Background: an optimization exercise with open tools, aiming at small area. Do not read the settings as production practice.
Only simulation tests tie the RTL to the original design; equivalence was not proved.
The series may have gaps, and a smaller design here may also do less where the tests do not look.
The clock cells of runs 8 and 9 come from the design's own scripts or RTL, not from TritonCTS.
No driver is modelled on the clock port, so clock power and skew are understated where the tree is cut down; a real chip needs a root buffer or a tree.

Figure 1. Cell classes on the final placement (run 1).
Bar = 100 µm.
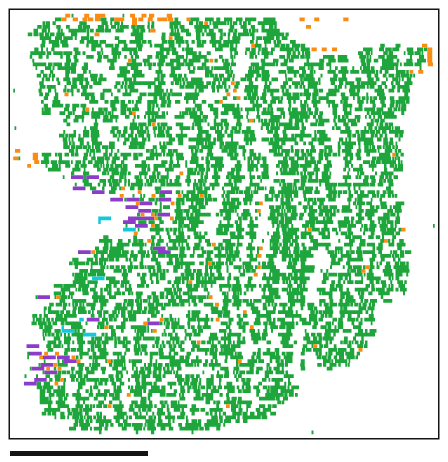
Figure 2. Clock routing (run 1).
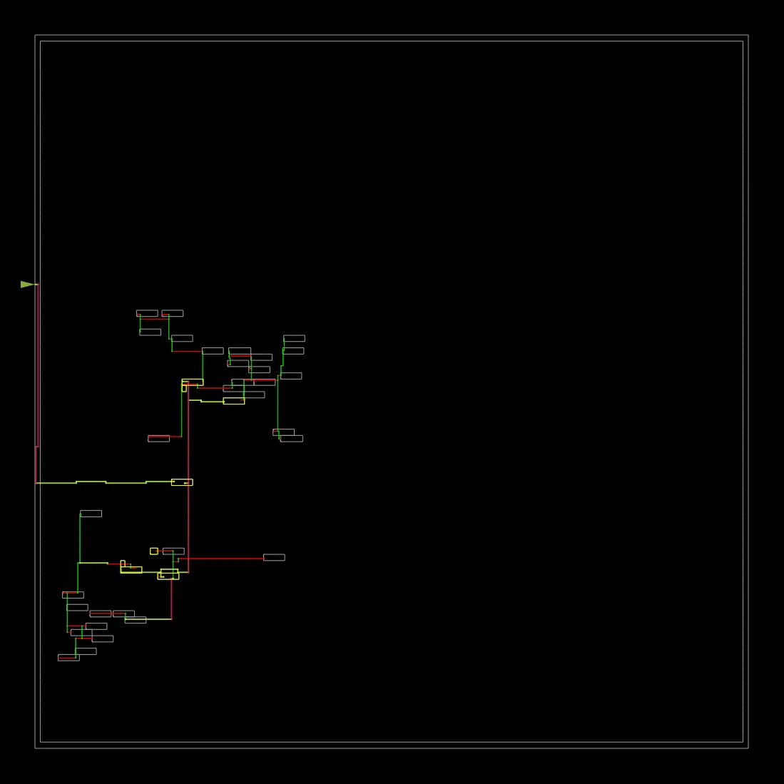
Figure 3. Clock distribution (run 1).
Bar = 100 µm.
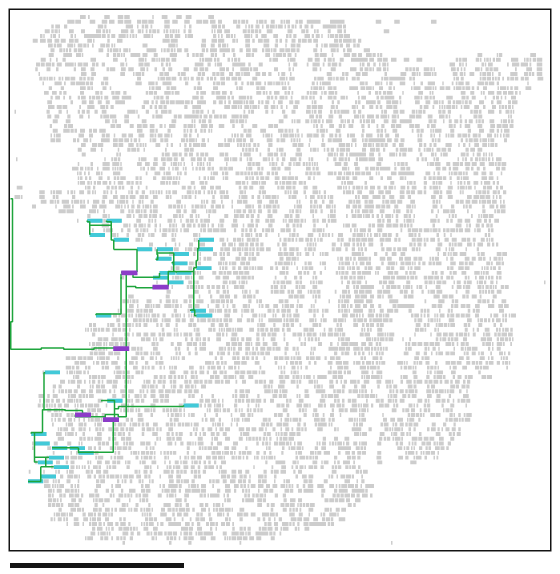
Figure 4. Clock tree branches (run 1).
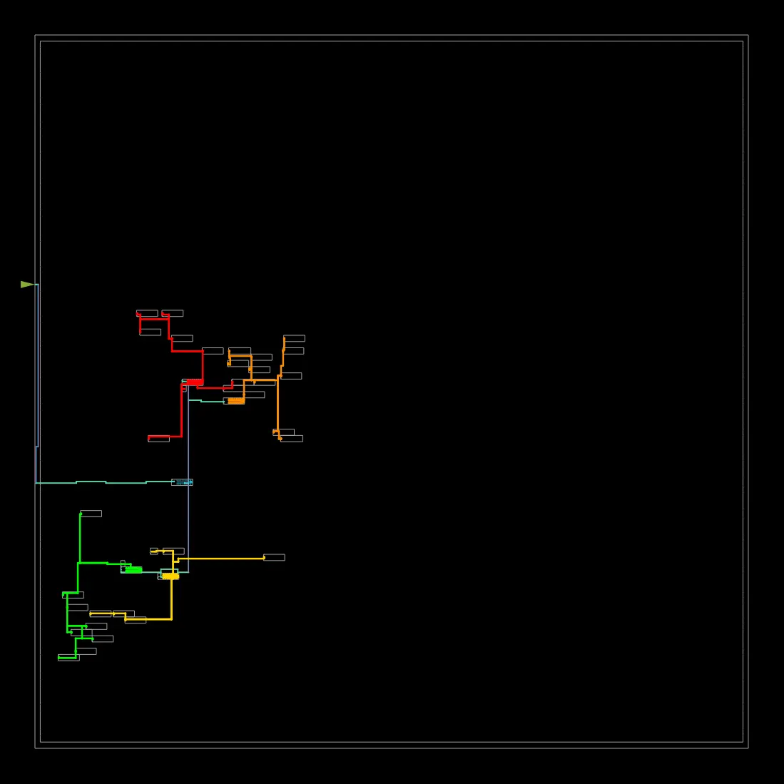
**flow/run.sh**
```bash
#!/bin/bash
# synth_recipe.tcl (not shown) runs the flow's synth.tcl, then flattens the netlist and writes it again
# the make line also repeats each setting of config.mk as NAME=value (left out here)
make -C /OpenROAD-flow-scripts/flow DESIGN_CONFIG=/design/flow/config.mk WORK_HOME=/design/flow/orfs CLKGATE_MAP_FILE= SYNTH_SCRIPT=/design/flow/synth_recipe.tcl finish
```
**flow/config.mk**
```make
export PLATFORM = sky130hd
export DESIGN_NAME = detection_counter_keeper
export DESIGN_NICKNAME = detection_counter_keeper
export VERILOG_FILES = /design/flow/design.v
export SDC_FILE = /design/flow/constraint.sdc
export NUM_CORES = 4
export LEC_CHECK = 0
export CAP_MARGIN = 20
export CORE_MARGIN = 2
export CORE_UTILIZATION = 40
export SLEW_MARGIN = 20
```
**flow/constraint.sdc**
```tcl
create_clock -name core_clock -period 50.0 [get_ports {in_count_increment}]
set_input_delay 10.0000 -clock core_clock [delete_from_list [all_inputs] [get_ports {in_count_increment}]]
set_output_delay 10.0000 -clock core_clock [all_outputs]
set_load 0.01 [all_outputs]
```
**flow/design.v**
```verilog
module digit_display(number, seven_segment);
input [3:0] number;
output reg [7:0] seven_segment;
parameter ZERO = 8'b11000000, ONE = 8'b11111001, TWO = 8'b10100100 , THREE = 8'b10110000, FOUR = 8'b10011001,
FIVE = 8'b10010010, SIX = 8'b10000010, SEVEN = 8'b11111000, EIGHT = 8'b10000000, 
NINE = 8'b10010000;
always @(*) begin
  case (number)
  4'd0: begin
  seven_segment = ZERO;
  end
  4'd1: begin
  seven_segment = ONE;
  end
  4'd2: begin
  seven_segment = TWO;
  end
  4'd3: begin
  seven_segment = THREE;
  end
  4'd4: begin
  seven_segment = FOUR;
  end
  4'd5: begin
  seven_segment = FIVE;
  end
  4'd6: begin
  seven_segment = SIX;
  end
  4'd7: begin
  seven_segment = SEVEN;
  end
  4'd8: begin
  seven_segment = EIGHT;
  end
  4'd9: begin
  seven_segment = NINE;
  end
  default: begin
  seven_segment = ZERO;
  end
  endcase
end
endmodule
module detection_counter_keeper #(parameter STARTING_COUNT = 32'd0)(in_reset, in_count_increment,
displ0, displ1, displ2, displ3, displ4, displ5);
input in_reset, in_count_increment; 
output wire [7:0] displ0, displ1, displ2, displ3, displ4, displ5;
reg [3:0] dig1, dig2, dig3, dig4, dig5, dig6;
reg [31:0] counter;
always@(posedge in_count_increment or posedge in_reset) begin
    if (in_reset) begin
        counter <= STARTING_COUNT;
    end
    else begin
        counter <= ((counter + 32'd1) > 32'd999999) ? 32'd1 : counter + 32'd1;
    end
end
always@(counter) begin
    dig6 = counter / 32'd100000;
    dig5 = (counter % 32'd100000) / 32'd10000;
    dig4 = (counter % 32'd10000) / 32'd1000;
    dig3 = (counter % 32'd1000) / 32'd100;
    dig2 = (counter % 32'd100) / 32'd10;
    dig1 = (counter % 32'd10) / 32'd1;
end
digit_display d1(.number(dig1), .seven_segment(displ0));
digit_display d2(.number(dig2), .seven_segment(displ1));
digit_display d3(.number(dig3), .seven_segment(displ2));
digit_display d4(.number(dig4), .seven_segment(displ3));
digit_display d5(.number(dig5), .seven_segment(displ4));
digit_display d6(.number(dig6), .seven_segment(displ5));
endmodule    
```
==> qor.yml, run 1 <==
setup_path:
  reg2reg_to: "counter[0]$_DFF_PP0_"
  cp-startpoint: "counter[31]$_DFF_PP0_"
  regToRegStartpoint: "counter[7]$_DFF_PP0_"
  worst_setup_path_start_kind: "flip-flop"
  r2r_cells: 14
  critical_path_required_ps: 40000
  endpoint: "displ3[3]"
  critPathMaxFanout: 44
  crit_type: "flip-flop to output pin"
  end_kind: "output pin"
  r2r_slack_ps: 45110
  cp.arrival_ps: 31390
  slowest_delay_ps: 930
  crit_slowest_cell: "nor3_2"
drt:
  drt_wl_total_mm: 128.0
  drc: 0
  drtIter0Drc: 4771
  wl_per_cell_um: 18.70
  num_vias: 45000
  drtAntennaViolNets: 0
  routed_via_density: 6.571
  drt_pass1_iterations: 6
timing:
  post-route-period-util: 0.8277
  fin_ws_ps: 8615
  drv_slew: 0
  slew_headroom: 0.2185
  finalSetupViolCount: 0
  finalHoldViolCount: 0
  setup_tns_ps: 0
  max_freq_ghz: 0.02416
  rsz0062_at_grt: "no"
  min_period_ps: 41390
  worst_pin_slew_ps: 1161
floorplan:
  die_w_um: 310.1
  start_util: 0.4027
  die_h_um: 310.1
  io_pins: 50
  dieArea_mm2: 0.09613
cells_and_area:
  drive_gt1_frac: 0.07133
  largest_register: "counter"
  antenna_cells: 0
  reg_top3: "counter: 32 flops"
  largest_reg_flops: 32
  fin_nets: 5623
  syn2layout_area_growth_pct: 3.677
logic_synthesis:
  async_flop_share: 1.000
  synth_area_leaders: "xnor2_1 8.3%, nor2_1 6.0%, nand2_1 5.7%"
  seq_area_frac_synth: 0.02137
  synth_edf_count: 0
  synth_cell_types: 158
  avgSynthCellArea_um2: 6.473
  synth_top_cell_by_area: "xnor2_1"
  yosysTopAreaCellShare: 0.08275
  synth-seq-cells: 32
  synthCells: 5788
  synth_area_mm2: 0.03747
  synthFlopType: "dfrtp_1"
  yosysWarnings: 2
grt:
  grt_pass1_vias: 39250
  grt_antenna_before_repair: 0
  grt_pass1_wl_mm: 206.7
  grt_overflow: 0
  grt_use_total: 0.2511
  grt_max_degree: 63
place:
  numPortBuffers: 43
  place_ws_ps: 9268
  routabilityCongestion: 0.9525
  place_hpwl_mm: 98.26
clocking:
  clk_pin_slew_ps: 60
  cts_tree: "done"
  cts_max_level: 2
  ctsHoldBuffers: 0
  cts_setup_buffers: 0
  ctsLongestPathBuffers: 2
  post_cts_resize_count: 0
worst_hold_path:
  min_to: "counter[3]$_DFF_PP0_"
  hold_depth: 3
  hp-start: "counter[1]$_DFF_PP0_"
  hp-class: "flip-flop to flip-flop"
job:
  max_cap_violations: 0
status:
  outcome: "complete, no violations"
About Figure 1:
Green is remaining logic cells, cells 5433, share of their area 95%. Orange is remaining buffers and delay cells, cells 121, share of their area 2.7%. Purple is registers, cells 32, share of their area 2.2%. Cyan is clock drivers and dummy loads, cells 8, share of their area 0.39%.
Final Cell Area: 0.03885 mm²
Cell Rows: 112
Core ar.: 0.09305 mm²

About Figure 2:
Seq Cell Count: 32
clock buffers: 5
Setup Skew: 3.498 ps

About Figure 3:
Cyan is flip-flops, count 32. Green is clock wires, length 774 µm. Purple is clock-net drivers, count 5.
There are 6 routed clock nets.
worst skew pair latency: 290 ps

About Figure 4:
number of CTS-inserted buffers: 5
Clock Tree Root: clkbuf_16
Sink Count: 32

## run 1: logic make-up (layout without fill, tap and decap cells)
logic type,Yosys count,count (layout),share of synthesized area
buf+inv,502,292,0.05450
fa+ha+maj,72,72,0.02117
compound gates,2171,2171,0.4244
flops,32,32,0.02137
xor+xnor,459,459,0.1105
mux,187,187,0.05256
simple gates,2363,2363,0.3153
other cells,2,18,0.0002004
## run 1: cells in the final DEF (no fill, tap or decap), drive strengths merged, types with 109 or more instances in the layout
cell	Yosys	final
a21oi	404	404
a31oi	122	122
and2	109	109
inv	158	158
mux2i	131	131
nand2	566	566
nand3	209	209
nor2	605	605
nor3	250	250
o211ai	124	124
o21ai	385	385
xnor2	361	361
## run 1: per-layer routing
layer | vias to the layer above | wire, µm | GRT usage
li1 | 21870 | - | -
met1 | 21140 | 60280 | 0.3691
met2 | 1811 | 56270 | 0.3990
met3 | 180 | 9163 | 0.01750
met4 | 0 | 2336 | 0.05145
met5 | - | 0 | 0
## run 1: cell usage after synthesis (all sizes together) (94+ instances only)
library cell  instances
mux2i               131
and2                109
a31oi               122
buf                 115
o211ai              124
nand2               566
inv                 158
clkbuf              224
nand3               209
nor2                605
a211oi               96
xor2                 94
xnor2               361
a21oi               404
o21ai               385
nor3                250
## run 1: worst max-delay path: cells and delay by family (launching register included)
family | cells | cell delay (ps)
simple gates | 18 | 5530
xor+xnor | 4 | 1520
flops | 1 | 320
compound gates | 48 | 18960
mux | 8 | 2720
buf+inv | 5 | 1600
fa+ha+maj | 1 | 320
## run 1: metrics by stage
stage | hold slack (ps) | area [µm²] | cells | util
global route | 798.1 | 38850 | 6848 | 0.4175
detailed placement | 727.6 | 38690 | 6840 | 0.4158
floorplan | 681.7 | 37530 | 5804 | -
finish | 738.5 | 38850 | 6848 | 0.4175
CTS | 742.0 | 38840 | 6848 | 0.4174
global placement | 717.5 | 38690 | 6840 | 0.4158
## run 1: final cells by class
cell class / count / area, µm²
clock inverter: 3 / 18.77
multi-input combinational: 5270 / 34700
sequential: 32 / 804.5
inverter: 163 / 611.8
clock buffer: 5 / 125.1
tap: 1254 / 1569
fill: 9921 / 54200
timing repair buffer: 121 / 1016
==> run 1 -> run 2 <==
==> flow/design.v (replaced) <==
module digit_display(number, seven_segment);
parameter [111:0] SEG_TT = 112'd0;
input [3:0] number;
output wire [7:0] seven_segment;
genvar i;
generate
  for (i = 0; i < 7; i = i + 1) begin : seg
    assign seven_segment[i] = SEG_TT[16*i + number];
  end
endgenerate
assign seven_segment[7] = 1'b1;
endmodule
module detection_counter_keeper(in_reset, in_count_increment,
displ0, displ1, displ2, displ3, displ4, displ5);
input in_reset, in_count_increment;
output wire [7:0] displ0, displ1, displ2, displ3, displ4, displ5;
localparam [63:0] U_NEXT = 64'h55500fec0505ff00;
localparam [15:0] U_IS9  = 16'ha;
localparam [3:0]  U_ONE  = 4'd2;
localparam [63:0] M_TOG  = 64'h7777fac8ffffafaf;
localparam [15:0] M_IS9  = 16'hc000;
reg [3:0] dig1, dig2, dig3, dig4, dig5, dig6;
function [3:0] lut4x4;
  input [63:0] tt;
  input [3:0] s;
  integer b;
  begin
    for (b = 0; b < 4; b = b + 1) lut4x4[b] = tt[16*b + s];
  end
endfunction
wire c2 = U_IS9[dig1];
wire c3 = c2 & M_IS9[dig2];
wire c4 = c3 & M_IS9[dig3];
wire c5 = c4 & M_IS9[dig4];
wire c6 = c5 & M_IS9[dig5];
wire wrap = c6 & M_IS9[dig6];
always @(posedge in_count_increment or posedge in_reset) begin
    if (in_reset) begin
        dig1 <= 4'd0; dig2 <= 4'd0; dig3 <= 4'd0;
        dig4 <= 4'd0; dig5 <= 4'd0; dig6 <= 4'd0;
    end
    else begin
        dig1 <= lut4x4(U_NEXT, dig1) | ({4{wrap}} & U_ONE);
        dig2 <= dig2 ^ ({4{c2}} & lut4x4(M_TOG, dig2));
        dig3 <= dig3 ^ ({4{c3}} & lut4x4(M_TOG, dig3));
        dig4 <= dig4 ^ ({4{c4}} & lut4x4(M_TOG, dig4));
        dig5 <= dig5 ^ ({4{c5}} & lut4x4(M_TOG, dig5));
        dig6 <= dig6 ^ ({4{c6}} & lut4x4(M_TOG, dig6));
    end
end
digit_display #(.SEG_TT(112'h50555443f2e0f0c00c000300e0c)) d1(.number(dig1), .seven_segment(displ0));
digit_display #(.SEG_TT(112'h888b3c0ceeeeaaaa30000540aa00)) d2(.number(dig2), .seven_segment(displ1));
digit_display #(.SEG_TT(112'h888b3c0ceeeeaaaa30000540aa00)) d3(.number(dig3), .seven_segment(displ2));
digit_display #(.SEG_TT(112'h888b3c0ceeeeaaaa30000540aa00)) d4(.number(dig4), .seven_segment(displ3));
digit_display #(.SEG_TT(112'h888b3c0ceeeeaaaa30000540aa00)) d5(.number(dig5), .seven_segment(displ4));
digit_display #(.SEG_TT(112'h888b3c0ceeeeaaaa30000540aa00)) d6(.number(dig6), .seven_segment(displ5));
endmodule
--- a/flow/config.mk
+++ b/flow/config.mk
@@ -7,5 +7,7 @@
 export LEC_CHECK = 0
+export ABC_AREA = 1
 export CAP_MARGIN = 20
 export CORE_MARGIN = 2
-export CORE_UTILIZATION = 40
+export CORE_UTILIZATION = 60
+export CTS_BUF_LIST = sky130_fd_sc_hd__clkbuf_16
 export SLEW_MARGIN = 20
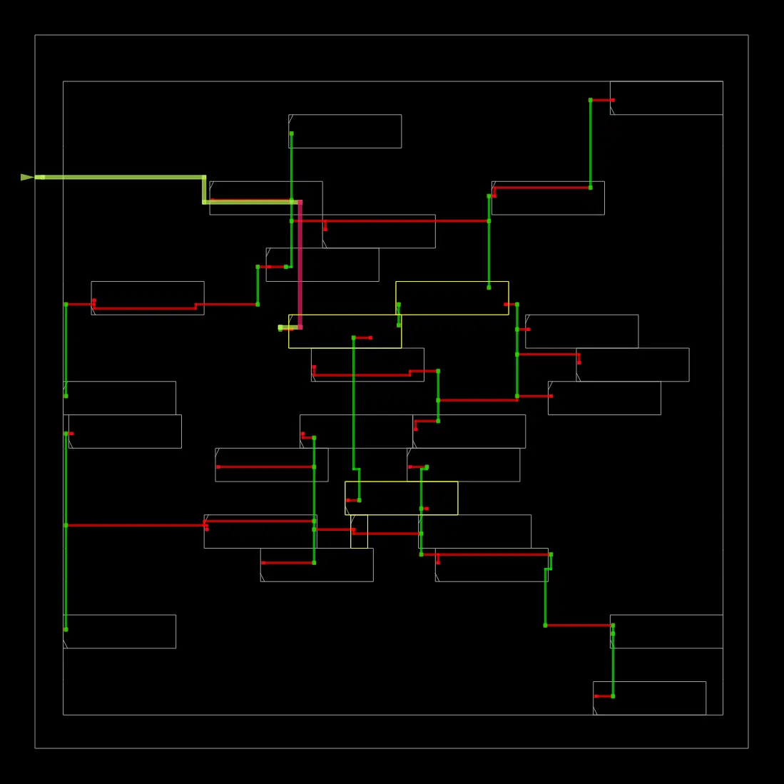
Figure 5: run 2, clock routing.
Sink Count: 24
number of CTS-inserted buffers: 3

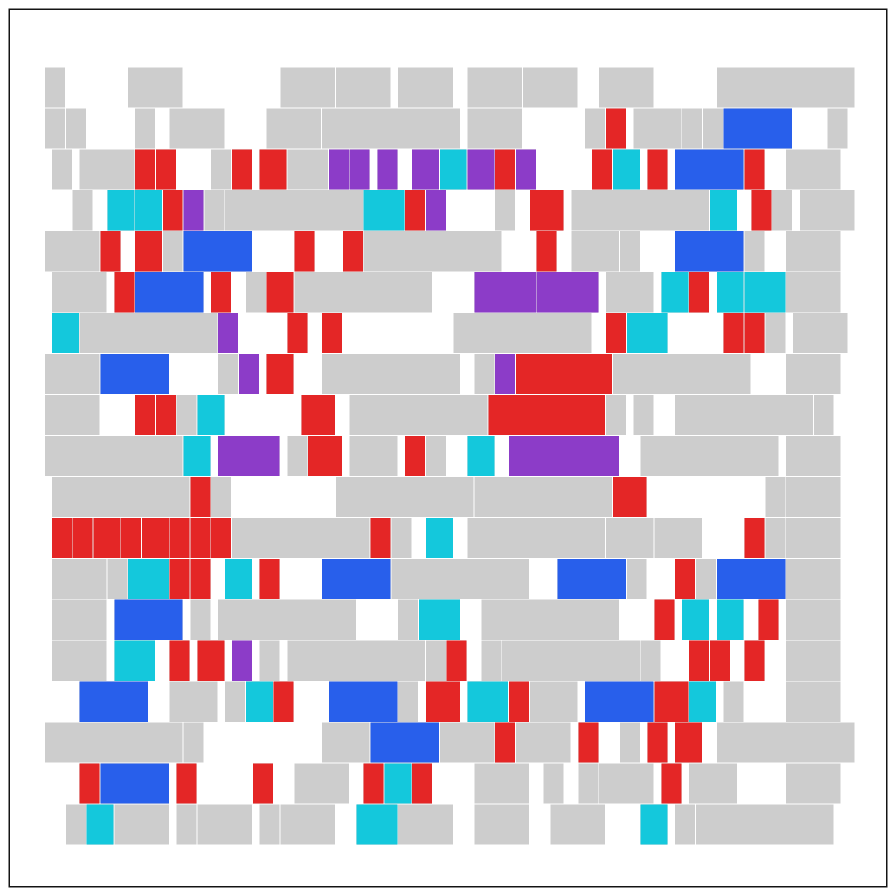
Figure 6: run 2, gate families picked out.
Blue is fa/ha/maj cells, cells 15, most used ha_1. Red is nand cells, cells 73, most used nand2_1, where all over the die. Cyan is aoi and oai cells, cells 28, most used o21ai_0, where all over the die. Purple is nor cells, cells 16, most used nor2_1.
multi-input gate share of total cell area: 0.4058
most common cell after layout, fill and taps aside: nand2_1

==> qor.yml, run 2 <==
drt:
  wl_per_cell_um: 10.57  # -43%
  drtAntennaViolNets: 0  # unchanged
  drc: 0  # unchanged
  routed_via_density: 5.027  # -23%
  drt_pass1_iterations: 4  # -2
  drtIter0Drc: 85  # -98%
  drt_wl_total_mm: 3.119  # -98%
  num_vias: 1483  # -97%
cells_and_area:
  syn2layout_area_growth_pct: 25.50
  final_cell_mix: "57 x nand2_1, 43 x clkdlybuf4s50_1, 41 x inv_1"
  fin_nets: 282  # -95%
  antenna_cells: 0  # unchanged
  instances_no_fill: 295  # -96%
  n_fill_cell: 212  # -98%
  drive_gt1_frac: 0.04924  # -0.02208
  final_area_mm2: 0.002211  # -94%
clocking:
  ctsLongestPathBuffers: 2  # unchanged
  post_cts_resize_count: 0  # unchanged
  clkLatencyLatePin_ps: 250  # -40 ps
  cts_setup_buffers: 0  # unchanged
  cts_max_level: 1  # -1
  cts_tree: "done"
  clk_pin_slew_ps: 60  # about the same
  ctsHoldBuffers: 0  # unchanged
  cts-root-buf: "clkbuf_16"
setup_path:
  r2r_slack_ps: 48560  # +3450 ps
  r2r_cells: 6  # -8
  reg2reg_to: "dig6[0]$_DFF_PP0_"
  critPathMaxFanout: 7  # -84%
  worst_setup_path_start_kind: "flip-flop"
  crit_type: "flip-flop to output pin"
  cp.arrival_ps: 1820  # -29570 ps
  regToRegStartpoint: "dig4[2]$_DFF_PP0_"
  end_kind: "output pin"
  critical_path_required_ps: 40000  # about the same
place:
  place_ws_ps: 38450  # +29180 ps
  place_hpwl_mm: 2.376  # -98%
  routabilityCongestion: 0.8531  # -10%
  numPortBuffers: 43  # unchanged
  dp.cells: 291  # -96%
  dpl_cell_area_mm2: 0.002132  # -94%
logic_synthesis:
  async_flop_share: 1.000  # unchanged
  synth_top_cell_by_area: "dfrtp_1"
  synth_edf_count: 0  # unchanged
  synth-seq-cells: 24  # -25%
  yosysTopAreaCellShare: 0.3409  # +0.2582
  seq_area_frac_synth: 0.3409  # +0.3195
  synthTopCellsByCount: "57 x nand2_1, 41 x inv_1, 24 x dfrtp_1, 15 x ha_1, 15 x o21ai_0"
  synth_xor_xnor_area_share: 0.04972  # -0.06078
  synth_area_mm2: 0.001762  # -95%
  synth_top_family_by_area: "simple AND/OR/NAND/NOR gates"
  synthFlopType: "dfrtp_1"
  avgSynthCellArea_um2: 7.761  # +20%
  synthAdderAreaFrac: 0.1065  # +0.08536
  synth.most_common_cell: "nand2_1"
  synthMuxAreaShare: 0  # -0.05256
  yosysWarnings: 1  # -1
  synth-compound-area-share: 0.09517  # -0.3292
  synth_area_leaders: "dfrtp_1 34%, nand2_1 12%, ha_1 11%"
  synth-simple-area-share: 0.2450  # -0.07027
  synth_cell_types: 29  # -82%
  synthCells: 227  # -96%
timing:
  max_freq_ghz: 0.08463  # +250%
  min_period_ps: 11820  # -29570 ps
  slew_headroom: 0.3917  # +0.1732
  finalHoldViolCount: 0  # unchanged
  post-route-period-util: 0.2363  # -0.5914
  finalSetupViolCount: 0  # unchanged
  fin_ws_ps: 38180  # +29570 ps
  drv_slew: 0  # unchanged
  worst_pin_slew_ps: 911.4  # -250.1 ps
  rsz0062_at_grt: "no"
  clock_skew_ps: 3.644  # +0.1453 ps
  setup_tns_ps: 0  # unchanged
floorplan:
  start_util: 0.6334  # +0.2307
  core_area_mm2: 0.002781  # -97%
  die_h_um: 58.19  # -81%
  die_w_um: 58.19  # -81%
  num_rows: 19  # -83%
  dieArea_mm2: 0.003385  # -96%
  io_pins: 50  # unchanged
worst_hold_path:
  hold_depth: 0  # -3
  hp-class: "flip-flop to flip-flop"
  hp-start: "dig1[3]$_DFF_PP0_"
  min_to: "dig1[0]$_DFF_PP0_"
grt:
  grt_overflow: 0  # unchanged
  grt_pass1_wl_mm: 5.230  # -97%
  grt_use_total: 0.1976  # -0.05353
  grt_pass1_vias: 1246  # -97%
  grt_antenna_before_repair: 0  # unchanged
  grt_max_degree: 25  # -60%
job:
  max_cap_violations: 0  # unchanged
status:
  outcome: "complete, no violations"
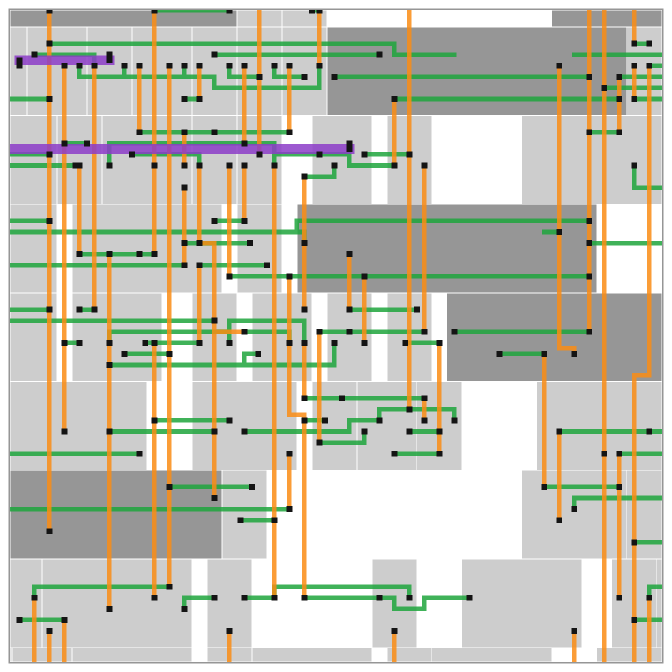
Figure 7: run 2, zoomed window.
Region (5, 5) to (25, 25) µm. Cells in gray, sequential cells in the stronger gray; small squares are vias.
Orange is M2. Purple is M3. Green is M1.
Sequential cells in the window: 4. Most frequent: nand2_1 (14), inv_1 (5), ha_1 (5). 39 logic cells have their middle in the window. Netlist names of flops here include dig5 (3), dig4 (1).

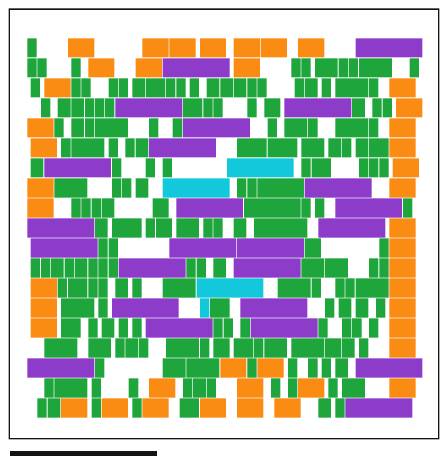
Figure 8: run 2, cell classes on the final placement.
Bar = 20 µm.
Cyan is clock drivers and dummy loads, cells 4, share of their area 3.6%. Purple is registers, cells 24, share of their area 28%. Green is remaining logic cells, cells 193, share of their area 49%. Orange is remaining buffers and delay cells, cells 43, share of their area 20%.

[run 2: kinds of logic (layout without fill, tap and decap cells)]
kind of cell,after synthesis,count (layout)
flip-flops,24,24
XOR/XNOR,10,10
adder cells (fa/ha/maj),15,15
buffers and inverters,59,91
AO/OA/AOI/OAI,29,29
other,1,6
AND/OR/NAND/NOR,89,89
[run 2: worst max-delay path by stage]
stage | from | endpoint
final | dig4[1]$_DFF_PP0_ | displ3[5]
after global routing | dig6[1]$_DFF_PP0_ | displ5[5]
after CTS | dig4[1]$_DFF_PP0_ | displ3[5]
after detailed placement | dig4[1]$_DFF_PP0_ | displ3[5]
after global placement | dig4[1]$_DFF_PP0_ | displ3[5]
after floorplan | dig4[1]$_DFF_PP0_ | displ3[5]
[run 2: area by class of cell]
class,instances,area [µm²],share of cell area
clock inverter,1,3.754,0.001698
inverter,44,165.2,0.07470
sequential,24,600.6,0.2716
multi-input combinational,149,897.1,0.4058
clock buffer,3,75.07,0.03396
tap,31,38.79,0.01754
timing repair buffer,43,430.4,0.1947
[run 2: through the flow]
stage	hold WS, ps	util
detailed placement	585.0	0.7665
floorplan	530.2	-
CTS	603.0	0.7949
global placement	580.2	0.7665
global route	627.6	0.7949
finish	597.9	0.7949
[run 2: per-layer routing]
layer	part of all wire	routed length (µm)	track usage	up-vias
met5	0	0	0	-
met3	0.037	115	0.02679	2
li1	-	-	-	762
met1	0.46	1426	0.2579	685
met2	0.50	1567	0.3458	34
met4	0.0032	10	0.04983	0
[run 2: worst max-delay path, stage by stage (launching register included)]
cell	delay (ps)
dfrtp_1	460
inv_1	110
ha_1	290
o21ai_0	150
clkdlybuf4s50_1	550
==> run 2 -> run 3 <==
--- a/flow/config.mk
+++ b/flow/config.mk
@@ -9,5 +9,7 @@
 export CAP_MARGIN = 20
-export CORE_MARGIN = 2
-export CORE_UTILIZATION = 60
-export CTS_BUF_LIST = sky130_fd_sc_hd__clkbuf_16
+export CORE_AREA = 3 3 72 72
+export CTS_BUF_LIST = sky130_fd_sc_hd__clkbuf_8
+export CTS_CLUSTER_DIAMETER = 200
+export CTS_CLUSTER_SIZE = 30
+export DIE_AREA = 0 0 75 75
 export SLEW_MARGIN = 20
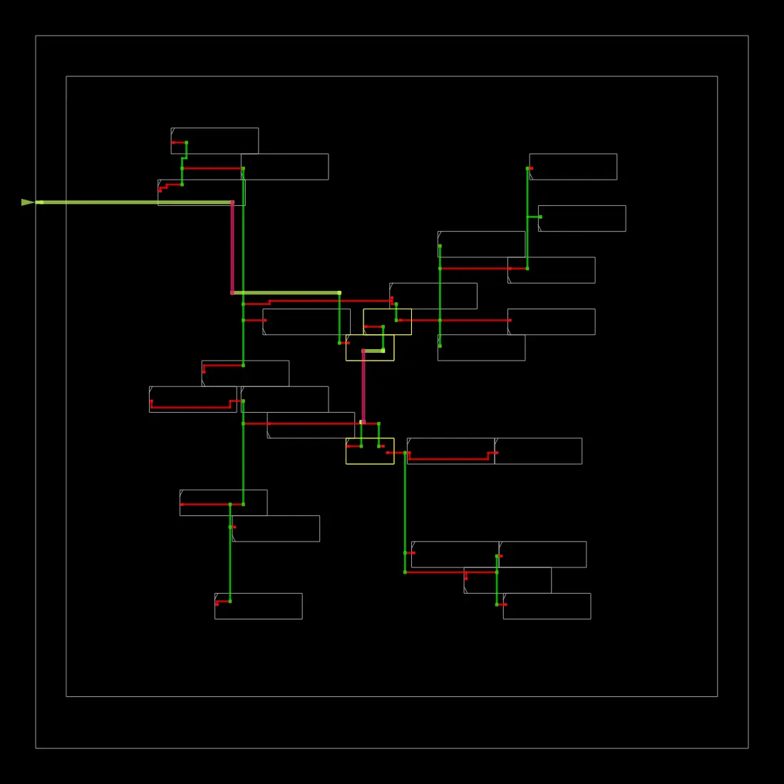
Figure 9: run 3, clock routing.
clock buffers: 3
worst skew pair latency: 250 ps
Setup Skew: 1.262 ps
Seq Cell Count: 24

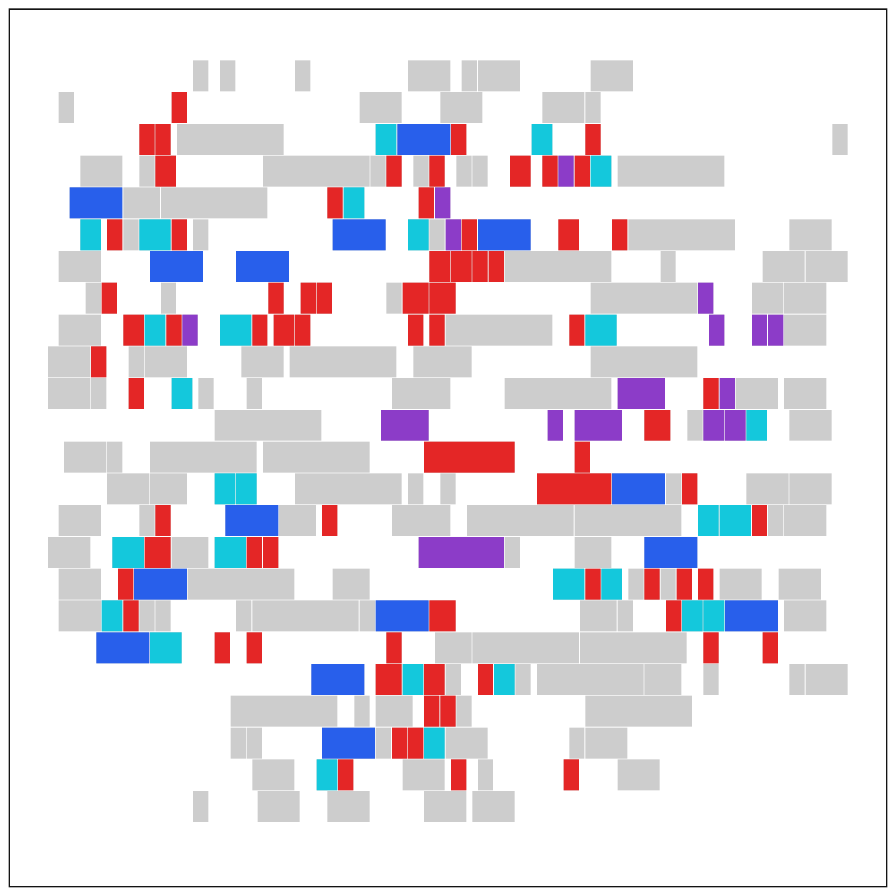
Figure 10: run 3, gate families picked out.
Red is nand cells, cells 73, most used nand2_1. Blue is fa/ha/maj cells, cells 15, most used ha_1. Cyan is aoi and oai cells, cells 28, most used o21ai_0. Purple is nor cells, cells 16, most used nor2_1.
multi-input gate share of total cell area: 0.4078
final std cells w/o fill: 315

==> qor.yml, run 3 <==
place:
  place_hpwl_mm: 2.538  # +6.8%
  routabilityCongestion: 0.8147  # -4.5%
  numPortBuffers: 43  # unchanged
  place_ws_ps: 38450  # +2.300 ps
drt:
  routed_via_density: 4.540  # -9.7%
  wl_per_cell_um: 10.35  # -2.1%
  drt_pass1_iterations: 4  # unchanged
  drt_wl_total_mm: 3.259  # +4.5%
  num_vias: 1430  # -3.6%
  drtAntennaViolNets: 0  # unchanged
  drtIter0Drc: 66  # -22%
  drc: 0  # unchanged
worst_hold_path:
  hp-class: "flip-flop to flip-flop"
clocking:
  ctsLongestPathBuffers: 2  # unchanged
  clk_pin_slew_ps: 80  # +20 ps
  cts.sinks: 24  # unchanged
  cts_tree: "done"
  post_cts_resize_count: 0  # unchanged
  numCtsBuffers: 3  # unchanged
  cts_setup_buffers: 0  # unchanged
  ctsHoldBuffers: 0  # unchanged
  cts_max_level: 1  # unchanged
  cts-root-buf: "clkbuf_8"
setup_path:
  cp.arrival_ps: 1860  # +40 ps
  critPathMaxFanout: 6  # -1
  cp_top_family: "buffers and inverters"
  critPathBufInv: 2  # unchanged
  crit_type: "flip-flop to output pin"
  slowest_delay_ps: 560  # about the same
  end_kind: "output pin"
  crit_slowest_cell: "clkdlybuf4s50_1"
  critical_path_required_ps: 40000  # about the same
  worst_setup_path_start_kind: "flip-flop"
  path_cells: "inv_1 > ha_1 > o21ai_0 > clkdlybuf4s50_1"
floorplan:
  dieArea_mm2: 0.005625  # +66%
  start_util: 0.3937  # -0.2396
  num_rows: 24  # +5
  core_area_mm2: 0.004474  # +61%
  die_h_um: 75  # +29%
  io_pins: 50  # unchanged
  die_w_um: 75  # +29%
timing:
  min_period_ps: 11860  # +40.60 ps
  max_freq_ghz: 0.08435  # -0.34%
  drv_slew: 0  # unchanged
  finalHoldViolCount: 0  # unchanged
  setup_tns_ps: 0  # unchanged
  worst_pin_slew_ps: 889.0  # -22.40 ps
  fin_ws_ps: 38140  # -40.60 ps
  post-route-period-util: 0.2371  # +0.0008120
  rsz0062_at_grt: "no"
  finalSetupViolCount: 0  # unchanged
  slew_headroom: 0.4067  # +0.01495
logic_synthesis:
  synth_cell_types: 29  # unchanged
  seq_area_frac_synth: 0.3409  # unchanged
  synth_area_leaders: "dfrtp_1 34%, nand2_1 12%, ha_1 11%"
  synthTopCellsByCount: "57 x nand2_1, 41 x inv_1, 24 x dfrtp_1, 15 x ha_1, 15 x o21ai_0"
  synth_edf_count: 0  # unchanged
  synth_area_mm2: 0.001762  # unchanged
  yosysTopAreaCellShare: 0.3409  # unchanged
  synthFlopType: "dfrtp_1"
  yosysWarnings: 1  # unchanged
  avgSynthCellArea_um2: 7.761  # unchanged
  synth_top_cell_by_area: "dfrtp_1"
  async_flop_share: 1.000  # unchanged
  synth-seq-cells: 24  # unchanged
  synthCells: 227  # unchanged
  synth.most_common_cell: "nand2_1"
status:
  outcome: "complete, no violations"
cells_and_area:
  antenna_cells: 0  # unchanged
  syn2layout_area_growth_pct: 24.86
  final_cell_mix: "57 x nand2_1, 43 x clkdlybuf4s50_1, 41 x inv_1"
  final_common_cell: "nand2_1"
  drive_gt1_frac: 0.04943  # +0.0001872
  fin_nets: 282  # unchanged
grt:
  grt_overflow: 0  # unchanged
  grt_pass1_vias: 1265  # +1.5%
  grt_pass1_wl_mm: 5.582  # +6.7%
  grt_max_degree: 25  # unchanged
  grt_use_total: 0.1251  # -0.07248
  grt_antenna_before_repair: 0  # unchanged
job:
  max_cap_violations: 0  # unchanged
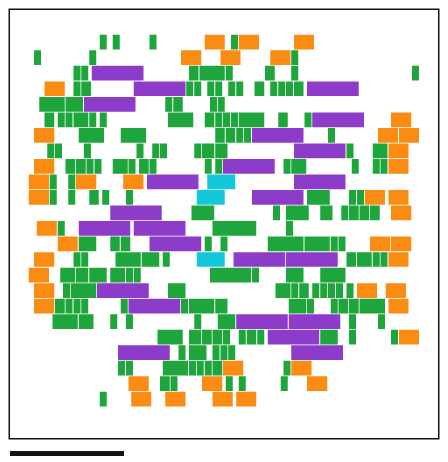
Figure 11: run 3, cell classes on the final placement.
Bar = 20 µm.
Purple is registers, cells 24, share of their area 28%. Cyan is clock-net drivers, cells 3, share of their area 1.9%. Orange is remaining buffers and delay cells, cells 43, share of their area 20%. Green is remaining logic cells, cells 193, share of their area 50%.

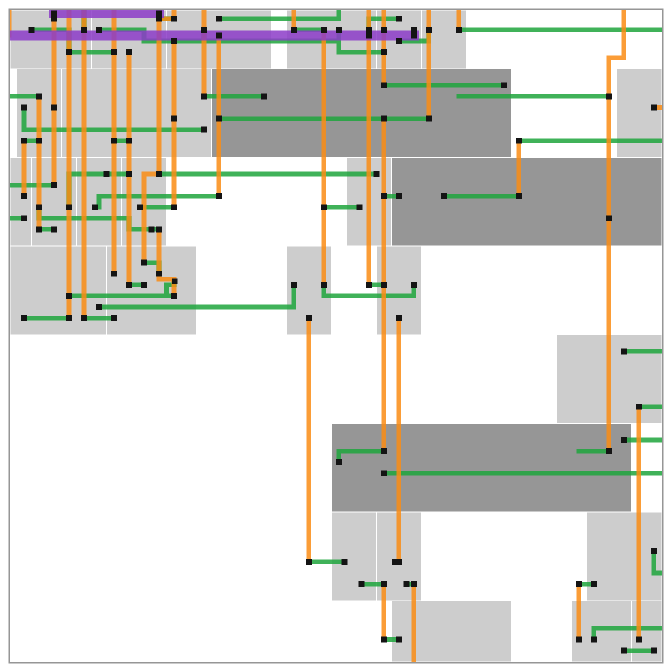
Figure 12: run 3, zoomed window.
Region (9, 9) to (29, 29) µm. Cells in gray, sequential cells in the stronger gray; small squares are vias.
Purple is M3. Green is M1. Orange is M2.
Most frequent: nand2_1 (7), inv_1 (5), ha_1 (4). Netlist names of flops here include dig3 (2), dig4 (1). 26 logic cells have their middle in the window. Sequential cells in the window: 3.

run 3: cell count changes in the layout (fill, tap and decap cells not counted), sizes merged:
| cell | delta |
|---|---|
| clkinv | -1 |
run 3: final cells by class:
class | count | area [µm²]
clock buffers | 3 | 41.29
fillers | 438 | 2275
inverters | 44 | 165.2
multi-input cells | 149 | 897.1
flip-flops and latches | 24 | 600.6
well taps | 52 | 65.06
repair buffers | 43 | 430.4
run 3: worst paths after layout:
path	endpoint	cells past startpoint	slack, ps	from
setup reg to reg	dig5[2]$_DFF_PP0_	8	48540	dig4[2]$_DFF_PP0_
hold / removal	dig1[0]$_DFF_PP0_	0	590	dig1[3]$_DFF_PP0_
min in group asynchronous	dig4[2]$_DFF_PP0_	2	10230	in_reset
hold reg to reg	dig1[0]$_DFF_PP0_	0	590	dig1[3]$_DFF_PP0_
setup / recovery	displ4[5]	4	38140	dig5[1]$_DFF_PP0_
max in group asynchronous	dig6[0]$_DFF_PP0_	2	39230	in_reset
run 3: logic make-up (layout without fill, tap and decap cells):
group,count (synthesis),after routing,synth area share
xor gates and xnor gates,10,10,0.04971
AOI/OAI and AO/OA,29,29,0.09517
DFF,24,24,0.3409
and+or+nand+nor,89,89,0.2450
adders and majority gates,15,15,0.1065
other,1,6,0.002129
buffers and inverters,59,90,0.1605
run 3: per-stage QoR:
stage,instances,utilization,hold WS (ps),instance area [µm²]
3_3_place_gp,312,0.4824,579.9,2158
3_5_place_dp,312,0.4824,578.9,2158
2_1_floorplan,232,-,530.2,1780
6_report,315,0.4916,593.8,2200
4_1_cts,315,0.4916,590.1,2200
5_1_grt,315,0.4916,610.8,2200
run 3: routing by layer:
metal  vias up  share of wire  track usage
li1        759              -            -
met1       618           0.48       0.1757
met2        49           0.44       0.1992
met3         4          0.066      0.02804
met4         0         0.0052      0.02372
met5         -              0            0
==> run 3 -> run 4 <==
--- a/flow/design.v
+++ b/flow/design.v
@@ -19,4 +19,4 @@
 localparam [3:0]  U_ONE  = 4'd2;
-localparam [63:0] M_TOG  = 64'h7777fac8ffffafaf;
-localparam [15:0] M_IS9  = 16'hc000;
+localparam [63:0] M_TOG  = 64'ha0a0c7c7aa00ffff;
+localparam [15:0] M_IS9  = 16'h8800;
 reg [3:0] dig1, dig2, dig3, dig4, dig5, dig6;
@@ -51,7 +51,7 @@
 digit_display #(.SEG_TT(112'h50555443f2e0f0c00c000300e0c)) d1(.number(dig1), .seven_segment(displ0));
-digit_display #(.SEG_TT(112'h888b3c0ceeeeaaaa30000540aa00)) d2(.number(dig2), .seven_segment(displ1));
-digit_display #(.SEG_TT(112'h888b3c0ceeeeaaaa30000540aa00)) d3(.number(dig3), .seven_segment(displ2));
-digit_display #(.SEG_TT(112'h888b3c0ceeeeaaaa30000540aa00)) d4(.number(dig4), .seven_segment(displ3));
-digit_display #(.SEG_TT(112'h888b3c0ceeeeaaaa30000540aa00)) d5(.number(dig5), .seven_segment(displ4));
-digit_display #(.SEG_TT(112'h888b3c0ceeeeaaaa30000540aa00)) d6(.number(dig6), .seven_segment(displ5));
+digit_display #(.SEG_TT(112'hb333a0eaea00f01010000c0070)) d2(.number(dig2), .seven_segment(displ1));
+digit_display #(.SEG_TT(112'hb333a0eaea00f01010000c0070)) d3(.number(dig3), .seven_segment(displ2));
+digit_display #(.SEG_TT(112'hb333a0eaea00f01010000c0070)) d4(.number(dig4), .seven_segment(displ3));
+digit_display #(.SEG_TT(112'hb333a0eaea00f01010000c0070)) d5(.number(dig5), .seven_segment(displ4));
+digit_display #(.SEG_TT(112'hb333a0eaea00f01010000c0070)) d6(.number(dig6), .seven_segment(displ5));
 endmodule
==> flow/flow/run.sh (new file) <==
#!/bin/bash
# Own layout flow: the standard ORFS flow with three changes:
#  - synthesis: Yosys's half/full adder extraction is skipped and ABC maps for
#    area without buffering/upsizing (flow/abc_area_plain.script);
#  - port buffering uses the smallest buffer (buf_1) instead of the default;
#  - CTS does not insert dummy loads.
# Each tool's output goes to its own log in this folder (and ORFS's logs).
set -euo pipefail
W=$(pwd)
F=$W/flow
export MY_ABC_SCRIPT=$F/abc_area_plain.script
export BUFFER_PORTS_ARGS="-buffer_cell sky130_fd_sc_hd__buf_1"
export CTS_ARGS="-sink_clustering_enable -repair_clock_nets -dont_use_dummy_load ${MY_CTS_EXTRA:-}"
make -C "$FLOW_HOME" DESIGN_CONFIG=$W/config.mk WORK_HOME=$W/orfs CLKGATE_MAP_FILE= \
  SYNTH_SCRIPT=$F/synth.tcl synth > $W/make_synth.log 2>&1
make -C "$FLOW_HOME" DESIGN_CONFIG=$W/config.mk WORK_HOME=$W/orfs CLKGATE_MAP_FILE= \
  SYNTH_SCRIPT=$F/synth.tcl finish > $W/make_finish.log 2>&1
R=$W/orfs/results/$FLOW_PLATFORM/detection_counter_keeper/base
: # left out here: write the final layout as DEF
==> flow/flow/abc_area_plain.script (new file) <==
strash
dch
map -a
topo
==> flow/flow/synth.tcl (new file) <==
# The standard flow's synthesis script (synth_recipe.tcl) with two overrides:
# extract_fa is skipped and abc gets this flow's area script.
proc synth {args} { yosys synth -nofsm -noshare {*}$args }
proc extract_fa {args} { puts "extract_fa skipped" }
proc abc {args} {
  set i [lsearch -exact $args -script]
  if { $i >= 0 } { lset args [expr {$i + 1}] $::env(MY_ABC_SCRIPT) }
  yosys abc {*}$args
}
source $::env(SCRIPTS_DIR)/synth.tcl
# left out here: clear keep_hierarchy, flatten, clean up, hide names made inside functions, write 1_2_yosys.v
==> flow/standard.sh (new file) <==
#!/bin/bash
# synth_recipe.tcl (not shown) runs the flow's synth.tcl, then flattens the netlist and writes it again
# the make line also repeats each setting of config.mk as NAME=value (left out here)
make -C /OpenROAD-flow-scripts/flow DESIGN_CONFIG=/design/flow/config.mk WORK_HOME=/design/flow/orfs CLKGATE_MAP_FILE= SYNTH_SCRIPT=/design/flow/synth_recipe.tcl "${@:-finish}"
--- a/flow/config.mk
+++ b/flow/config.mk
@@ -9,3 +9,4 @@
 export CAP_MARGIN = 20
-export CORE_AREA = 3 3 72 72
+export CORE_MARGIN = 2
+export CORE_UTILIZATION = 60
 export CTS_BUF_LIST = sky130_fd_sc_hd__clkbuf_8
@@ -13,3 +14,2 @@
 export CTS_CLUSTER_SIZE = 30
-export DIE_AREA = 0 0 75 75
 export SLEW_MARGIN = 20
removed: flow/run.sh
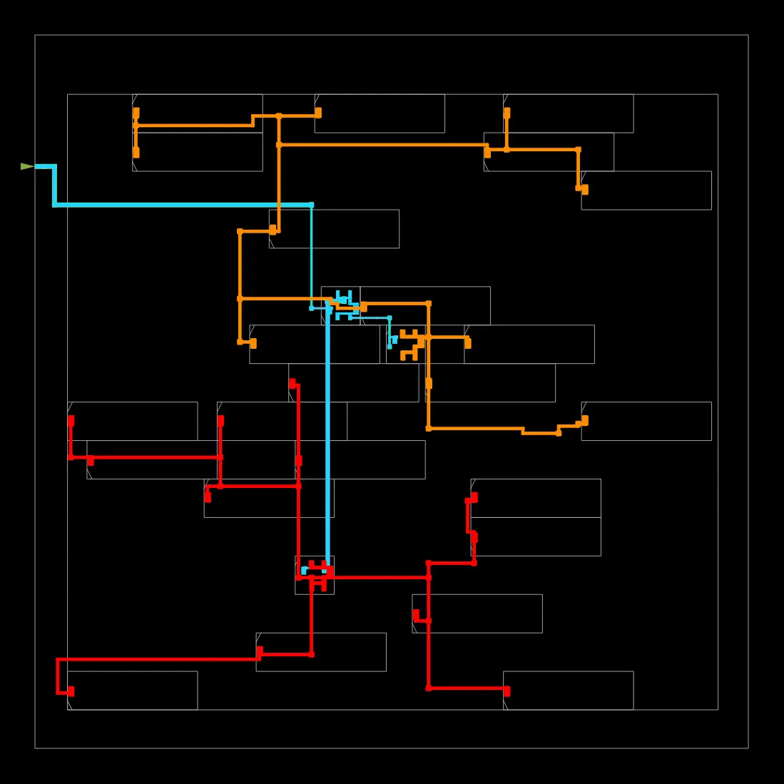
Figure 13: run 4, clock tree branches.
Clock Tree Root: clkbuf_4
htree depth: 1

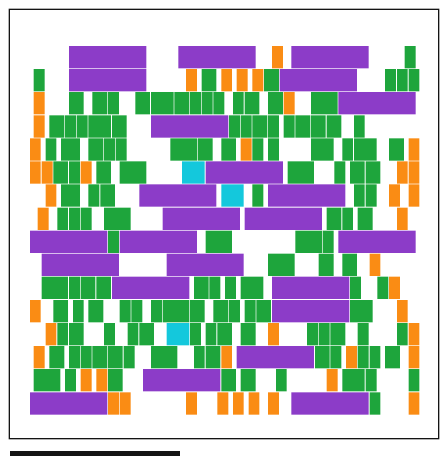
Figure 14: run 4, cell classes on the final placement.
Bar = 20 µm.
Green is remaining logic cells, cells 137, share of their area 46%. Cyan is clock-net drivers, cells 3, share of their area 1.6%. Purple is registers, cells 24, share of their area 41%. Orange is remaining buffers and delay cells, cells 43, share of their area 11%.
Seq/total area: 0.4044
Final Cell Area: 0.001485 mm²
Core ar.: 0.002002 mm²
Cell Rows: 16
final design utilization: 0.7419

==> qor.yml, run 4 <==
status:
  outcome: "complete, no violations"
floorplan:
  io_pins: 50  # unchanged
  die_w_um: 50.44  # -33%
  dieArea_mm2: 0.002544  # -55%
  die_h_um: 50.44  # -33%
clocking:
  clkLatencyLatePin_ps: 310  # +60 ps
  ctsLongestPathBuffers: 2  # unchanged
  cts_setup_buffers: 0  # unchanged
  ctsHoldBuffers: 0  # unchanged
  cts.sinks: 24  # unchanged
  clk_pin_slew_ps: 120  # +40 ps
  post_cts_resize_count: 0  # unchanged
  cts_tree: "done"
  numCtsBuffers: 3  # unchanged
place:
  numPortBuffers: 43  # unchanged
  dpl_cell_area_mm2: 0.001463  # -32%
  place_hpwl_mm: 1.873  # -26%
  dp.cells: 231  # -26%
  routabilityCongestion: 0.7861  # -3.5%
setup_path:
  end_kind: "output pin"
  path_cells: "clkinv_1 > nor2_1 > clkinv_1 > o22ai_1 > buf_1"
  crit_type: "flip-flop to output pin"
  worst_setup_path_start_kind: "flip-flop"
  slowest_delay_ps: 380  # -180 ps
  crit_slowest_cell: "dfrtp_1"
  critical_path_required_ps: 40000  # about the same
  cp.arrival_ps: 1430  # -430 ps
  critPathMaxFanout: 6  # unchanged
logic_synthesis:
  yosysWarnings: 1  # unchanged
  synthFlopType: "dfrtp_1"
  synth_area_leaders: "dfrtp_1 46%, xor2_1 7.4%, nor3_1 7.4%"
  synth.most_common_cell: "clkinv_1"
  avgSynthCellArea_um2: 7.986  # +2.9%
  synth-seq-cells: 24  # unchanged
  async_flop_share: 1.000  # unchanged
  synthCells: 162  # -29%
  synthTopCellsByCount: "25 x clkinv_1, 24 x dfrtp_1, 22 x nor2_1, 19 x nor3_1, 16 x o21ai_0"
  synth_top_cell_by_area: "dfrtp_1"
  yosysTopAreaCellShare: 0.4642  # +0.1233
  synth_cell_types: 15  # -48%
  synth_edf_count: 0  # unchanged
  seq_area_frac_synth: 0.4642  # +0.1233
  synth_area_mm2: 0.001294  # -27%
grt:
  grt_pass1_vias: 976  # -23%
  grt_overflow: 0  # unchanged
  grt_max_degree: 25  # unchanged
  grt_use_total: 0.2082  # +0.08313
  grt_antenna_before_repair: 0  # unchanged
  grt_pass1_wl_mm: 4.119  # -26%
cells_and_area:
  syn2layout_area_growth_pct: 14.80
  final_cell_mix: "43 x buf_1, 25 x clkinv_1, 24 x dfrtp_1"
  drive_gt1_frac: 0.01449  # -0.03494
  fin_nets: 211  # -25%
  n_fill_cell: 187  # -57%
  antenna_cells: 0  # unchanged
  final_common_cell: "buf_1"
  instances_no_fill: 234  # -26%
timing:
  finalSetupViolCount: 0  # unchanged
  max_freq_ghz: 0.08749  # +3.7%
  min_period_ps: 11430  # -426.8 ps
  clock_skew_ps: 2.487  # +1.225 ps
  holdWs_ps: 539.2  # -54.58 ps
  setup_tns_ps: 0  # unchanged
  worst_pin_slew_ps: 848.2  # -40.88 ps
  drv_slew: 0  # unchanged
  finalHoldViolCount: 0  # unchanged
  post-route-period-util: 0.2286  # -0.008536
  rsz0062_at_grt: "no"
  slew_headroom: 0.4311  # +0.02441
drt:
  drtAntennaViolNets: 0  # unchanged
  drt_pass1_iterations: 2  # -2
  drtIter0Drc: 12  # -82%
  routed_via_density: 5.090  # +12%
  drt_wl_total_mm: 2.453  # -25%
  num_vias: 1191  # -17%
  drc: 0  # unchanged
  wl_per_cell_um: 10.48  # +1.3%
job:
  max_cap_violations: 0  # unchanged
worst_hold_path:
  hp-class: "flip-flop to flip-flop"
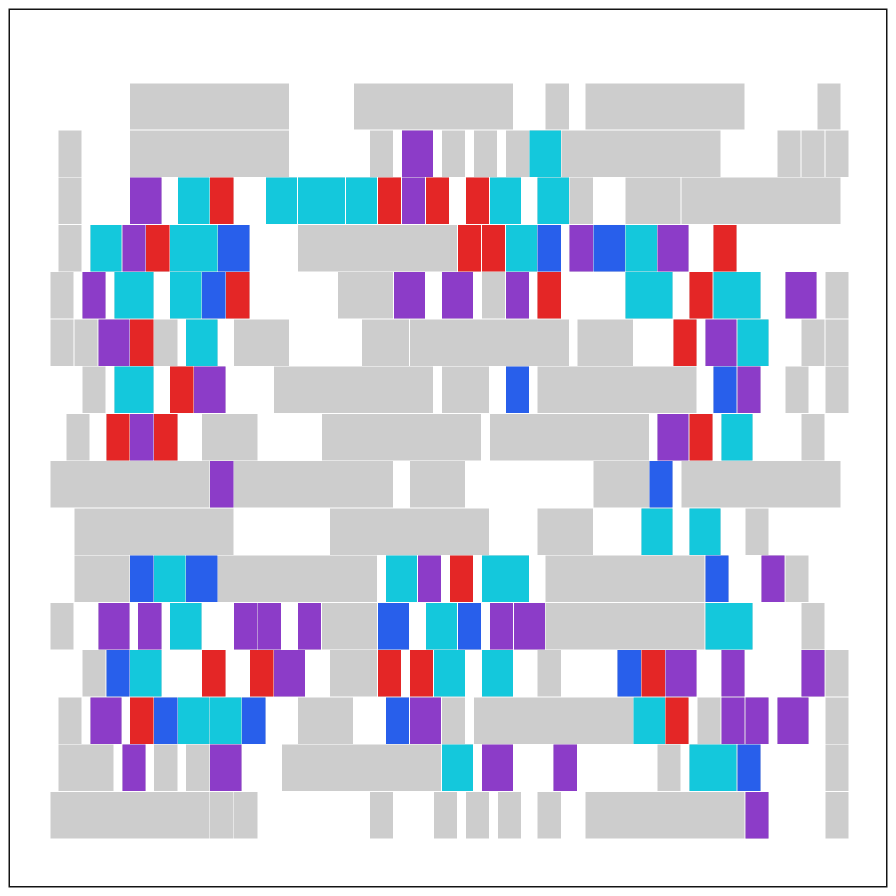
Figure 15: run 4, gate families picked out.
Cyan is aoi and oai cells, cells 35, most used o21ai_0. Red is inv cells, cells 25, most used clkinv_1. Blue is nand cells, cells 18, most used nand2_1. Purple is nor cells, cells 41, most used nor2_1.

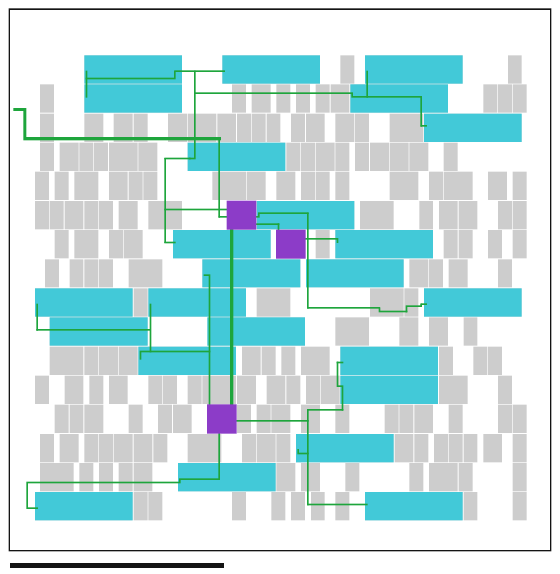
Figure 16: run 4, clock distribution.
Bar = 20 µm.
Purple is clock-net drivers, count 3. Cyan is flip-flops, count 24. Green is clock wires, length 259 µm.
There are 4 routed clock nets.

run 4: final cells by class:
type / instances / area, µm² / share of cell area
clock buffers: 3 / 22.52 / 0.01516
inverters: 25 / 93.84 / 0.06318
repair buffers: 43 / 161.4 / 0.1087
multi-input cells: 112 / 573.1 / 0.3858
well taps: 27 / 33.78 / 0.02275
flip-flops and latches: 24 / 600.6 / 0.4044
run 4: logic make-up after synthesis:
group	synth area share
AND/OR/NAND/NOR	0.1934
AO/OA/AOI/OAI	0.1509
buffers and inverters	0.1073
flip-flops	0.4642
XOR/XNOR	0.08124
other	0.002899
run 4: stage by stage:
step / worst slack [ps]
2_1_floorplan: 38950
3_3_place_gp: 39010
3_5_place_dp: 38940
4_1_cts: 38580
5_1_grt: 38430
6_report: 38570
run 4: path summary, 6_finish.rpt:
path / cells after the start / from / to / slack (ps)
max: 5 / dig4[2]$_DFF_PP0_ / displ3[6] / 38570
min: 0 / dig1[3]$_DFF_PP0_ / dig1[0]$_DFF_PP0_ / 540
max reg2reg: 12 / dig1[2]$_DFF_PP0_ / dig6[1]$_DFF_PP0_ / 47400
min reg2reg: 0 / dig1[3]$_DFF_PP0_ / dig1[0]$_DFF_PP0_ / 540
max in group asynchronous: 2 / in_reset / dig6[0]$_DFF_PP0_ / 39890
min in group asynchronous: 2 / in_reset / dig3[2]$_DFF_PP0_ / 9710
run 4: worst max-delay path: cells and delay by family, from the launching register on:
| family | cells | cell delay, ps |
|---|---|---|
| flip-flops | 1 | 380 |
| AO/OA/AOI/OAI | 1 | 130 |
| buffers and inverters | 3 | 450 |
| AND/OR/NAND/NOR | 1 | 170 |
run 4: metal layers:
layer | up-vias | track usage | wire [µm]
met2 | 33 | 0.3618 | 1149
met1 | 531 | 0.2653 | 1154
met5 | - | 0 | 0
met4 | 0 | 0.06306 | 35
li1 | 623 | - | -
met3 | 4 | 0.03571 | 113
==> run 4 -> run 5 <==
--- a/flow/flow/run.sh
+++ b/flow/flow/run.sh
@@ -12,3 +12,3 @@
 export BUFFER_PORTS_ARGS="-buffer_cell sky130_fd_sc_hd__buf_1"
-export CTS_ARGS="-sink_clustering_enable -repair_clock_nets -dont_use_dummy_load ${MY_CTS_EXTRA:-}"
+export CTS_ARGS="-dont_use_dummy_load -buf_list sky130_fd_sc_hd__clkbuf_16 -root_buf sky130_fd_sc_hd__clkbuf_16 -repair_clock_nets"
 make -C "$FLOW_HOME" DESIGN_CONFIG=$W/config.mk WORK_HOME=$W/orfs CLKGATE_MAP_FILE= \
--- a/flow/config.mk
+++ b/flow/config.mk
@@ -9,7 +9,4 @@
 export CAP_MARGIN = 20
-export CORE_MARGIN = 2
-export CORE_UTILIZATION = 60
-export CTS_BUF_LIST = sky130_fd_sc_hd__clkbuf_8
-export CTS_CLUSTER_DIAMETER = 200
-export CTS_CLUSTER_SIZE = 30
+export CORE_AREA = 3 3 72 72
+export DIE_AREA = 0 0 75 75
 export SLEW_MARGIN = 20
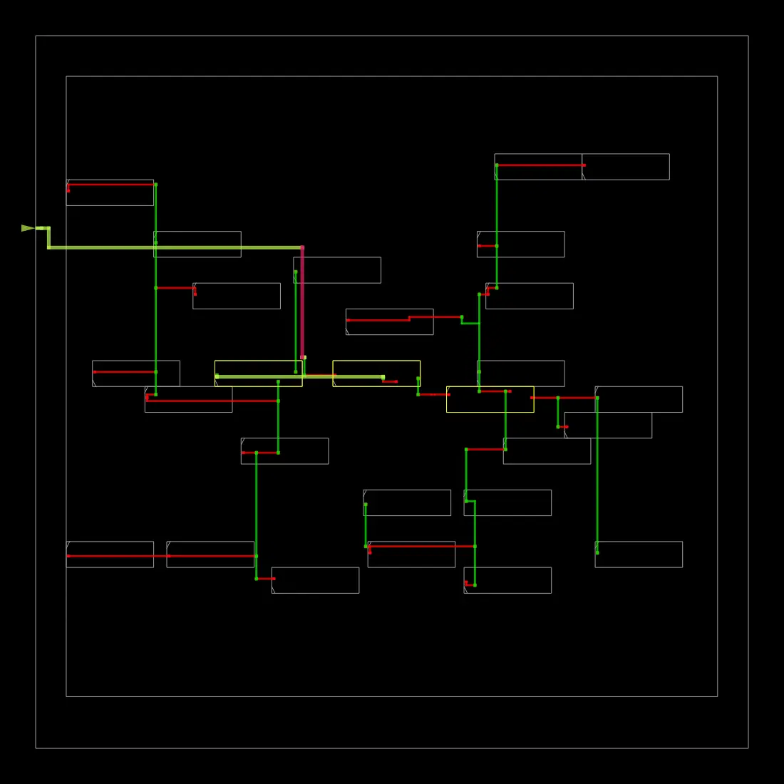
Figure 17: run 5, clock routing.
Setup Skew: 8.108 ps

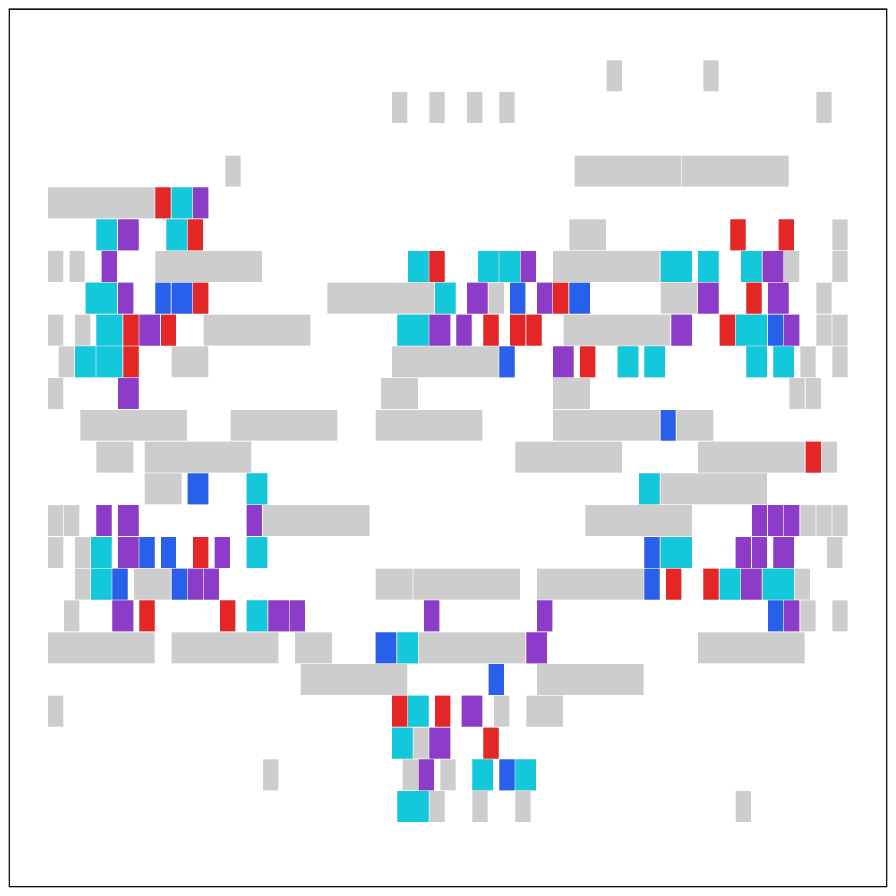
Figure 18: run 5, gate families picked out.
Cyan is aoi and oai cells, cells 35, most used o21ai_0. Red is inv cells, cells 25, most used clkinv_1. Blue is nand cells, cells 18, most used nand2_1. Purple is nor cells, cells 41, most used nor2_1.

==> qor.yml, run 5 <==
status:
  outcome: "complete, no violations"
logic_synthesis:
  synth_top_cell_by_area: "dfrtp_1"
  yosysTopAreaCellShare: 0.4642  # unchanged
  synth_area_leaders: "dfrtp_1 46%, xor2_1 7.4%, nor3_1 7.4%"
  avgSynthCellArea_um2: 7.986  # unchanged
  synth_area_mm2: 0.001294  # unchanged
  yosysWarnings: 1  # unchanged
  synth.most_common_cell: "clkinv_1"
  synth_cell_types: 15  # unchanged
  async_flop_share: 1.000  # unchanged
  synth_edf_count: 0  # unchanged
  synth-seq-cells: 24  # unchanged
  synthFlopType: "dfrtp_1"
  synthCells: 162  # unchanged
  synthTopCellsByCount: "25 x clkinv_1, 24 x dfrtp_1, 22 x nor2_1, 19 x nor3_1, 16 x o21ai_0"
  seq_area_frac_synth: 0.4642  # unchanged
floorplan:
  dieArea_mm2: 0.005625  # +120%
  start_util: 0.2891
  die_w_um: 75  # +49%
  num_rows: 24  # +8
  die_h_um: 75  # +49%
  core_area_mm2: 0.004474  # +120%
  io_pins: 50  # unchanged
clocking:
  cts.sinks: 24  # unchanged
  clk_pin_slew_ps: 60  # -60 ps
  post_cts_resize_count: 0  # unchanged
  cts_tree: "done"
  cts_max_level: 1  # unchanged
  ctsLongestPathBuffers: 2  # unchanged
  cts_setup_buffers: 0  # unchanged
  clkLatencyLatePin_ps: 250  # -60 ps
  ctsHoldBuffers: 0  # unchanged
  numCtsBuffers: 3  # unchanged
grt:
  grt_pass1_wl_mm: 4.374  # +6.2%
  grt_antenna_before_repair: 0  # unchanged
  grt_pass1_vias: 949  # -2.8%
  grt_use_total: 0.09809  # -0.1101
  grt_overflow: 0  # unchanged
  grt_max_degree: 25  # unchanged
timing:
  min_period_ps: 11340  # -90.30 ps
  rsz0062_at_grt: "no"
  max_freq_ghz: 0.08819  # +0.80%
  fin_ws_ps: 38660  # +90.30 ps
  finalSetupViolCount: 0  # unchanged
  finalHoldViolCount: 0  # unchanged
  worst_pin_slew_ps: 873.3  # +25.18 ps
  slew_headroom: 0.4142  # -0.01689
  setup_tns_ps: 0  # unchanged
  post-route-period-util: 0.2268  # -0.001806
  drv_slew: 0  # unchanged
drt:
  drt_wl_total_mm: 2.696  # +9.9%
  num_vias: 1181  # -0.84%
  drtIter0Drc: 34  # +22
  drtAntennaViolNets: 0  # unchanged
  routed_via_density: 4.560  # -10%
  drc: 0  # unchanged
  wl_per_cell_um: 10.41  # -0.70%
  drt_pass1_iterations: 4  # +2
place:
  routabilityCongestion: 0.7648  # -2.7%
  place_hpwl_mm: 2.072  # +11%
  place_ws_ps: 38920  # -21.20 ps
  numPortBuffers: 43  # unchanged
setup_path:
  cp.arrival_ps: 1340  # -90 ps
  r2r_slack_ps: 47340  # -60 ps
  cp_common_cell: "clkinv_1"
  crit_type: "flip-flop to output pin"
  worst_setup_path_start_kind: "flip-flop"
  end_kind: "output pin"
  slowest_delay_ps: 340  # -40 ps
  critPathMaxFanout: 6  # unchanged
  critical_path_required_ps: 40000  # about the same
  crit_slowest_cell: "dfrtp_1"
  path_cells: "clkinv_1 > nor2_1 > clkinv_1 > o22ai_1 > buf_1"
cells_and_area:
  fin_nets: 211  # unchanged
  syn2layout_area_growth_pct: 21.28
  drive_gt1_frac: 0.01449  # unchanged
  antenna_cells: 0  # unchanged
  final_cell_mix: "43 x buf_1, 25 x clkinv_1, 24 x dfrtp_1"
  final_common_cell: "buf_1"
job:
  max_cap_violations: 0  # unchanged
worst_hold_path:
  hp-class: "flip-flop to flip-flop"
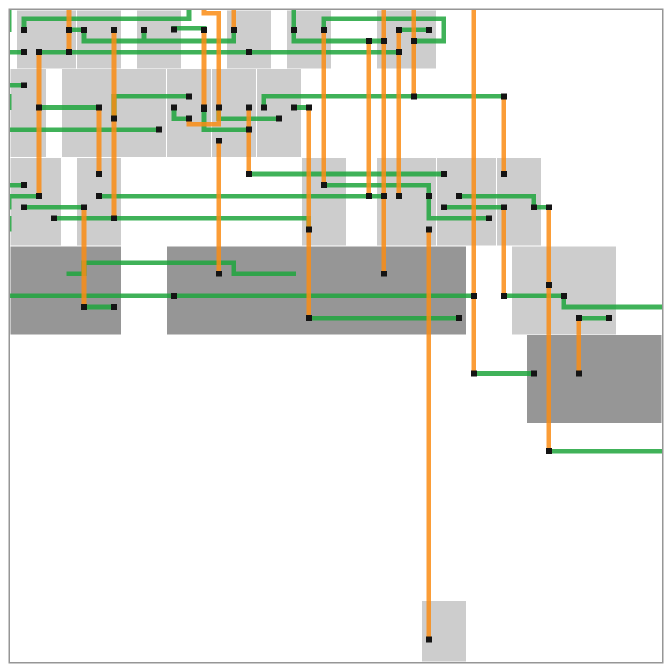
Figure 19: run 5, zoomed window.
Region (9, 9) to (29, 29) µm. Cells in gray, sequential cells in the stronger gray; small squares are vias.
Orange is M2. Green is M1.
Sequential cells in the window: 1. 20 logic cells have their middle in the window. Netlist names of flops here include dig3 (1). Most frequent: nor2_1 (4), nand2_1 (4).

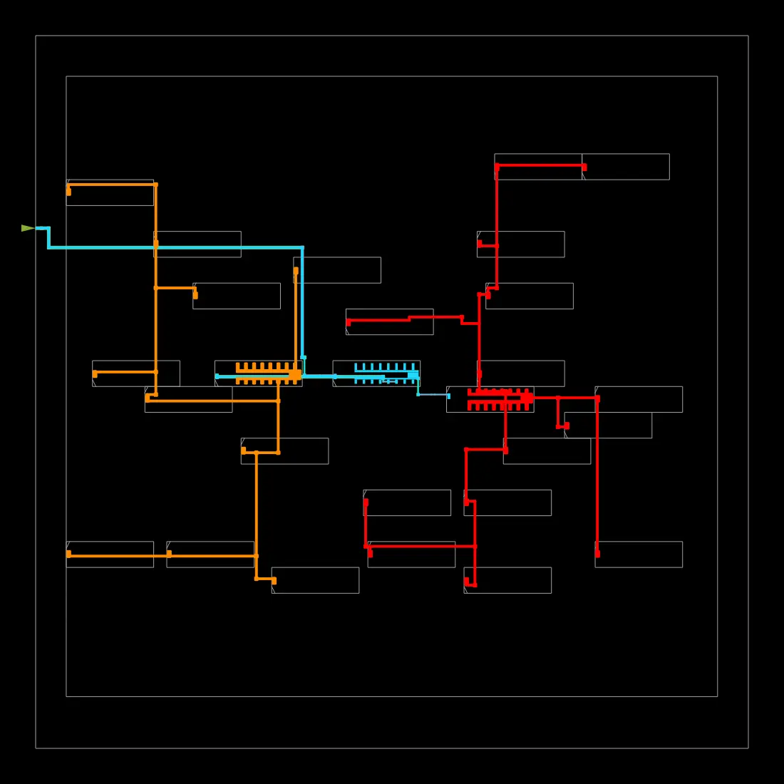
Figure 20: run 5, clock tree branches.
Clock Tree Root: clkbuf_16

==> run 5: cell count changes in the layout (fill, tap and decap cells not counted) <==
cell / previous run / this run
clkbuf_16: 0 / 3
clkbuf_4: 3 / 0
==> run 5: cell type report <==
cell class                      instances  area (µm²)
Fill cell                             487        2905
Sequential cell                        24       600.6
Multi-Input combinational cell        112       573.1
Timing Repair Buffer                   43       161.4
Inverter                               25       93.84
Clock buffer                            3       75.07
Tap cell                               52       65.06
==> run 5: through the flow <==
step | util | std cells | cell area [µm²] | hold WS, ps
after global routing | 0.3507 | 259 | 1569 | 565.2
after CTS | 0.3507 | 259 | 1569 | 536.9
final | 0.3507 | 259 | 1569 | 535.5
after detailed placement | 0.3339 | 256 | 1494 | 527.9
after floorplan | - | 167 | 1313 | 480.1
after global placement | 0.3339 | 256 | 1494 | 532.0
==> run 5: critical path, delay by kind of cell (launching register included) <==
kind	cells	cell delay, ps
buf+inv	3	450
flops	1	340
compound gates	1	130
simple gates	1	160
==> run 5: worst paths after layout <==
path,cells past startpoint,end,start
hold reg to reg,1,dig1[3]$_DFF_PP0_,dig1[0]$_DFF_PP0_
setup reg to reg,12,dig6[1]$_DFF_PP0_,dig1[2]$_DFF_PP0_
hold / removal,1,dig1[3]$_DFF_PP0_,dig1[0]$_DFF_PP0_
max in group asynchronous,2,dig5[2]$_DFF_PP0_,in_reset
setup / recovery,5,displ3[6],dig4[2]$_DFF_PP0_
min in group asynchronous,2,dig6[1]$_DFF_PP0_,in_reset
==> run 5: cells by family after synthesis <==
kind of cell / synth area share
compound gates: 0.1509
xor+xnor: 0.08124
buf+inv: 0.1073
flops: 0.4642
other cells: 0.002899
simple gates: 0.1934
==> run 5: metal layers <==
metal  vias up  GRT usage  wire length (µm)
met1       510     0.1460              1341
li1        624          -                 -
met2        45     0.1422              1148
met3         2    0.03204               194
met4         0    0.01186                11
met5         -          0                 0
==> run 5 -> run 6 <==
--- a/flow/flow/run.sh
+++ b/flow/flow/run.sh
@@ -12,3 +12,3 @@
 export BUFFER_PORTS_ARGS="-buffer_cell sky130_fd_sc_hd__buf_1"
-export CTS_ARGS="-dont_use_dummy_load -buf_list sky130_fd_sc_hd__clkbuf_16 -root_buf sky130_fd_sc_hd__clkbuf_16 -repair_clock_nets"
+export CTS_ARGS="-sink_clustering_enable -sink_clustering_size 30 -sink_clustering_max_diameter 200 -dont_use_dummy_load -buf_list sky130_fd_sc_hd__clkbuf_8 -root_buf sky130_fd_sc_hd__clkbuf_8 -repair_clock_nets"
 make -C "$FLOW_HOME" DESIGN_CONFIG=$W/config.mk WORK_HOME=$W/orfs CLKGATE_MAP_FILE= \
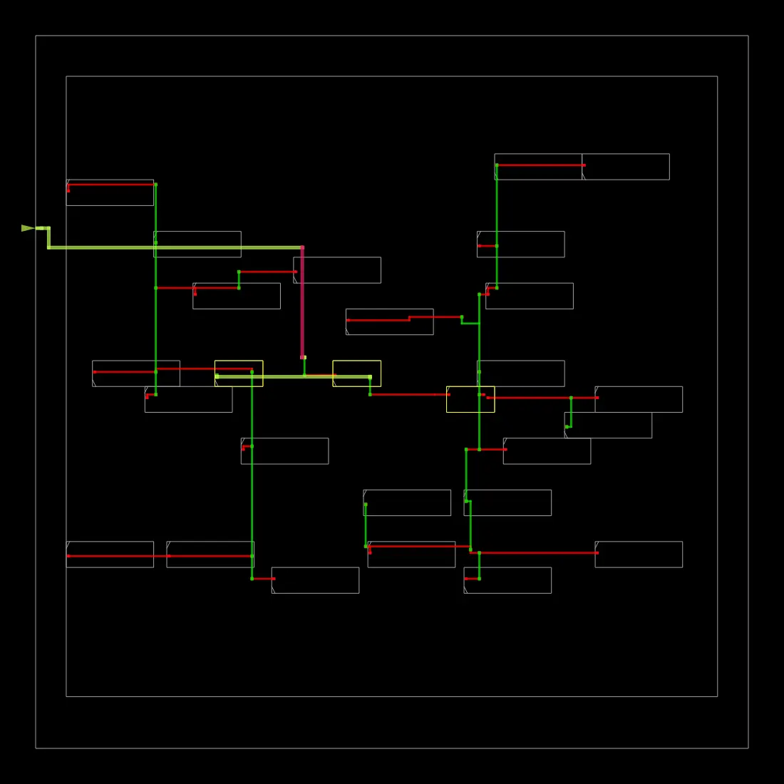
Figure 21: run 6, clock routing.
Setup Skew: 10.43 ps

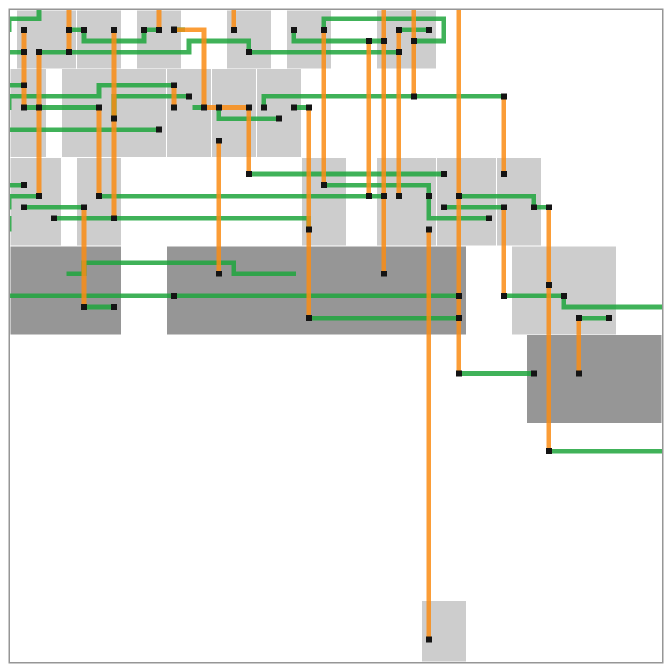
Figure 22: run 6, zoomed window.
Region (9, 9) to (29, 29) µm. Cells in gray, sequential cells in the stronger gray; small squares are vias.
Green is M1. Orange is M2.
Sequential cells in the window: 1. Netlist names of flops here include dig3 (1). 20 logic cells have their middle in the window. Most frequent: nor2_1 (4), nand2_1 (4).

==> qor.yml, run 6 <==
drt:
  drtIter0Drc: 35  # +2.9%
  num_vias: 1188  # +0.59%
  drc: 0  # unchanged
  drt_pass1_iterations: 4  # unchanged
  wl_per_cell_um: 10.33  # -0.78%
  routed_via_density: 4.587  # +0.59%
  drtAntennaViolNets: 0  # unchanged
  drt_wl_total_mm: 2.675  # -0.78%
clocking:
  post_cts_resize_count: 0  # unchanged
  cts_tree: "done"
  ctsHoldBuffers: 0  # unchanged
  numCtsBuffers: 3  # unchanged
  cts_max_level: 1  # unchanged
  ctsLongestPathBuffers: 2  # unchanged
  cts.sinks: 24  # unchanged
  cts_setup_buffers: 0  # unchanged
  clk_pin_slew_ps: 90  # +30 ps
  clkLatencyLatePin_ps: 260  # about the same
cells_and_area:
  final_cell_mix: "43 x buf_1, 25 x clkinv_1, 24 x dfrtp_1"
  drive_gt1_frac: 0.01449  # unchanged
  fin_nets: 211  # unchanged
  final_common_cell: "buf_1"
  ff_latch_area_um2: 600.6  # unchanged
  antenna_cells: 0  # unchanged
  multi_input_area_um2: 573.1  # unchanged
  n_fill_cell: 488  # +0.21%
  syn2layout_area_growth_pct: 18.67
worst_hold_path:
  hold_depth: 1  # unchanged
  min_to: "dig1[3]$_DFF_PP0_"
  hp-start: "dig1[0]$_DFF_PP0_"
  hp-class: "flip-flop to flip-flop"
floorplan:
  die_h_um: 75  # unchanged
  die_w_um: 75  # unchanged
  start_util: 0.2891  # unchanged
  dieArea_mm2: 0.005625  # unchanged
  num_rows: 24  # unchanged
  core_area_mm2: 0.004474  # unchanged
  io_pins: 50  # unchanged
logic_synthesis:
  synthCells: 162  # unchanged
  synthFlopType: "dfrtp_1"
  synth_edf_count: 0  # unchanged
  seq_area_frac_synth: 0.4642  # unchanged
  synth-seq-cells: 24  # unchanged
  synthTopCellsByCount: "25 x clkinv_1, 24 x dfrtp_1, 22 x nor2_1, 19 x nor3_1, 16 x o21ai_0"
  synth_top_cell_by_area: "dfrtp_1"
  async_flop_share: 1.000  # unchanged
  yosysWarnings: 1  # unchanged
  synth_area_mm2: 0.001294  # unchanged
  avgSynthCellArea_um2: 7.986  # unchanged
  synth.most_common_cell: "clkinv_1"
  yosysTopAreaCellShare: 0.4642  # unchanged
  synth_area_leaders: "dfrtp_1 46%, xor2_1 7.4%, nor3_1 7.4%"
  synth_cell_types: 15  # unchanged
status:
  outcome: "complete, no violations"
grt:
  grt_overflow: 0  # unchanged
  grt_pass1_vias: 943  # -0.63%
  grt_pass1_wl_mm: 4.367  # -0.16%
  grt_max_degree: 25  # unchanged
  grt_use_total: 0.09781  # -0.0002771
  grt_antenna_before_repair: 0  # unchanged
setup_path:
  reg2reg_to: "dig6[1]$_DFF_PP0_"
  end_kind: "output pin"
  crit_type: "flip-flop to output pin"
  r2r_slack_ps: 47340  # about the same
  critical_path_required_ps: 40000  # about the same
  regToRegStartpoint: "dig1[2]$_DFF_PP0_"
  critPathMaxFanout: 6  # unchanged
  cp.arrival_ps: 1350  # about the same
  worst_setup_path_start_kind: "flip-flop"
  r2r_cells: 12  # unchanged
timing:
  max_freq_ghz: 0.08809  # -0.11%
  worst_pin_slew_ps: 870.0  # -3.280 ps
  min_period_ps: 11350  # +12.80 ps
  slew_headroom: 0.4164  # +0.002201
  drv_slew: 0  # unchanged
  finalHoldViolCount: 0  # unchanged
  finalSetupViolCount: 0  # unchanged
  post-route-period-util: 0.2270  # +0.0002560
  rsz0062_at_grt: "no"
  setup_tns_ps: 0  # unchanged
job:
  max_cap_violations: 0  # unchanged
place:
  numPortBuffers: 43  # unchanged
  routabilityCongestion: 0.7648  # unchanged
  place_hpwl_mm: 2.072  # unchanged
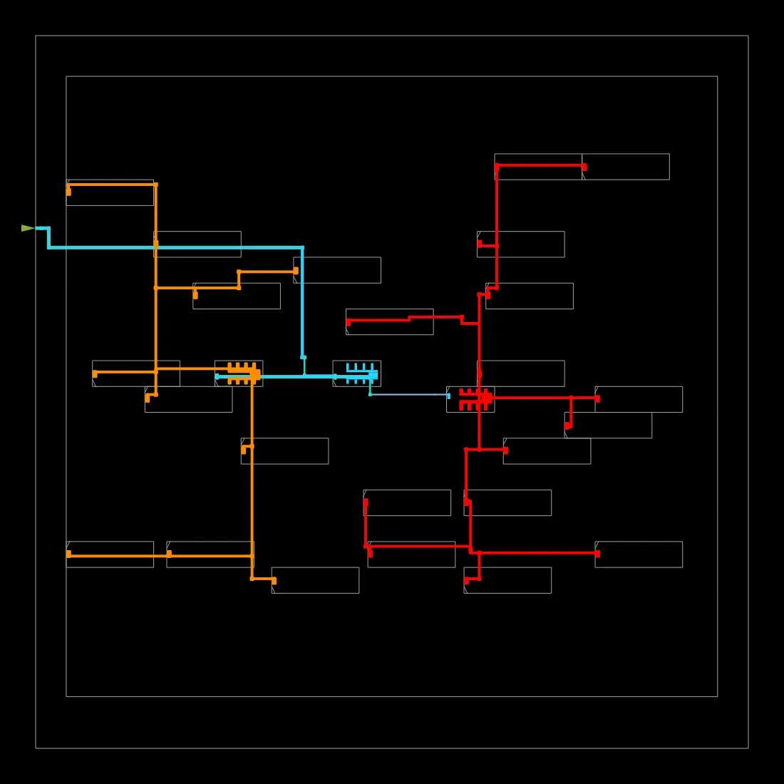
Figure 23: run 6, clock tree branches.
Clock Tree Root: clkbuf_8

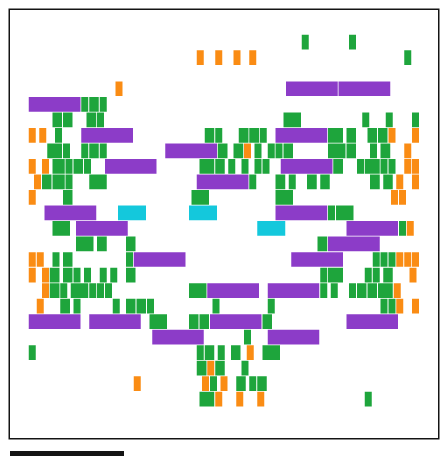
Figure 24: run 6, cell classes on the final placement.
Bar = 20 µm.
Orange is remaining buffers and delay cells, cells 43, share of their area 11%. Cyan is clock-net drivers, cells 3, share of their area 2.8%. Purple is registers, cells 24, share of their area 41%. Green is remaining logic cells, cells 137, share of their area 45%.
Seq/total area: 0.3912
final design utilization: 0.3431

[run 6: cell types whose count changed in the layout (fill, tap and decap cells not counted)]
cell / change
clkbuf_16: -3
clkbuf_8: +3
[run 6: area by class of cell]
type                       count  share of cell area
multi-input combinational    112              0.3733
timing repair buffer          43              0.1051
tap                           52             0.04238
inverter                      25             0.06112
sequential                    24              0.3912
clock buffer                   3             0.02689
[run 6: cell families after synthesis]
family	after synthesis	synth area share
buffers and inverters	31	0.1073
xor gates and xnor gates	12	0.08124
and+or+nand+nor	59	0.1934
DFF	24	0.4642
AOI/OAI and AO/OA	35	0.1509
other	1	0.002899
[run 6: critical path, cell delays in order (launching register included)]
cell and delay (ps):
dfrtp_1 350, clkinv_1 140, nor2_1 160, clkinv_1 140, o22ai_1 130, buf_1 170
[run 6: metrics by stage]
step                cells  setup slack, ps  hold WS, ps  instance area (µm²)
floorplan             167            38950        480.1                 1313
global placement      256            38940        532.0                 1494
detailed placement    256            38920        527.9                 1494
CTS                   259            38630        540.8                 1535
global route          259            38480        568.5                 1535
finish                259            38650        536.5                 1535
[run 6: how the worst max path moves through the flow]
stage	slack [ps]	cells after the start	from	end
5_1_grt	38480	5	dig4[2]$_DFF_PP0_	displ3[5]
4_1_cts	38630	5	dig4[2]$_DFF_PP0_	displ3[5]
2_1_floorplan	38950	4	dig4[2]$_DFF_PP0_	displ3[5]
3_3_place_gp	38940	5	dig4[2]$_DFF_PP0_	displ3[6]
6_report	38650	5	dig4[2]$_DFF_PP0_	displ3[6]
3_5_place_dp	38920	5	dig4[2]$_DFF_PP0_	displ3[5]
[run 6: metal layers]
metal / global-route usage / up-vias / wire (µm)
li1: - / 621 / -
met1: 0.1477 / 518 / 1335
met2: 0.1393 / 47 / 1135
met3: 0.03204 / 2 / 193
met4: 0.01186 / 0 / 11
met5: 0 / - / 0
==> run 6 -> run 7 <==
--- a/flow/flow/run.sh
+++ b/flow/flow/run.sh
@@ -12,3 +12,3 @@
 export BUFFER_PORTS_ARGS="-buffer_cell sky130_fd_sc_hd__buf_1"
-export CTS_ARGS="-sink_clustering_enable -sink_clustering_size 30 -sink_clustering_max_diameter 200 -dont_use_dummy_load -buf_list sky130_fd_sc_hd__clkbuf_8 -root_buf sky130_fd_sc_hd__clkbuf_8 -repair_clock_nets"
+export CTS_ARGS="-sink_clustering_enable -sink_clustering_size 30 -sink_clustering_max_diameter 500 -sink_clustering_levels 1 -dont_use_dummy_load -buf_list sky130_fd_sc_hd__clkbuf_8 -root_buf sky130_fd_sc_hd__clkbuf_8 -repair_clock_nets"
 make -C "$FLOW_HOME" DESIGN_CONFIG=$W/config.mk WORK_HOME=$W/orfs CLKGATE_MAP_FILE= \
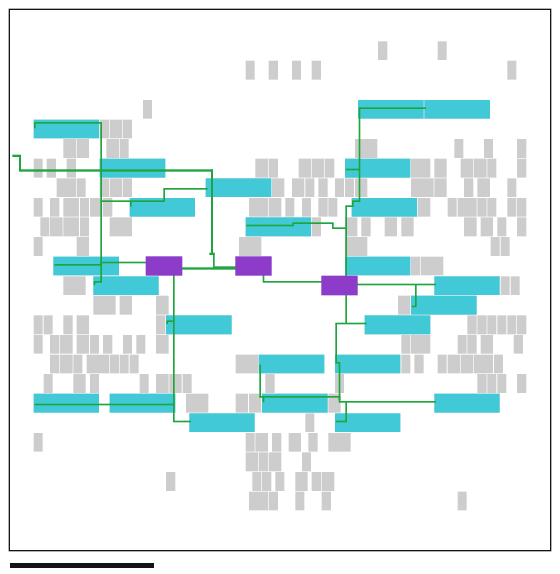
Figure 25: run 7, clock distribution.
Bar = 20 µm.
Purple is clock-net drivers, count 3. Cyan is flip-flops, count 24. Green is clock wires, length 308 µm.
There are 4 routed clock nets.
worst skew pair latency: 260 ps

==> qor.yml, run 7 <==
logic_synthesis:
  seq_area_frac_synth: 0.4642  # unchanged
  synth_edf_count: 0  # unchanged
  synth.most_common_cell: "clkinv_1"
  yosysWarnings: 1  # unchanged
  synth_area_leaders: "dfrtp_1 46%, xor2_1 7.4%, nor3_1 7.4%"
  synth_top_cell_by_area: "dfrtp_1"
  yosysTopAreaCellShare: 0.4642  # unchanged
  async_flop_share: 1.000  # unchanged
  synth_area_mm2: 0.001294  # unchanged
  synthCells: 162  # unchanged
  synth-seq-cells: 24  # unchanged
  avgSynthCellArea_um2: 7.986  # unchanged
  synth_cell_types: 15  # unchanged
  synthFlopType: "dfrtp_1"
  synthTopCellsByCount: "25 x clkinv_1, 24 x dfrtp_1, 22 x nor2_1, 19 x nor3_1, 16 x o21ai_0"
drt:
  drtIter0Drc: 35  # unchanged
  drc: 0  # unchanged
  wl_per_cell_um: 10.33  # unchanged
  num_vias: 1188  # unchanged
  routed_via_density: 4.587  # unchanged
  drtAntennaViolNets: 0  # unchanged
  drt_pass1_iterations: 4  # unchanged
  drt_wl_total_mm: 2.675  # unchanged
setup_path:
  cp-startpoint: "dig4[2]$_DFF_PP0_"
  r2r_slack_ps: 47340  # about the same
  regToRegStartpoint: "dig1[2]$_DFF_PP0_"
  critPathMaxFanout: 6  # unchanged
  worst_setup_path_start_kind: "flip-flop"
  cp.arrival_ps: 1350  # about the same
  critical_path_required_ps: 40000  # about the same
  crit_type: "flip-flop to output pin"
  end_kind: "output pin"
clocking:
  cts-root-buf: "clkbuf_8"
  clk_pin_slew_ps: 90  # about the same
  ctsHoldBuffers: 0  # unchanged
  numCtsBuffers: 3  # unchanged
  cts_max_level: 1  # unchanged
  cts.sinks: 24  # unchanged
  cts_tree: "done"
  ctsLongestPathBuffers: 2  # unchanged
  post_cts_resize_count: 0  # unchanged
  cts_setup_buffers: 0  # unchanged
cells_and_area:
  fin_nets: 211  # unchanged
  final_cell_mix: "43 x buf_1, 25 x clkinv_1, 24 x dfrtp_1"
  antenna_cells: 0  # unchanged
  multi_input_area_um2: 573.1  # unchanged
  n_fill_cell: 488  # unchanged
  ff_latch_area_um2: 600.6  # unchanged
  drive_gt1_frac: 0.01449  # unchanged
  syn2layout_area_growth_pct: 18.67  # unchanged
timing:
  finalHoldViolCount: 0  # unchanged
  min_period_ps: 11350  # unchanged
  drv_slew: 0  # unchanged
  max_freq_ghz: 0.08809  # unchanged
  clock_skew_ps: 10.43  # unchanged
  finalSetupViolCount: 0  # unchanged
  rsz0062_at_grt: "no"
  worst_pin_slew_ps: 870.0  # unchanged
  slew_headroom: 0.4164  # unchanged
  post-route-period-util: 0.2270  # unchanged
  setup_tns_ps: 0  # unchanged
floorplan:
  start_util: 0.2891  # unchanged
  die_w_um: 75  # unchanged
  io_pins: 50  # unchanged
  num_rows: 24  # unchanged
  die_h_um: 75  # unchanged
  core_area_mm2: 0.004474  # unchanged
  dieArea_mm2: 0.005625  # unchanged
status:
  outcome: "complete, no violations"
place:
  place_hpwl_mm: 2.072  # unchanged
  routabilityCongestion: 0.7648  # unchanged
  numPortBuffers: 43  # unchanged
worst_hold_path:
  hp-start: "dig1[0]$_DFF_PP0_"
  hp-class: "flip-flop to flip-flop"
grt:
  grt_pass1_vias: 943  # unchanged
  grt_max_degree: 25  # unchanged
  grt_pass1_wl_mm: 4.367  # unchanged
  grt_use_total: 0.09781  # unchanged
  grt_antenna_before_repair: 0  # unchanged
  grt_overflow: 0  # unchanged
job:
  max_cap_violations: 0  # unchanged
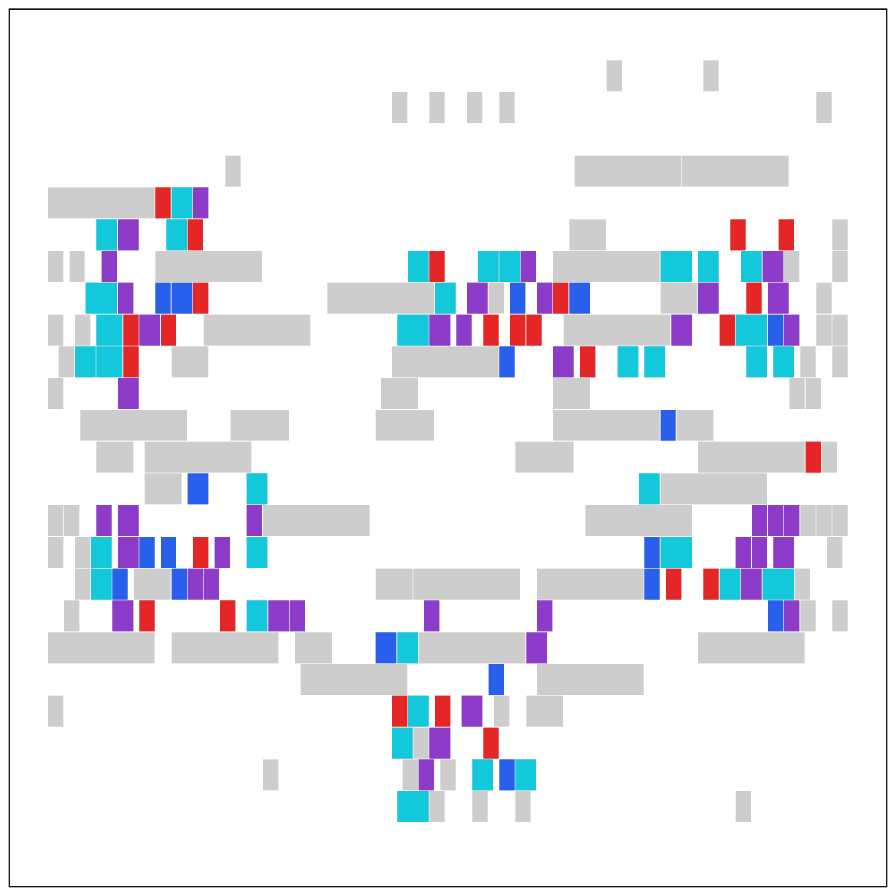
Figure 26: run 7, gate families picked out.
Red is inv cells, cells 25, most used clkinv_1. Purple is nor cells, cells 41, most used nor2_1. Blue is nand cells, cells 18, most used nand2_1. Cyan is aoi and oai cells, cells 35, most used o21ai_0.
multi-input gate share of total cell area: 0.3733
final std cells w/o fill: 259
most common cell after layout, fill and taps aside: buf_1

[run 7: path summary, 6_finish.rpt]
check / end / cells after the start
worst min-delay path: dig1[3]$_DFF_PP0_ / 1
worst min register to register: dig1[3]$_DFF_PP0_ / 1
max in group asynchronous: dig4[1]$_DFF_PP0_ / 2
worst max-delay path: displ3[6] / 5
worst max register to register: dig6[1]$_DFF_PP0_ / 12
min in group asynchronous: dig1[3]$_DFF_PP0_ / 2
[run 7: cells by family (layout without fill, tap and decap cells)]
kind of cell,after synthesis,after routing,share of synthesized area
and+or+nand+nor,59,59,0.1934
AOI/OAI and AO/OA,35,35,0.1509
buffers and inverters,31,71,0.1073
DFF,24,24,0.4642
xor gates and xnor gates,12,12,0.08124
other,1,6,0.002899
[run 7: metrics by stage]
stage	util	hold slack, ps	worst slack [ps]	instance area, µm²	std cells
3_5_place_dp	0.3339	527.9	38920	1494	256
6_report	0.3431	536.5	38650	1535	259
4_1_cts	0.3431	540.8	38630	1535	259
5_1_grt	0.3431	568.5	38480	1535	259
2_1_floorplan	-	480.1	38950	1313	167
3_3_place_gp	0.3339	532.0	38940	1494	256
[run 7: layout make-up]
class                           instances  share of cell area
Clock buffer                            3             0.02689
Inverter                               25             0.06112
Multi-Input combinational cell        112              0.3733
Sequential cell                        24              0.3912
Tap cell                               52             0.04238
Timing Repair Buffer                   43              0.1051
[run 7: worst max-delay path, stage by stage, from the launching register on]
cell      delay [ps]
dfrtp_1          350
clkinv_1         140
nor2_1           160
clkinv_1         140
o22ai_1          130
buf_1            170
[run 7: layer usage]
layer	vias up	share of wire	track usage	routed length, µm
li1	621	-	-	-
met1	518	0.50	0.1477	1335
met2	47	0.42	0.1393	1135
met3	2	0.072	0.03204	193
met4	0	0.0041	0.01186	11
met5	-	0	0	0
==> run 7 -> run 8 <==
--- a/flow/flow/run.sh
+++ b/flow/flow/run.sh
@@ -12,3 +12,4 @@
 export BUFFER_PORTS_ARGS="-buffer_cell sky130_fd_sc_hd__buf_1"
-export CTS_ARGS="-sink_clustering_enable -sink_clustering_size 30 -sink_clustering_max_diameter 500 -sink_clustering_levels 1 -dont_use_dummy_load -buf_list sky130_fd_sc_hd__clkbuf_8 -root_buf sky130_fd_sc_hd__clkbuf_8 -repair_clock_nets"
+export CTS_ARGS="-sink_clustering_enable -dont_use_dummy_load -buf_list sky130_fd_sc_hd__clkbuf_16 -root_buf sky130_fd_sc_hd__clkbuf_16 -repair_clock_nets"
+export POST_CTS_TCL=$F/post_cts.tcl
 make -C "$FLOW_HOME" DESIGN_CONFIG=$W/config.mk WORK_HOME=$W/orfs CLKGATE_MAP_FILE= \
==> flow/flow/post_cts.tcl (new file) <==
# After CTS: replace the small clock tree CTS built (a root buffer and leaf
# buffers) by one clkbuf_16 that drives every flip-flop clock pin, placed at
# the flip-flops' centre. All registers keep the same clock arrival.
set block [ord::get_db_block]
set db [ord::get_db]
set clk_port in_count_increment
set root_net [[$block findBTerm $clk_port] getNet]

set cts_insts {}
set cts_nets {}
foreach inst [$block getInsts] {
  set n [$inst getName]
  if { [string match "clkbuf_*_$clk_port" $n] || [string match "clkload*" $n] } {
    lappend cts_insts $inst
    set xt [$inst findITerm X]
    if { $xt != "NULL" && [$xt getNet] != "NULL" } { lappend cts_nets [$xt getNet] }
  }
}
set sinks {}
set sx 0
set sy 0
foreach inst [$block getInsts] {
  set ck [$inst findITerm CLK]
  if { $ck != "NULL" && [$ck getNet] != "NULL" } {
    lappend sinks $ck
    set b [$inst getBBox]
    set sx [expr {$sx + ([$b xMin] + [$b xMax]) / 2}]
    set sy [expr {$sy + ([$b yMin] + [$b yMax]) / 2}]
  }
}
set ns [llength $sinks]
puts "single clock buffer: removing [llength $cts_insts] CTS cells, $ns sinks"
foreach ck $sinks { $ck disconnect }
foreach inst $cts_insts {
  foreach it [$inst getITerms] { if { [$it getNet] != "NULL" } { $it disconnect } }
  odb::dbInst_destroy $inst
}
foreach net $cts_nets { odb::dbNet_destroy $net }

set master [$db findMaster sky130_fd_sc_hd__clkbuf_16]
set buf [odb::dbInst_create $block $master clkbuf_single_$clk_port]
set net [odb::dbNet_create $block clknet_single_$clk_port]
$net setSigType CLOCK
$root_net setSigType CLOCK
[$buf findITerm A] connect $root_net
[$buf findITerm X] connect $net
foreach ck $sinks { $ck connect $net }
$buf setLocation [expr {$sx / $ns}] [expr {$sy / $ns}]
$buf setPlacementStatus PLACED
detailed_placement
check_placement -verbose
estimate_parasitics -placement
report_clock_skew
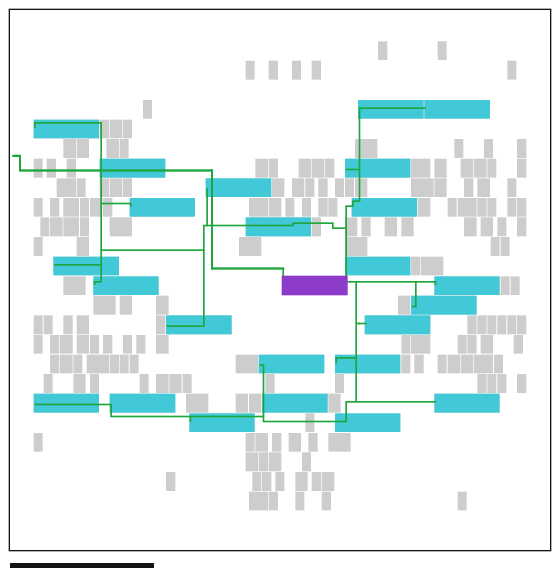
Figure 27: run 8, clock distribution.
Bar = 20 µm.
Cyan is flip-flops, count 24. Green is clock wires, length 303 µm. Purple is clock-net drivers, count 1.
There are 2 routed clock nets.

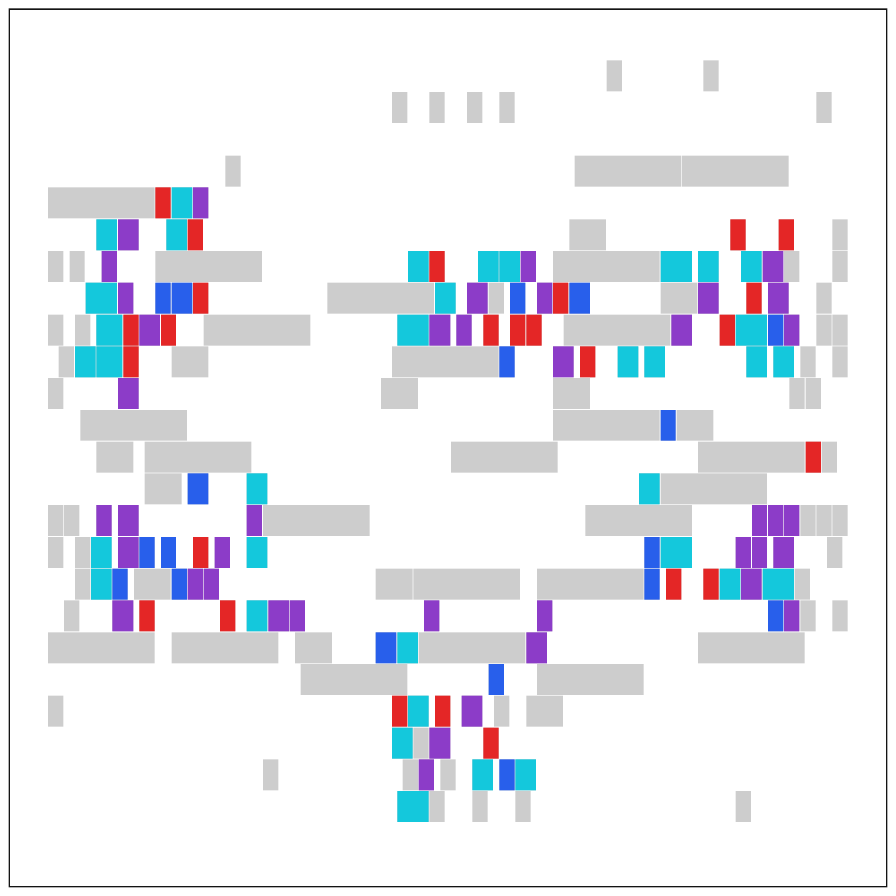
Figure 28: run 8, gate families picked out.
Purple is nor cells, cells 41, most used nor2_1. Cyan is aoi and oai cells, cells 35, most used o21ai_0. Blue is nand cells, cells 18, most used nand2_1. Red is inv cells, cells 25, most used clkinv_1.
multi-input gate share of total cell area: 0.3773
final std cells w/o fill: 257

==> qor.yml, run 8 <==
status:
  outcome: "complete, no violations"
logic_synthesis:
  synth_cell_types: 15  # unchanged
  synth_top_cell_by_area: "dfrtp_1"
  avgSynthCellArea_um2: 7.986  # unchanged
  synth_edf_count: 0  # unchanged
  synth_area_mm2: 0.001294  # unchanged
  synthCells: 162  # unchanged
  seq_area_frac_synth: 0.4642  # unchanged
  synthFlopType: "dfrtp_1"
  synth-seq-cells: 24  # unchanged
  synth.most_common_cell: "clkinv_1"
  yosysTopAreaCellShare: 0.4642  # unchanged
  synth_area_leaders: "dfrtp_1 46%, xor2_1 7.4%, nor3_1 7.4%"
  synthTopCellsByCount: "25 x clkinv_1, 24 x dfrtp_1, 22 x nor2_1, 19 x nor3_1, 16 x o21ai_0"
  yosysWarnings: 1  # unchanged
  async_flop_share: 1.000  # unchanged
timing:
  holdWs_ps: 537.6  # +1.084 ps
  setup_tns_ps: 0  # unchanged
  max_freq_ghz: 0.08877  # +0.77%
  rsz0062_at_grt: "no"
  finalHoldViolCount: 0  # unchanged
  drv_slew: 0  # unchanged
  min_period_ps: 11260  # -87.10 ps
  slew_headroom: 0.4152  # -0.001134
  finalSetupViolCount: 0  # unchanged
  worst_pin_slew_ps: 871.7  # +1.690 ps
  post-route-period-util: 0.2253  # -0.001742
  fin_ws_ps: 38740  # +87.10 ps
setup_path:
  reg2reg_to: "dig6[1]$_DFF_PP0_"
  crit_type: "flip-flop to output pin"
  regToRegStartpoint: "dig1[2]$_DFF_PP0_"
  end_kind: "output pin"
  critPathMaxFanout: 6  # unchanged
  cp.arrival_ps: 1260  # -90 ps
  r2r_slack_ps: 47350  # about the same
  worst_setup_path_start_kind: "flip-flop"
  r2r_cells: 12  # unchanged
  critical_path_required_ps: 40000  # about the same
floorplan:
  die_w_um: 75  # unchanged
  dieArea_mm2: 0.005625  # unchanged
  io_pins: 50  # unchanged
  num_rows: 24  # unchanged
  die_h_um: 75  # unchanged
  start_util: 0.2891  # unchanged
cells_and_area:
  syn2layout_area_growth_pct: 17.41
  final_cell_mix: "43 x buf_1, 25 x clkinv_1, 24 x dfrtp_1"
  antenna_cells: 0  # unchanged
  drive_gt1_frac: 0.004878  # -0.009615
  final_common_cell: "buf_1"
  fin_nets: 209  # -0.95%
  n_fill_cell: 489  # +0.20%
drt:
  drc: 0  # unchanged
  drtAntennaViolNets: 0  # unchanged
  routed_via_density: 4.588  # about the same
  drt_wl_total_mm: 2.669  # -0.22%
  wl_per_cell_um: 10.39  # +0.55%
  num_vias: 1179  # -0.76%
  drtIter0Drc: 38  # +8.6%
  drt_pass1_iterations: 4  # unchanged
worst_hold_path:
  min_to: "dig1[3]$_DFF_PP0_"
  hp-class: "flip-flop to flip-flop"
  hp-start: "dig1[0]$_DFF_PP0_"
  hold_depth: 1  # unchanged
grt:
  grt_antenna_before_repair: 0  # unchanged
  grt_use_total: 0.09559  # -0.002217
  grt_overflow: 0  # unchanged
  grt_max_degree: 25  # unchanged
  grt_pass1_vias: 936  # -0.74%
  grt_pass1_wl_mm: 4.347  # -0.46%
place:
  place_hpwl_mm: 2.072  # unchanged
  routabilityCongestion: 0.7648  # unchanged
  dpl_cell_area_mm2: 0.001494  # unchanged
  place_ws_ps: 38920  # unchanged
  numPortBuffers: 43  # unchanged
clocking:
  cts.sinks: 24  # unchanged
  clk_pin_slew_ps: 90  # about the same
job:
  max_cap_violations: 0  # unchanged
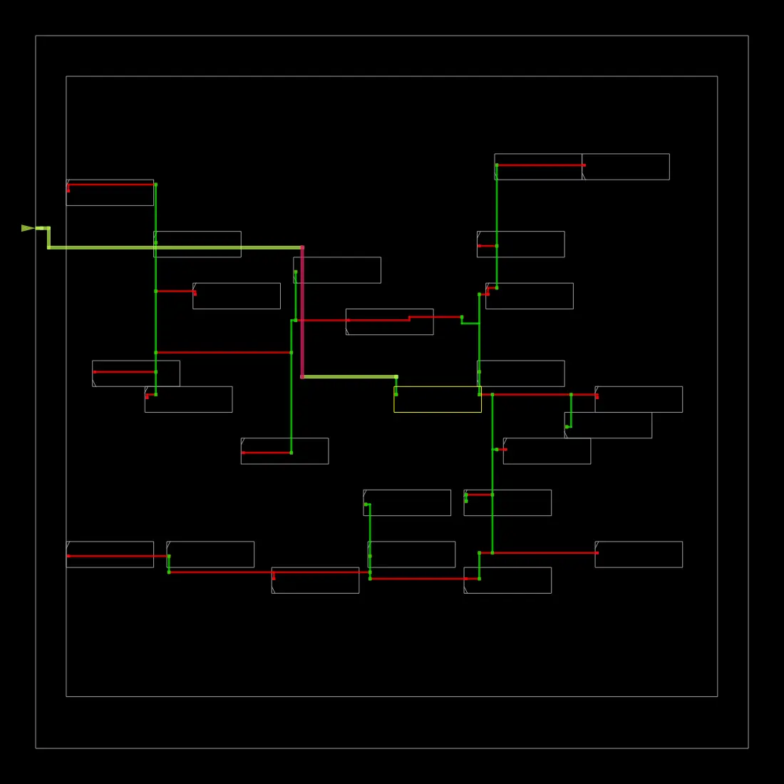
Figure 29: run 8, clock routing.
Setup Skew: 2.053 ps
worst skew pair latency: 160 ps

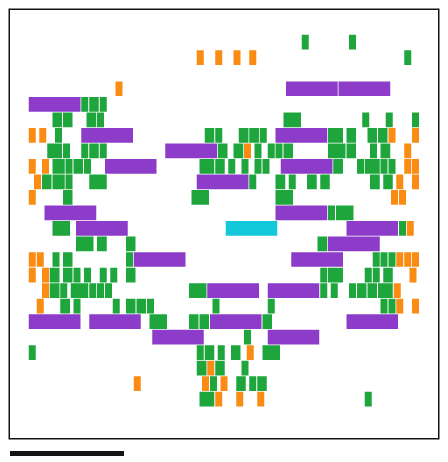
Figure 30: run 8, cell classes on the final placement.
Bar = 20 µm.
Orange is remaining buffers and delay cells, cells 43, share of their area 11%. Green is remaining logic cells, cells 137, share of their area 46%. Purple is registers, cells 24, share of their area 41%. Cyan is clock-net drivers, cells 1, share of their area 1.7%.
Final Cell Area: 0.001519 mm²
Core ar.: 0.004474 mm²
final design utilization: 0.3395

-- run 8: per-stage QoR --
step	utilization	cells
floorplan	-	167
global placement	0.3339	256
detailed placement	0.3339	256
finish	0.3395	257
global route	0.3395	257
-- run 8: kinds of logic (layout without fill, tap and decap cells) --
group / after synthesis / after routing / share of synthesized area
simple gates: 59 / 59 / 0.1934
compound gates: 35 / 35 / 0.1509
buf+inv: 31 / 69 / 0.1073
flops: 24 / 24 / 0.4642
xor+xnor: 12 / 12 / 0.08124
other cells: 1 / 6 / 0.002899
-- run 8: worst max-delay path, cell delays in order, from the launching register on --
cell and delay [ps]:
dfrtp_1 360, clkinv_1 140, nor2_1 160, clkinv_1 140
o22ai_1 130, buf_1 170
-- run 8: area by class of cell --
cell class,count,area (µm²),share of cell area
multi-input combinational,112,573.1,0.3773
inverter,25,93.84,0.06178
buffer,1,25.02,0.01647
tap,52,65.06,0.04283
timing repair buffer,43,161.4,0.1063
sequential,24,600.6,0.3954
-- run 8: how the worst max path moves through the flow --
| stage | slack [ps] | endpoint | start |
|---|---|---|---|
| after global routing | 38570 | displ3[5] | dig4[2]$_DFF_PP0_ |
| after floorplan | 38950 | displ3[5] | dig4[2]$_DFF_PP0_ |
| after global placement | 38940 | displ3[6] | dig4[2]$_DFF_PP0_ |
| after detailed placement | 38920 | displ3[5] | dig4[2]$_DFF_PP0_ |
| final | 38740 | displ3[6] | dig4[2]$_DFF_PP0_ |
-- run 8: metal layers --
layer | GRT usage | wire length [µm] | up-vias
li1 | - | - | 619
met1 | 0.1477 | 1345 | 511
met2 | 0.1402 | 1118 | 47
met3 | 0.02003 | 192 | 2
met4 | 0.01186 | 13 | 0
met5 | 0 | 0 | -
==> run 8 -> run 9 <==
--- a/flow/flow/run.sh
+++ b/flow/flow/run.sh
@@ -14,2 +14,4 @@
 export POST_CTS_TCL=$F/post_cts.tcl
+export SKIP_REPAIR_TIE_FANOUT=1
+export SYNTH_INSBUF=0
 make -C "$FLOW_HOME" DESIGN_CONFIG=$W/config.mk WORK_HOME=$W/orfs CLKGATE_MAP_FILE= \
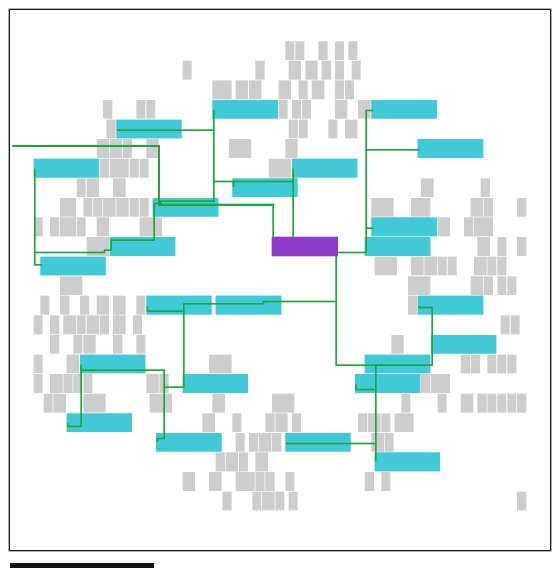
Figure 31: run 9, clock distribution.
Bar = 20 µm.
Cyan is flip-flops, count 24. Green is clock wires, length 327 µm. Purple is clock-net drivers, count 1.
There are 2 routed clock nets.

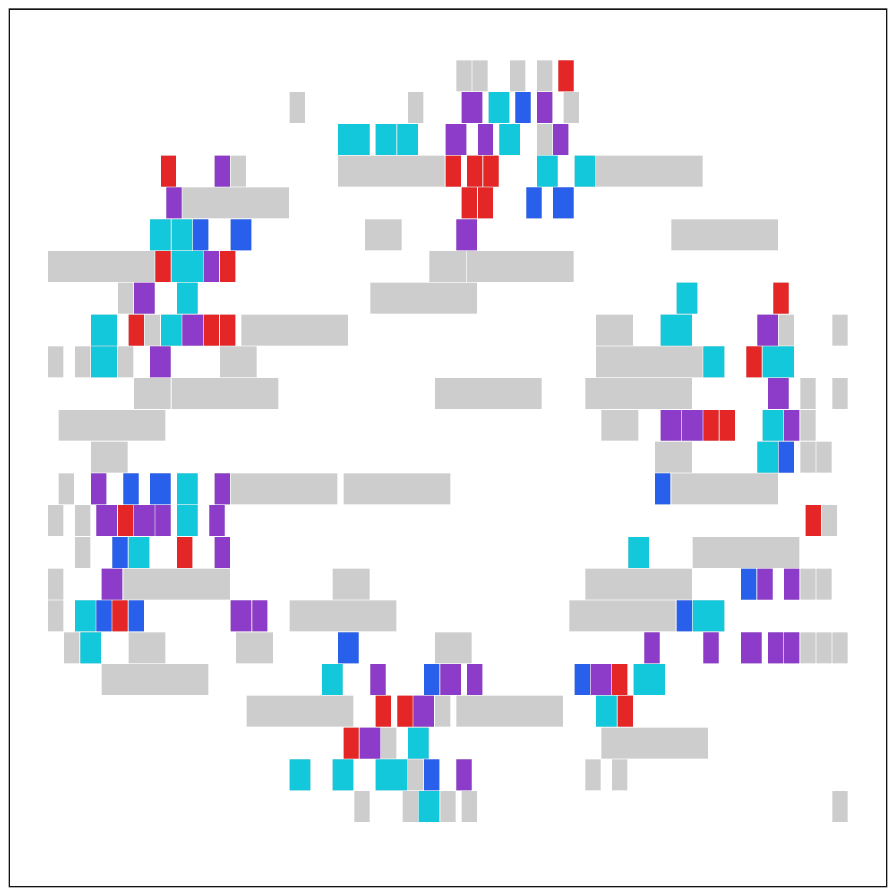
Figure 32: run 9, gate families picked out.
Purple is nor cells, cells 41, most used nor2_1, where all over the die. Blue is nand cells, cells 18, most used nand2_1. Red is inv cells, cells 25, most used clkinv_1, where all over the die. Cyan is aoi and oai cells, cells 35, most used o21ai_0, where all over the die.

==> qor.yml, run 9 <==
timing:
  post-route-period-util: 0.2250  # -0.0002980
  max_freq_ghz: 0.08889  # +0.13%
  fin_ws_ps: 38750  # +14.90 ps
  rsz0062_at_grt: "no"
  finalSetupViolCount: 0  # unchanged
  drv_slew: 0  # unchanged
  finalHoldViolCount: 0  # unchanged
  worst_pin_slew_ps: 895.3  # +23.57 ps
cells_and_area:
  drive_gt1_frac: 0.005000  # +0.0001220
  final_cell_mix: "43 x buf_1, 25 x clkinv_1, 24 x dfrtp_1"
  final_common_cell: "buf_1"
  syn2layout_area_growth_pct: 20.14
setup_path:
  cp.arrival_ps: 1250  # about the same
  crit_type: "flip-flop to output pin"
  endpoint: "displ3[5]"
  cp-startpoint: "dig4[2]$_DFF_PP0_"
  worst_setup_path_start_kind: "flip-flop"
  critPathBufInv: 3  # unchanged
  critPathMaxFanout: 6  # unchanged
drt:
  routed_via_density: 4.496  # -2.0%
  drtAntennaViolNets: 0  # unchanged
  wl_met3_um: 144  # -25%
  drtIter0Drc: 24  # -37%
  num_vias: 1133  # -3.9%
logic_synthesis:
  avgSynthCellArea_um2: 8.004  # +0.23%
  synthFlopType: "dfrtp_1"
  synthTopCellsByCount: "25 x clkinv_1, 24 x dfrtp_1, 22 x nor2_1, 19 x nor3_1, 16 x o21ai_0"
  synthCells: 156  # -3.7%
  yosysTopAreaCellShare: 0.4810  # +0.01675
  seq_area_frac_synth: 0.4810  # +0.01675
floorplan:
  num_rows: 24  # unchanged
grt:
  grt_use_total: 0.09528  # -0.0003166
job:
  max_cap_violations: 0  # unchanged
place:
  numPortBuffers: 43  # unchanged
status:
  outcome: "complete, no violations"
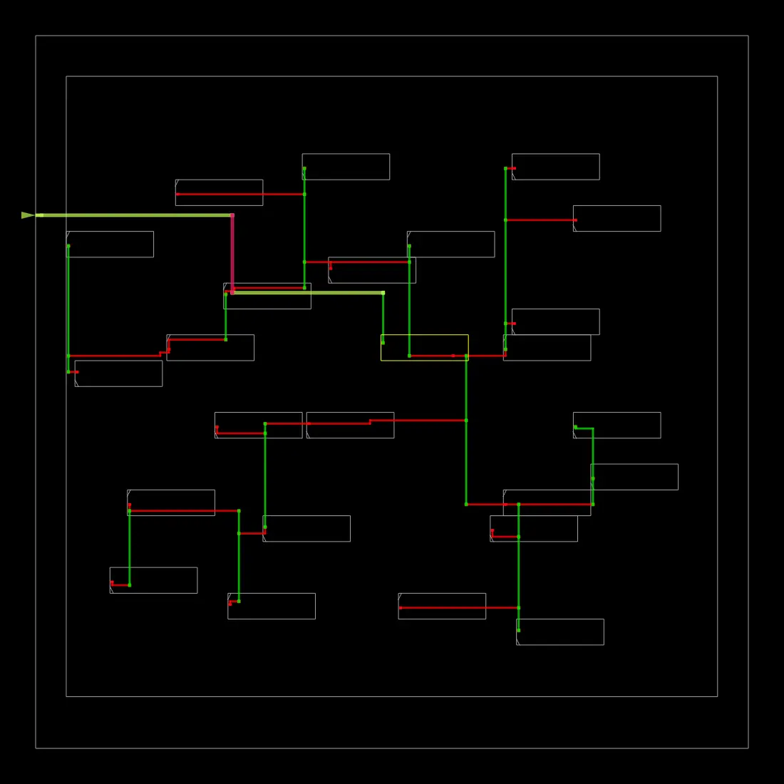
Figure 33: run 9, clock routing.
Setup Skew: 1.705 ps

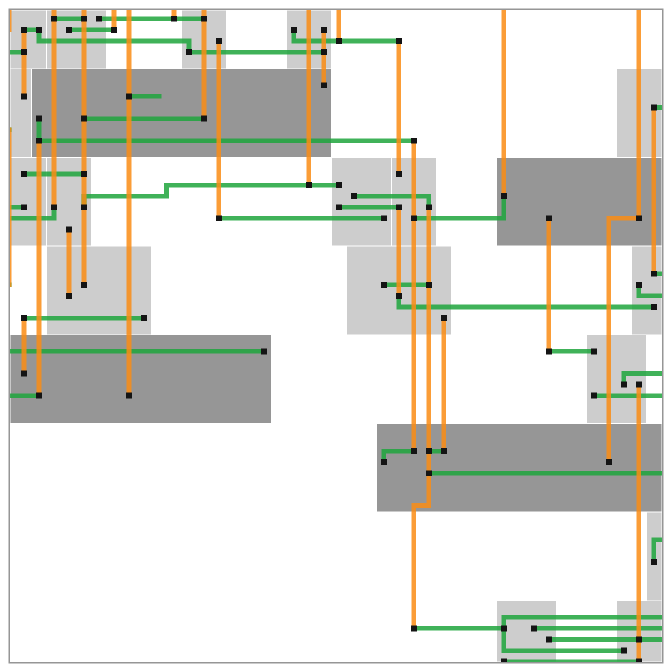
Figure 34: run 9, zoomed window.
Region (9, 9) to (29, 29) µm. Cells in gray, sequential cells in the stronger gray; small squares are vias.
Orange is M2. Green is M1.
Most frequent: dfrtp_1 (4). 18 logic cells have their middle in the window. Sequential cells in the window: 4. Netlist names of flops here include dig2 (2), dig3 (2).

==> run 9: changes by cell type in the layout (fill, tap and decap cells not counted), sizes merged <==
| cell | delta |
|---|---|
| conb | -5 |
==> run 9: area by class of cell <==
class	instances	area [µm²]
sequential	24	600.6
multi-input combinational	107	554.3
inverter	25	93.84
timing repair buffer	43	161.4
buffer	1	25.02
fill	488	2974
tap	52	65.06
==> run 9: per-layer routing <==
layer | up-vias | GRT usage
met2 | 29 | 0.1528
li1 | 613 | -
met3 | 2 | 0.02003
met5 | - | 0
met1 | 489 | 0.1355
met4 | 0 | 0.01383
==> run 9: worst min-delay path by stage <==
| stage | from | end | slack (ps) | cells after the start |
|---|---|---|---|---|
| finish | dig1[3]$_DFF_PP0_ | dig1[0]$_DFF_PP0_ | 550 | 0 |
| global route | dig1[3]$_DFF_PP0_ | dig1[0]$_DFF_PP0_ | 570 | 0 |
| detailed placement | dig1[3]$_DFF_PP0_ | dig1[0]$_DFF_PP0_ | 540 | 0 |
| global placement | dig1[3]$_DFF_PP0_ | dig1[0]$_DFF_PP0_ | 530 | 0 |
| floorplan | dig1[3]$_DFF_PP0_ | dig1[0]$_DFF_PP0_ | 480 | 0 |
==> run 9: logic make-up after synthesis <==
kind of cell           after synthesis  share of synthesized area
AND/OR/NAND/NOR                     59                     0.2004
AO/OA/AOI/OAI                       35                     0.1563
buffers and inverters               25                    0.07515
flip-flops                          24                     0.4810
XOR/XNOR                            12                    0.08417
other                                1                   0.003003
==> run 9: stage by stage <==
stage | cells | cell area, µm² | hold WS [ps]
3_5_place_dp | 251 | 1475 | 537.2
5_1_grt | 252 | 1500 | 571.2
6_report | 252 | 1500 | 549.5
3_3_place_gp | 251 | 1475 | 532.5
2_1_floorplan | 156 | 1249 | 480.1

==> gallery <==
Clock distribution.
Bar = 20 µm.
image #1
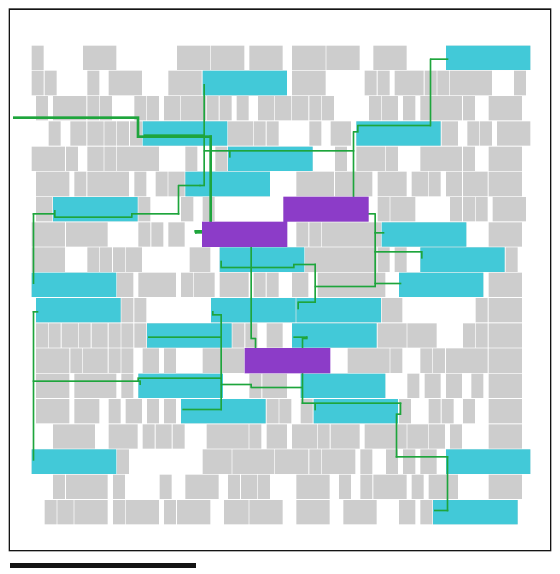
image #2
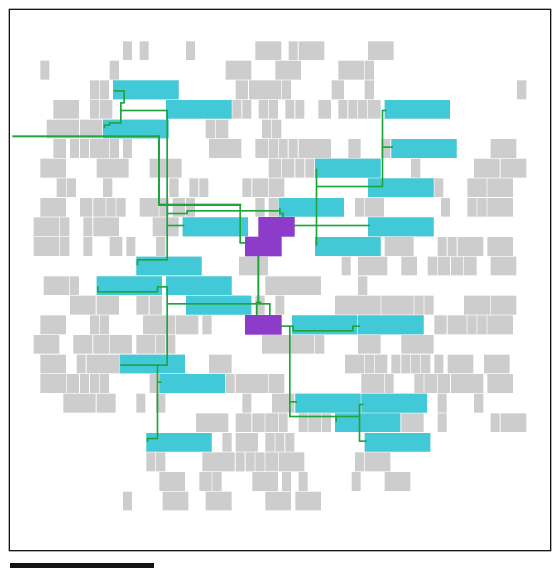
image #3
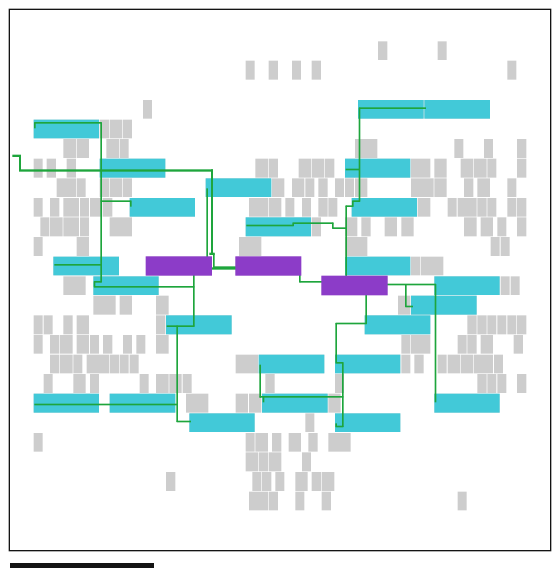
Image #2 comes from run 3.
Image #3 comes from run 5.
Image #1 comes from run 2.
The one with the smallest die is image #1.

Key to image #3:
Purple is clock-net drivers, count 3. Green is clock wires, length 311 µm. Cyan is flip-flops, count 24.
There are 4 routed clock nets.

static timing again, ports no longer ideal:
The flow's constraints put no driver on any port. The routed layouts listed below were extracted and timed again, unchanged, in two steps.
Step 1 assumes that a clkbuf_16 drives the clock port and a buf_2 every other input.
Step 2 moves the port delays by t, midway between the first and last clock arrival at a register: inputs arrive t later, outputs are due t later. That takes back most of the time a late clock gives input paths.
Slacks: no drivers / after step 1 / after step 2; pairs: no drivers / after step 1.
| run | t (ns) | setup WS [ns] | worst hold slack (ns) | worst setup path after step 2 | clock arrival spread, ns |
|---|---|---|---|---|---|
| run 1 | 0.329 | 8.615 / 8.575 / 8.903 | 0.739 / 0.739 / 0.739 | register to output | 0.004 / 0.003 |
| run 2 | 0.280 | 38.185 / 38.157 / 38.436 | 0.598 / 0.598 / 0.598 | register to output | 0.003 / 0.003 |
| run 3 | 0.279 | 38.144 / 38.119 / 38.398 | 0.594 / 0.594 / 0.594 | register to output | 0.001 / 0.001 |
| run 4 | 0.325 | 38.571 / 38.552 / 38.876 | 0.539 / 0.539 / 0.539 | register to output | 0.003 / 0.003 |
| run 5 | 0.276 | 38.661 / 38.633 / 38.909 | 0.535 / 0.535 / 0.535 | register to output | 0.008 / 0.008 |
| run 6 | 0.279 | 38.648 / 38.625 / 38.904 | 0.537 / 0.537 / 0.537 | register to output | 0.010 / 0.010 |
| run 7 | 0.279 | 38.648 / 38.625 / 38.904 | 0.537 / 0.537 / 0.537 | register to output | 0.010 / 0.010 |
| run 8 | 0.184 | 38.735 / 38.706 / 38.890 | 0.538 / 0.538 / 0.538 | register to output | 0.002 / 0.002 |
| run 9 | 0.187 | 38.750 / 38.722 / 38.909 | 0.550 / 0.550 / 0.550 | register to output | 0.001 / 0.002 |
After both steps setup and hold are still met in every run listed.
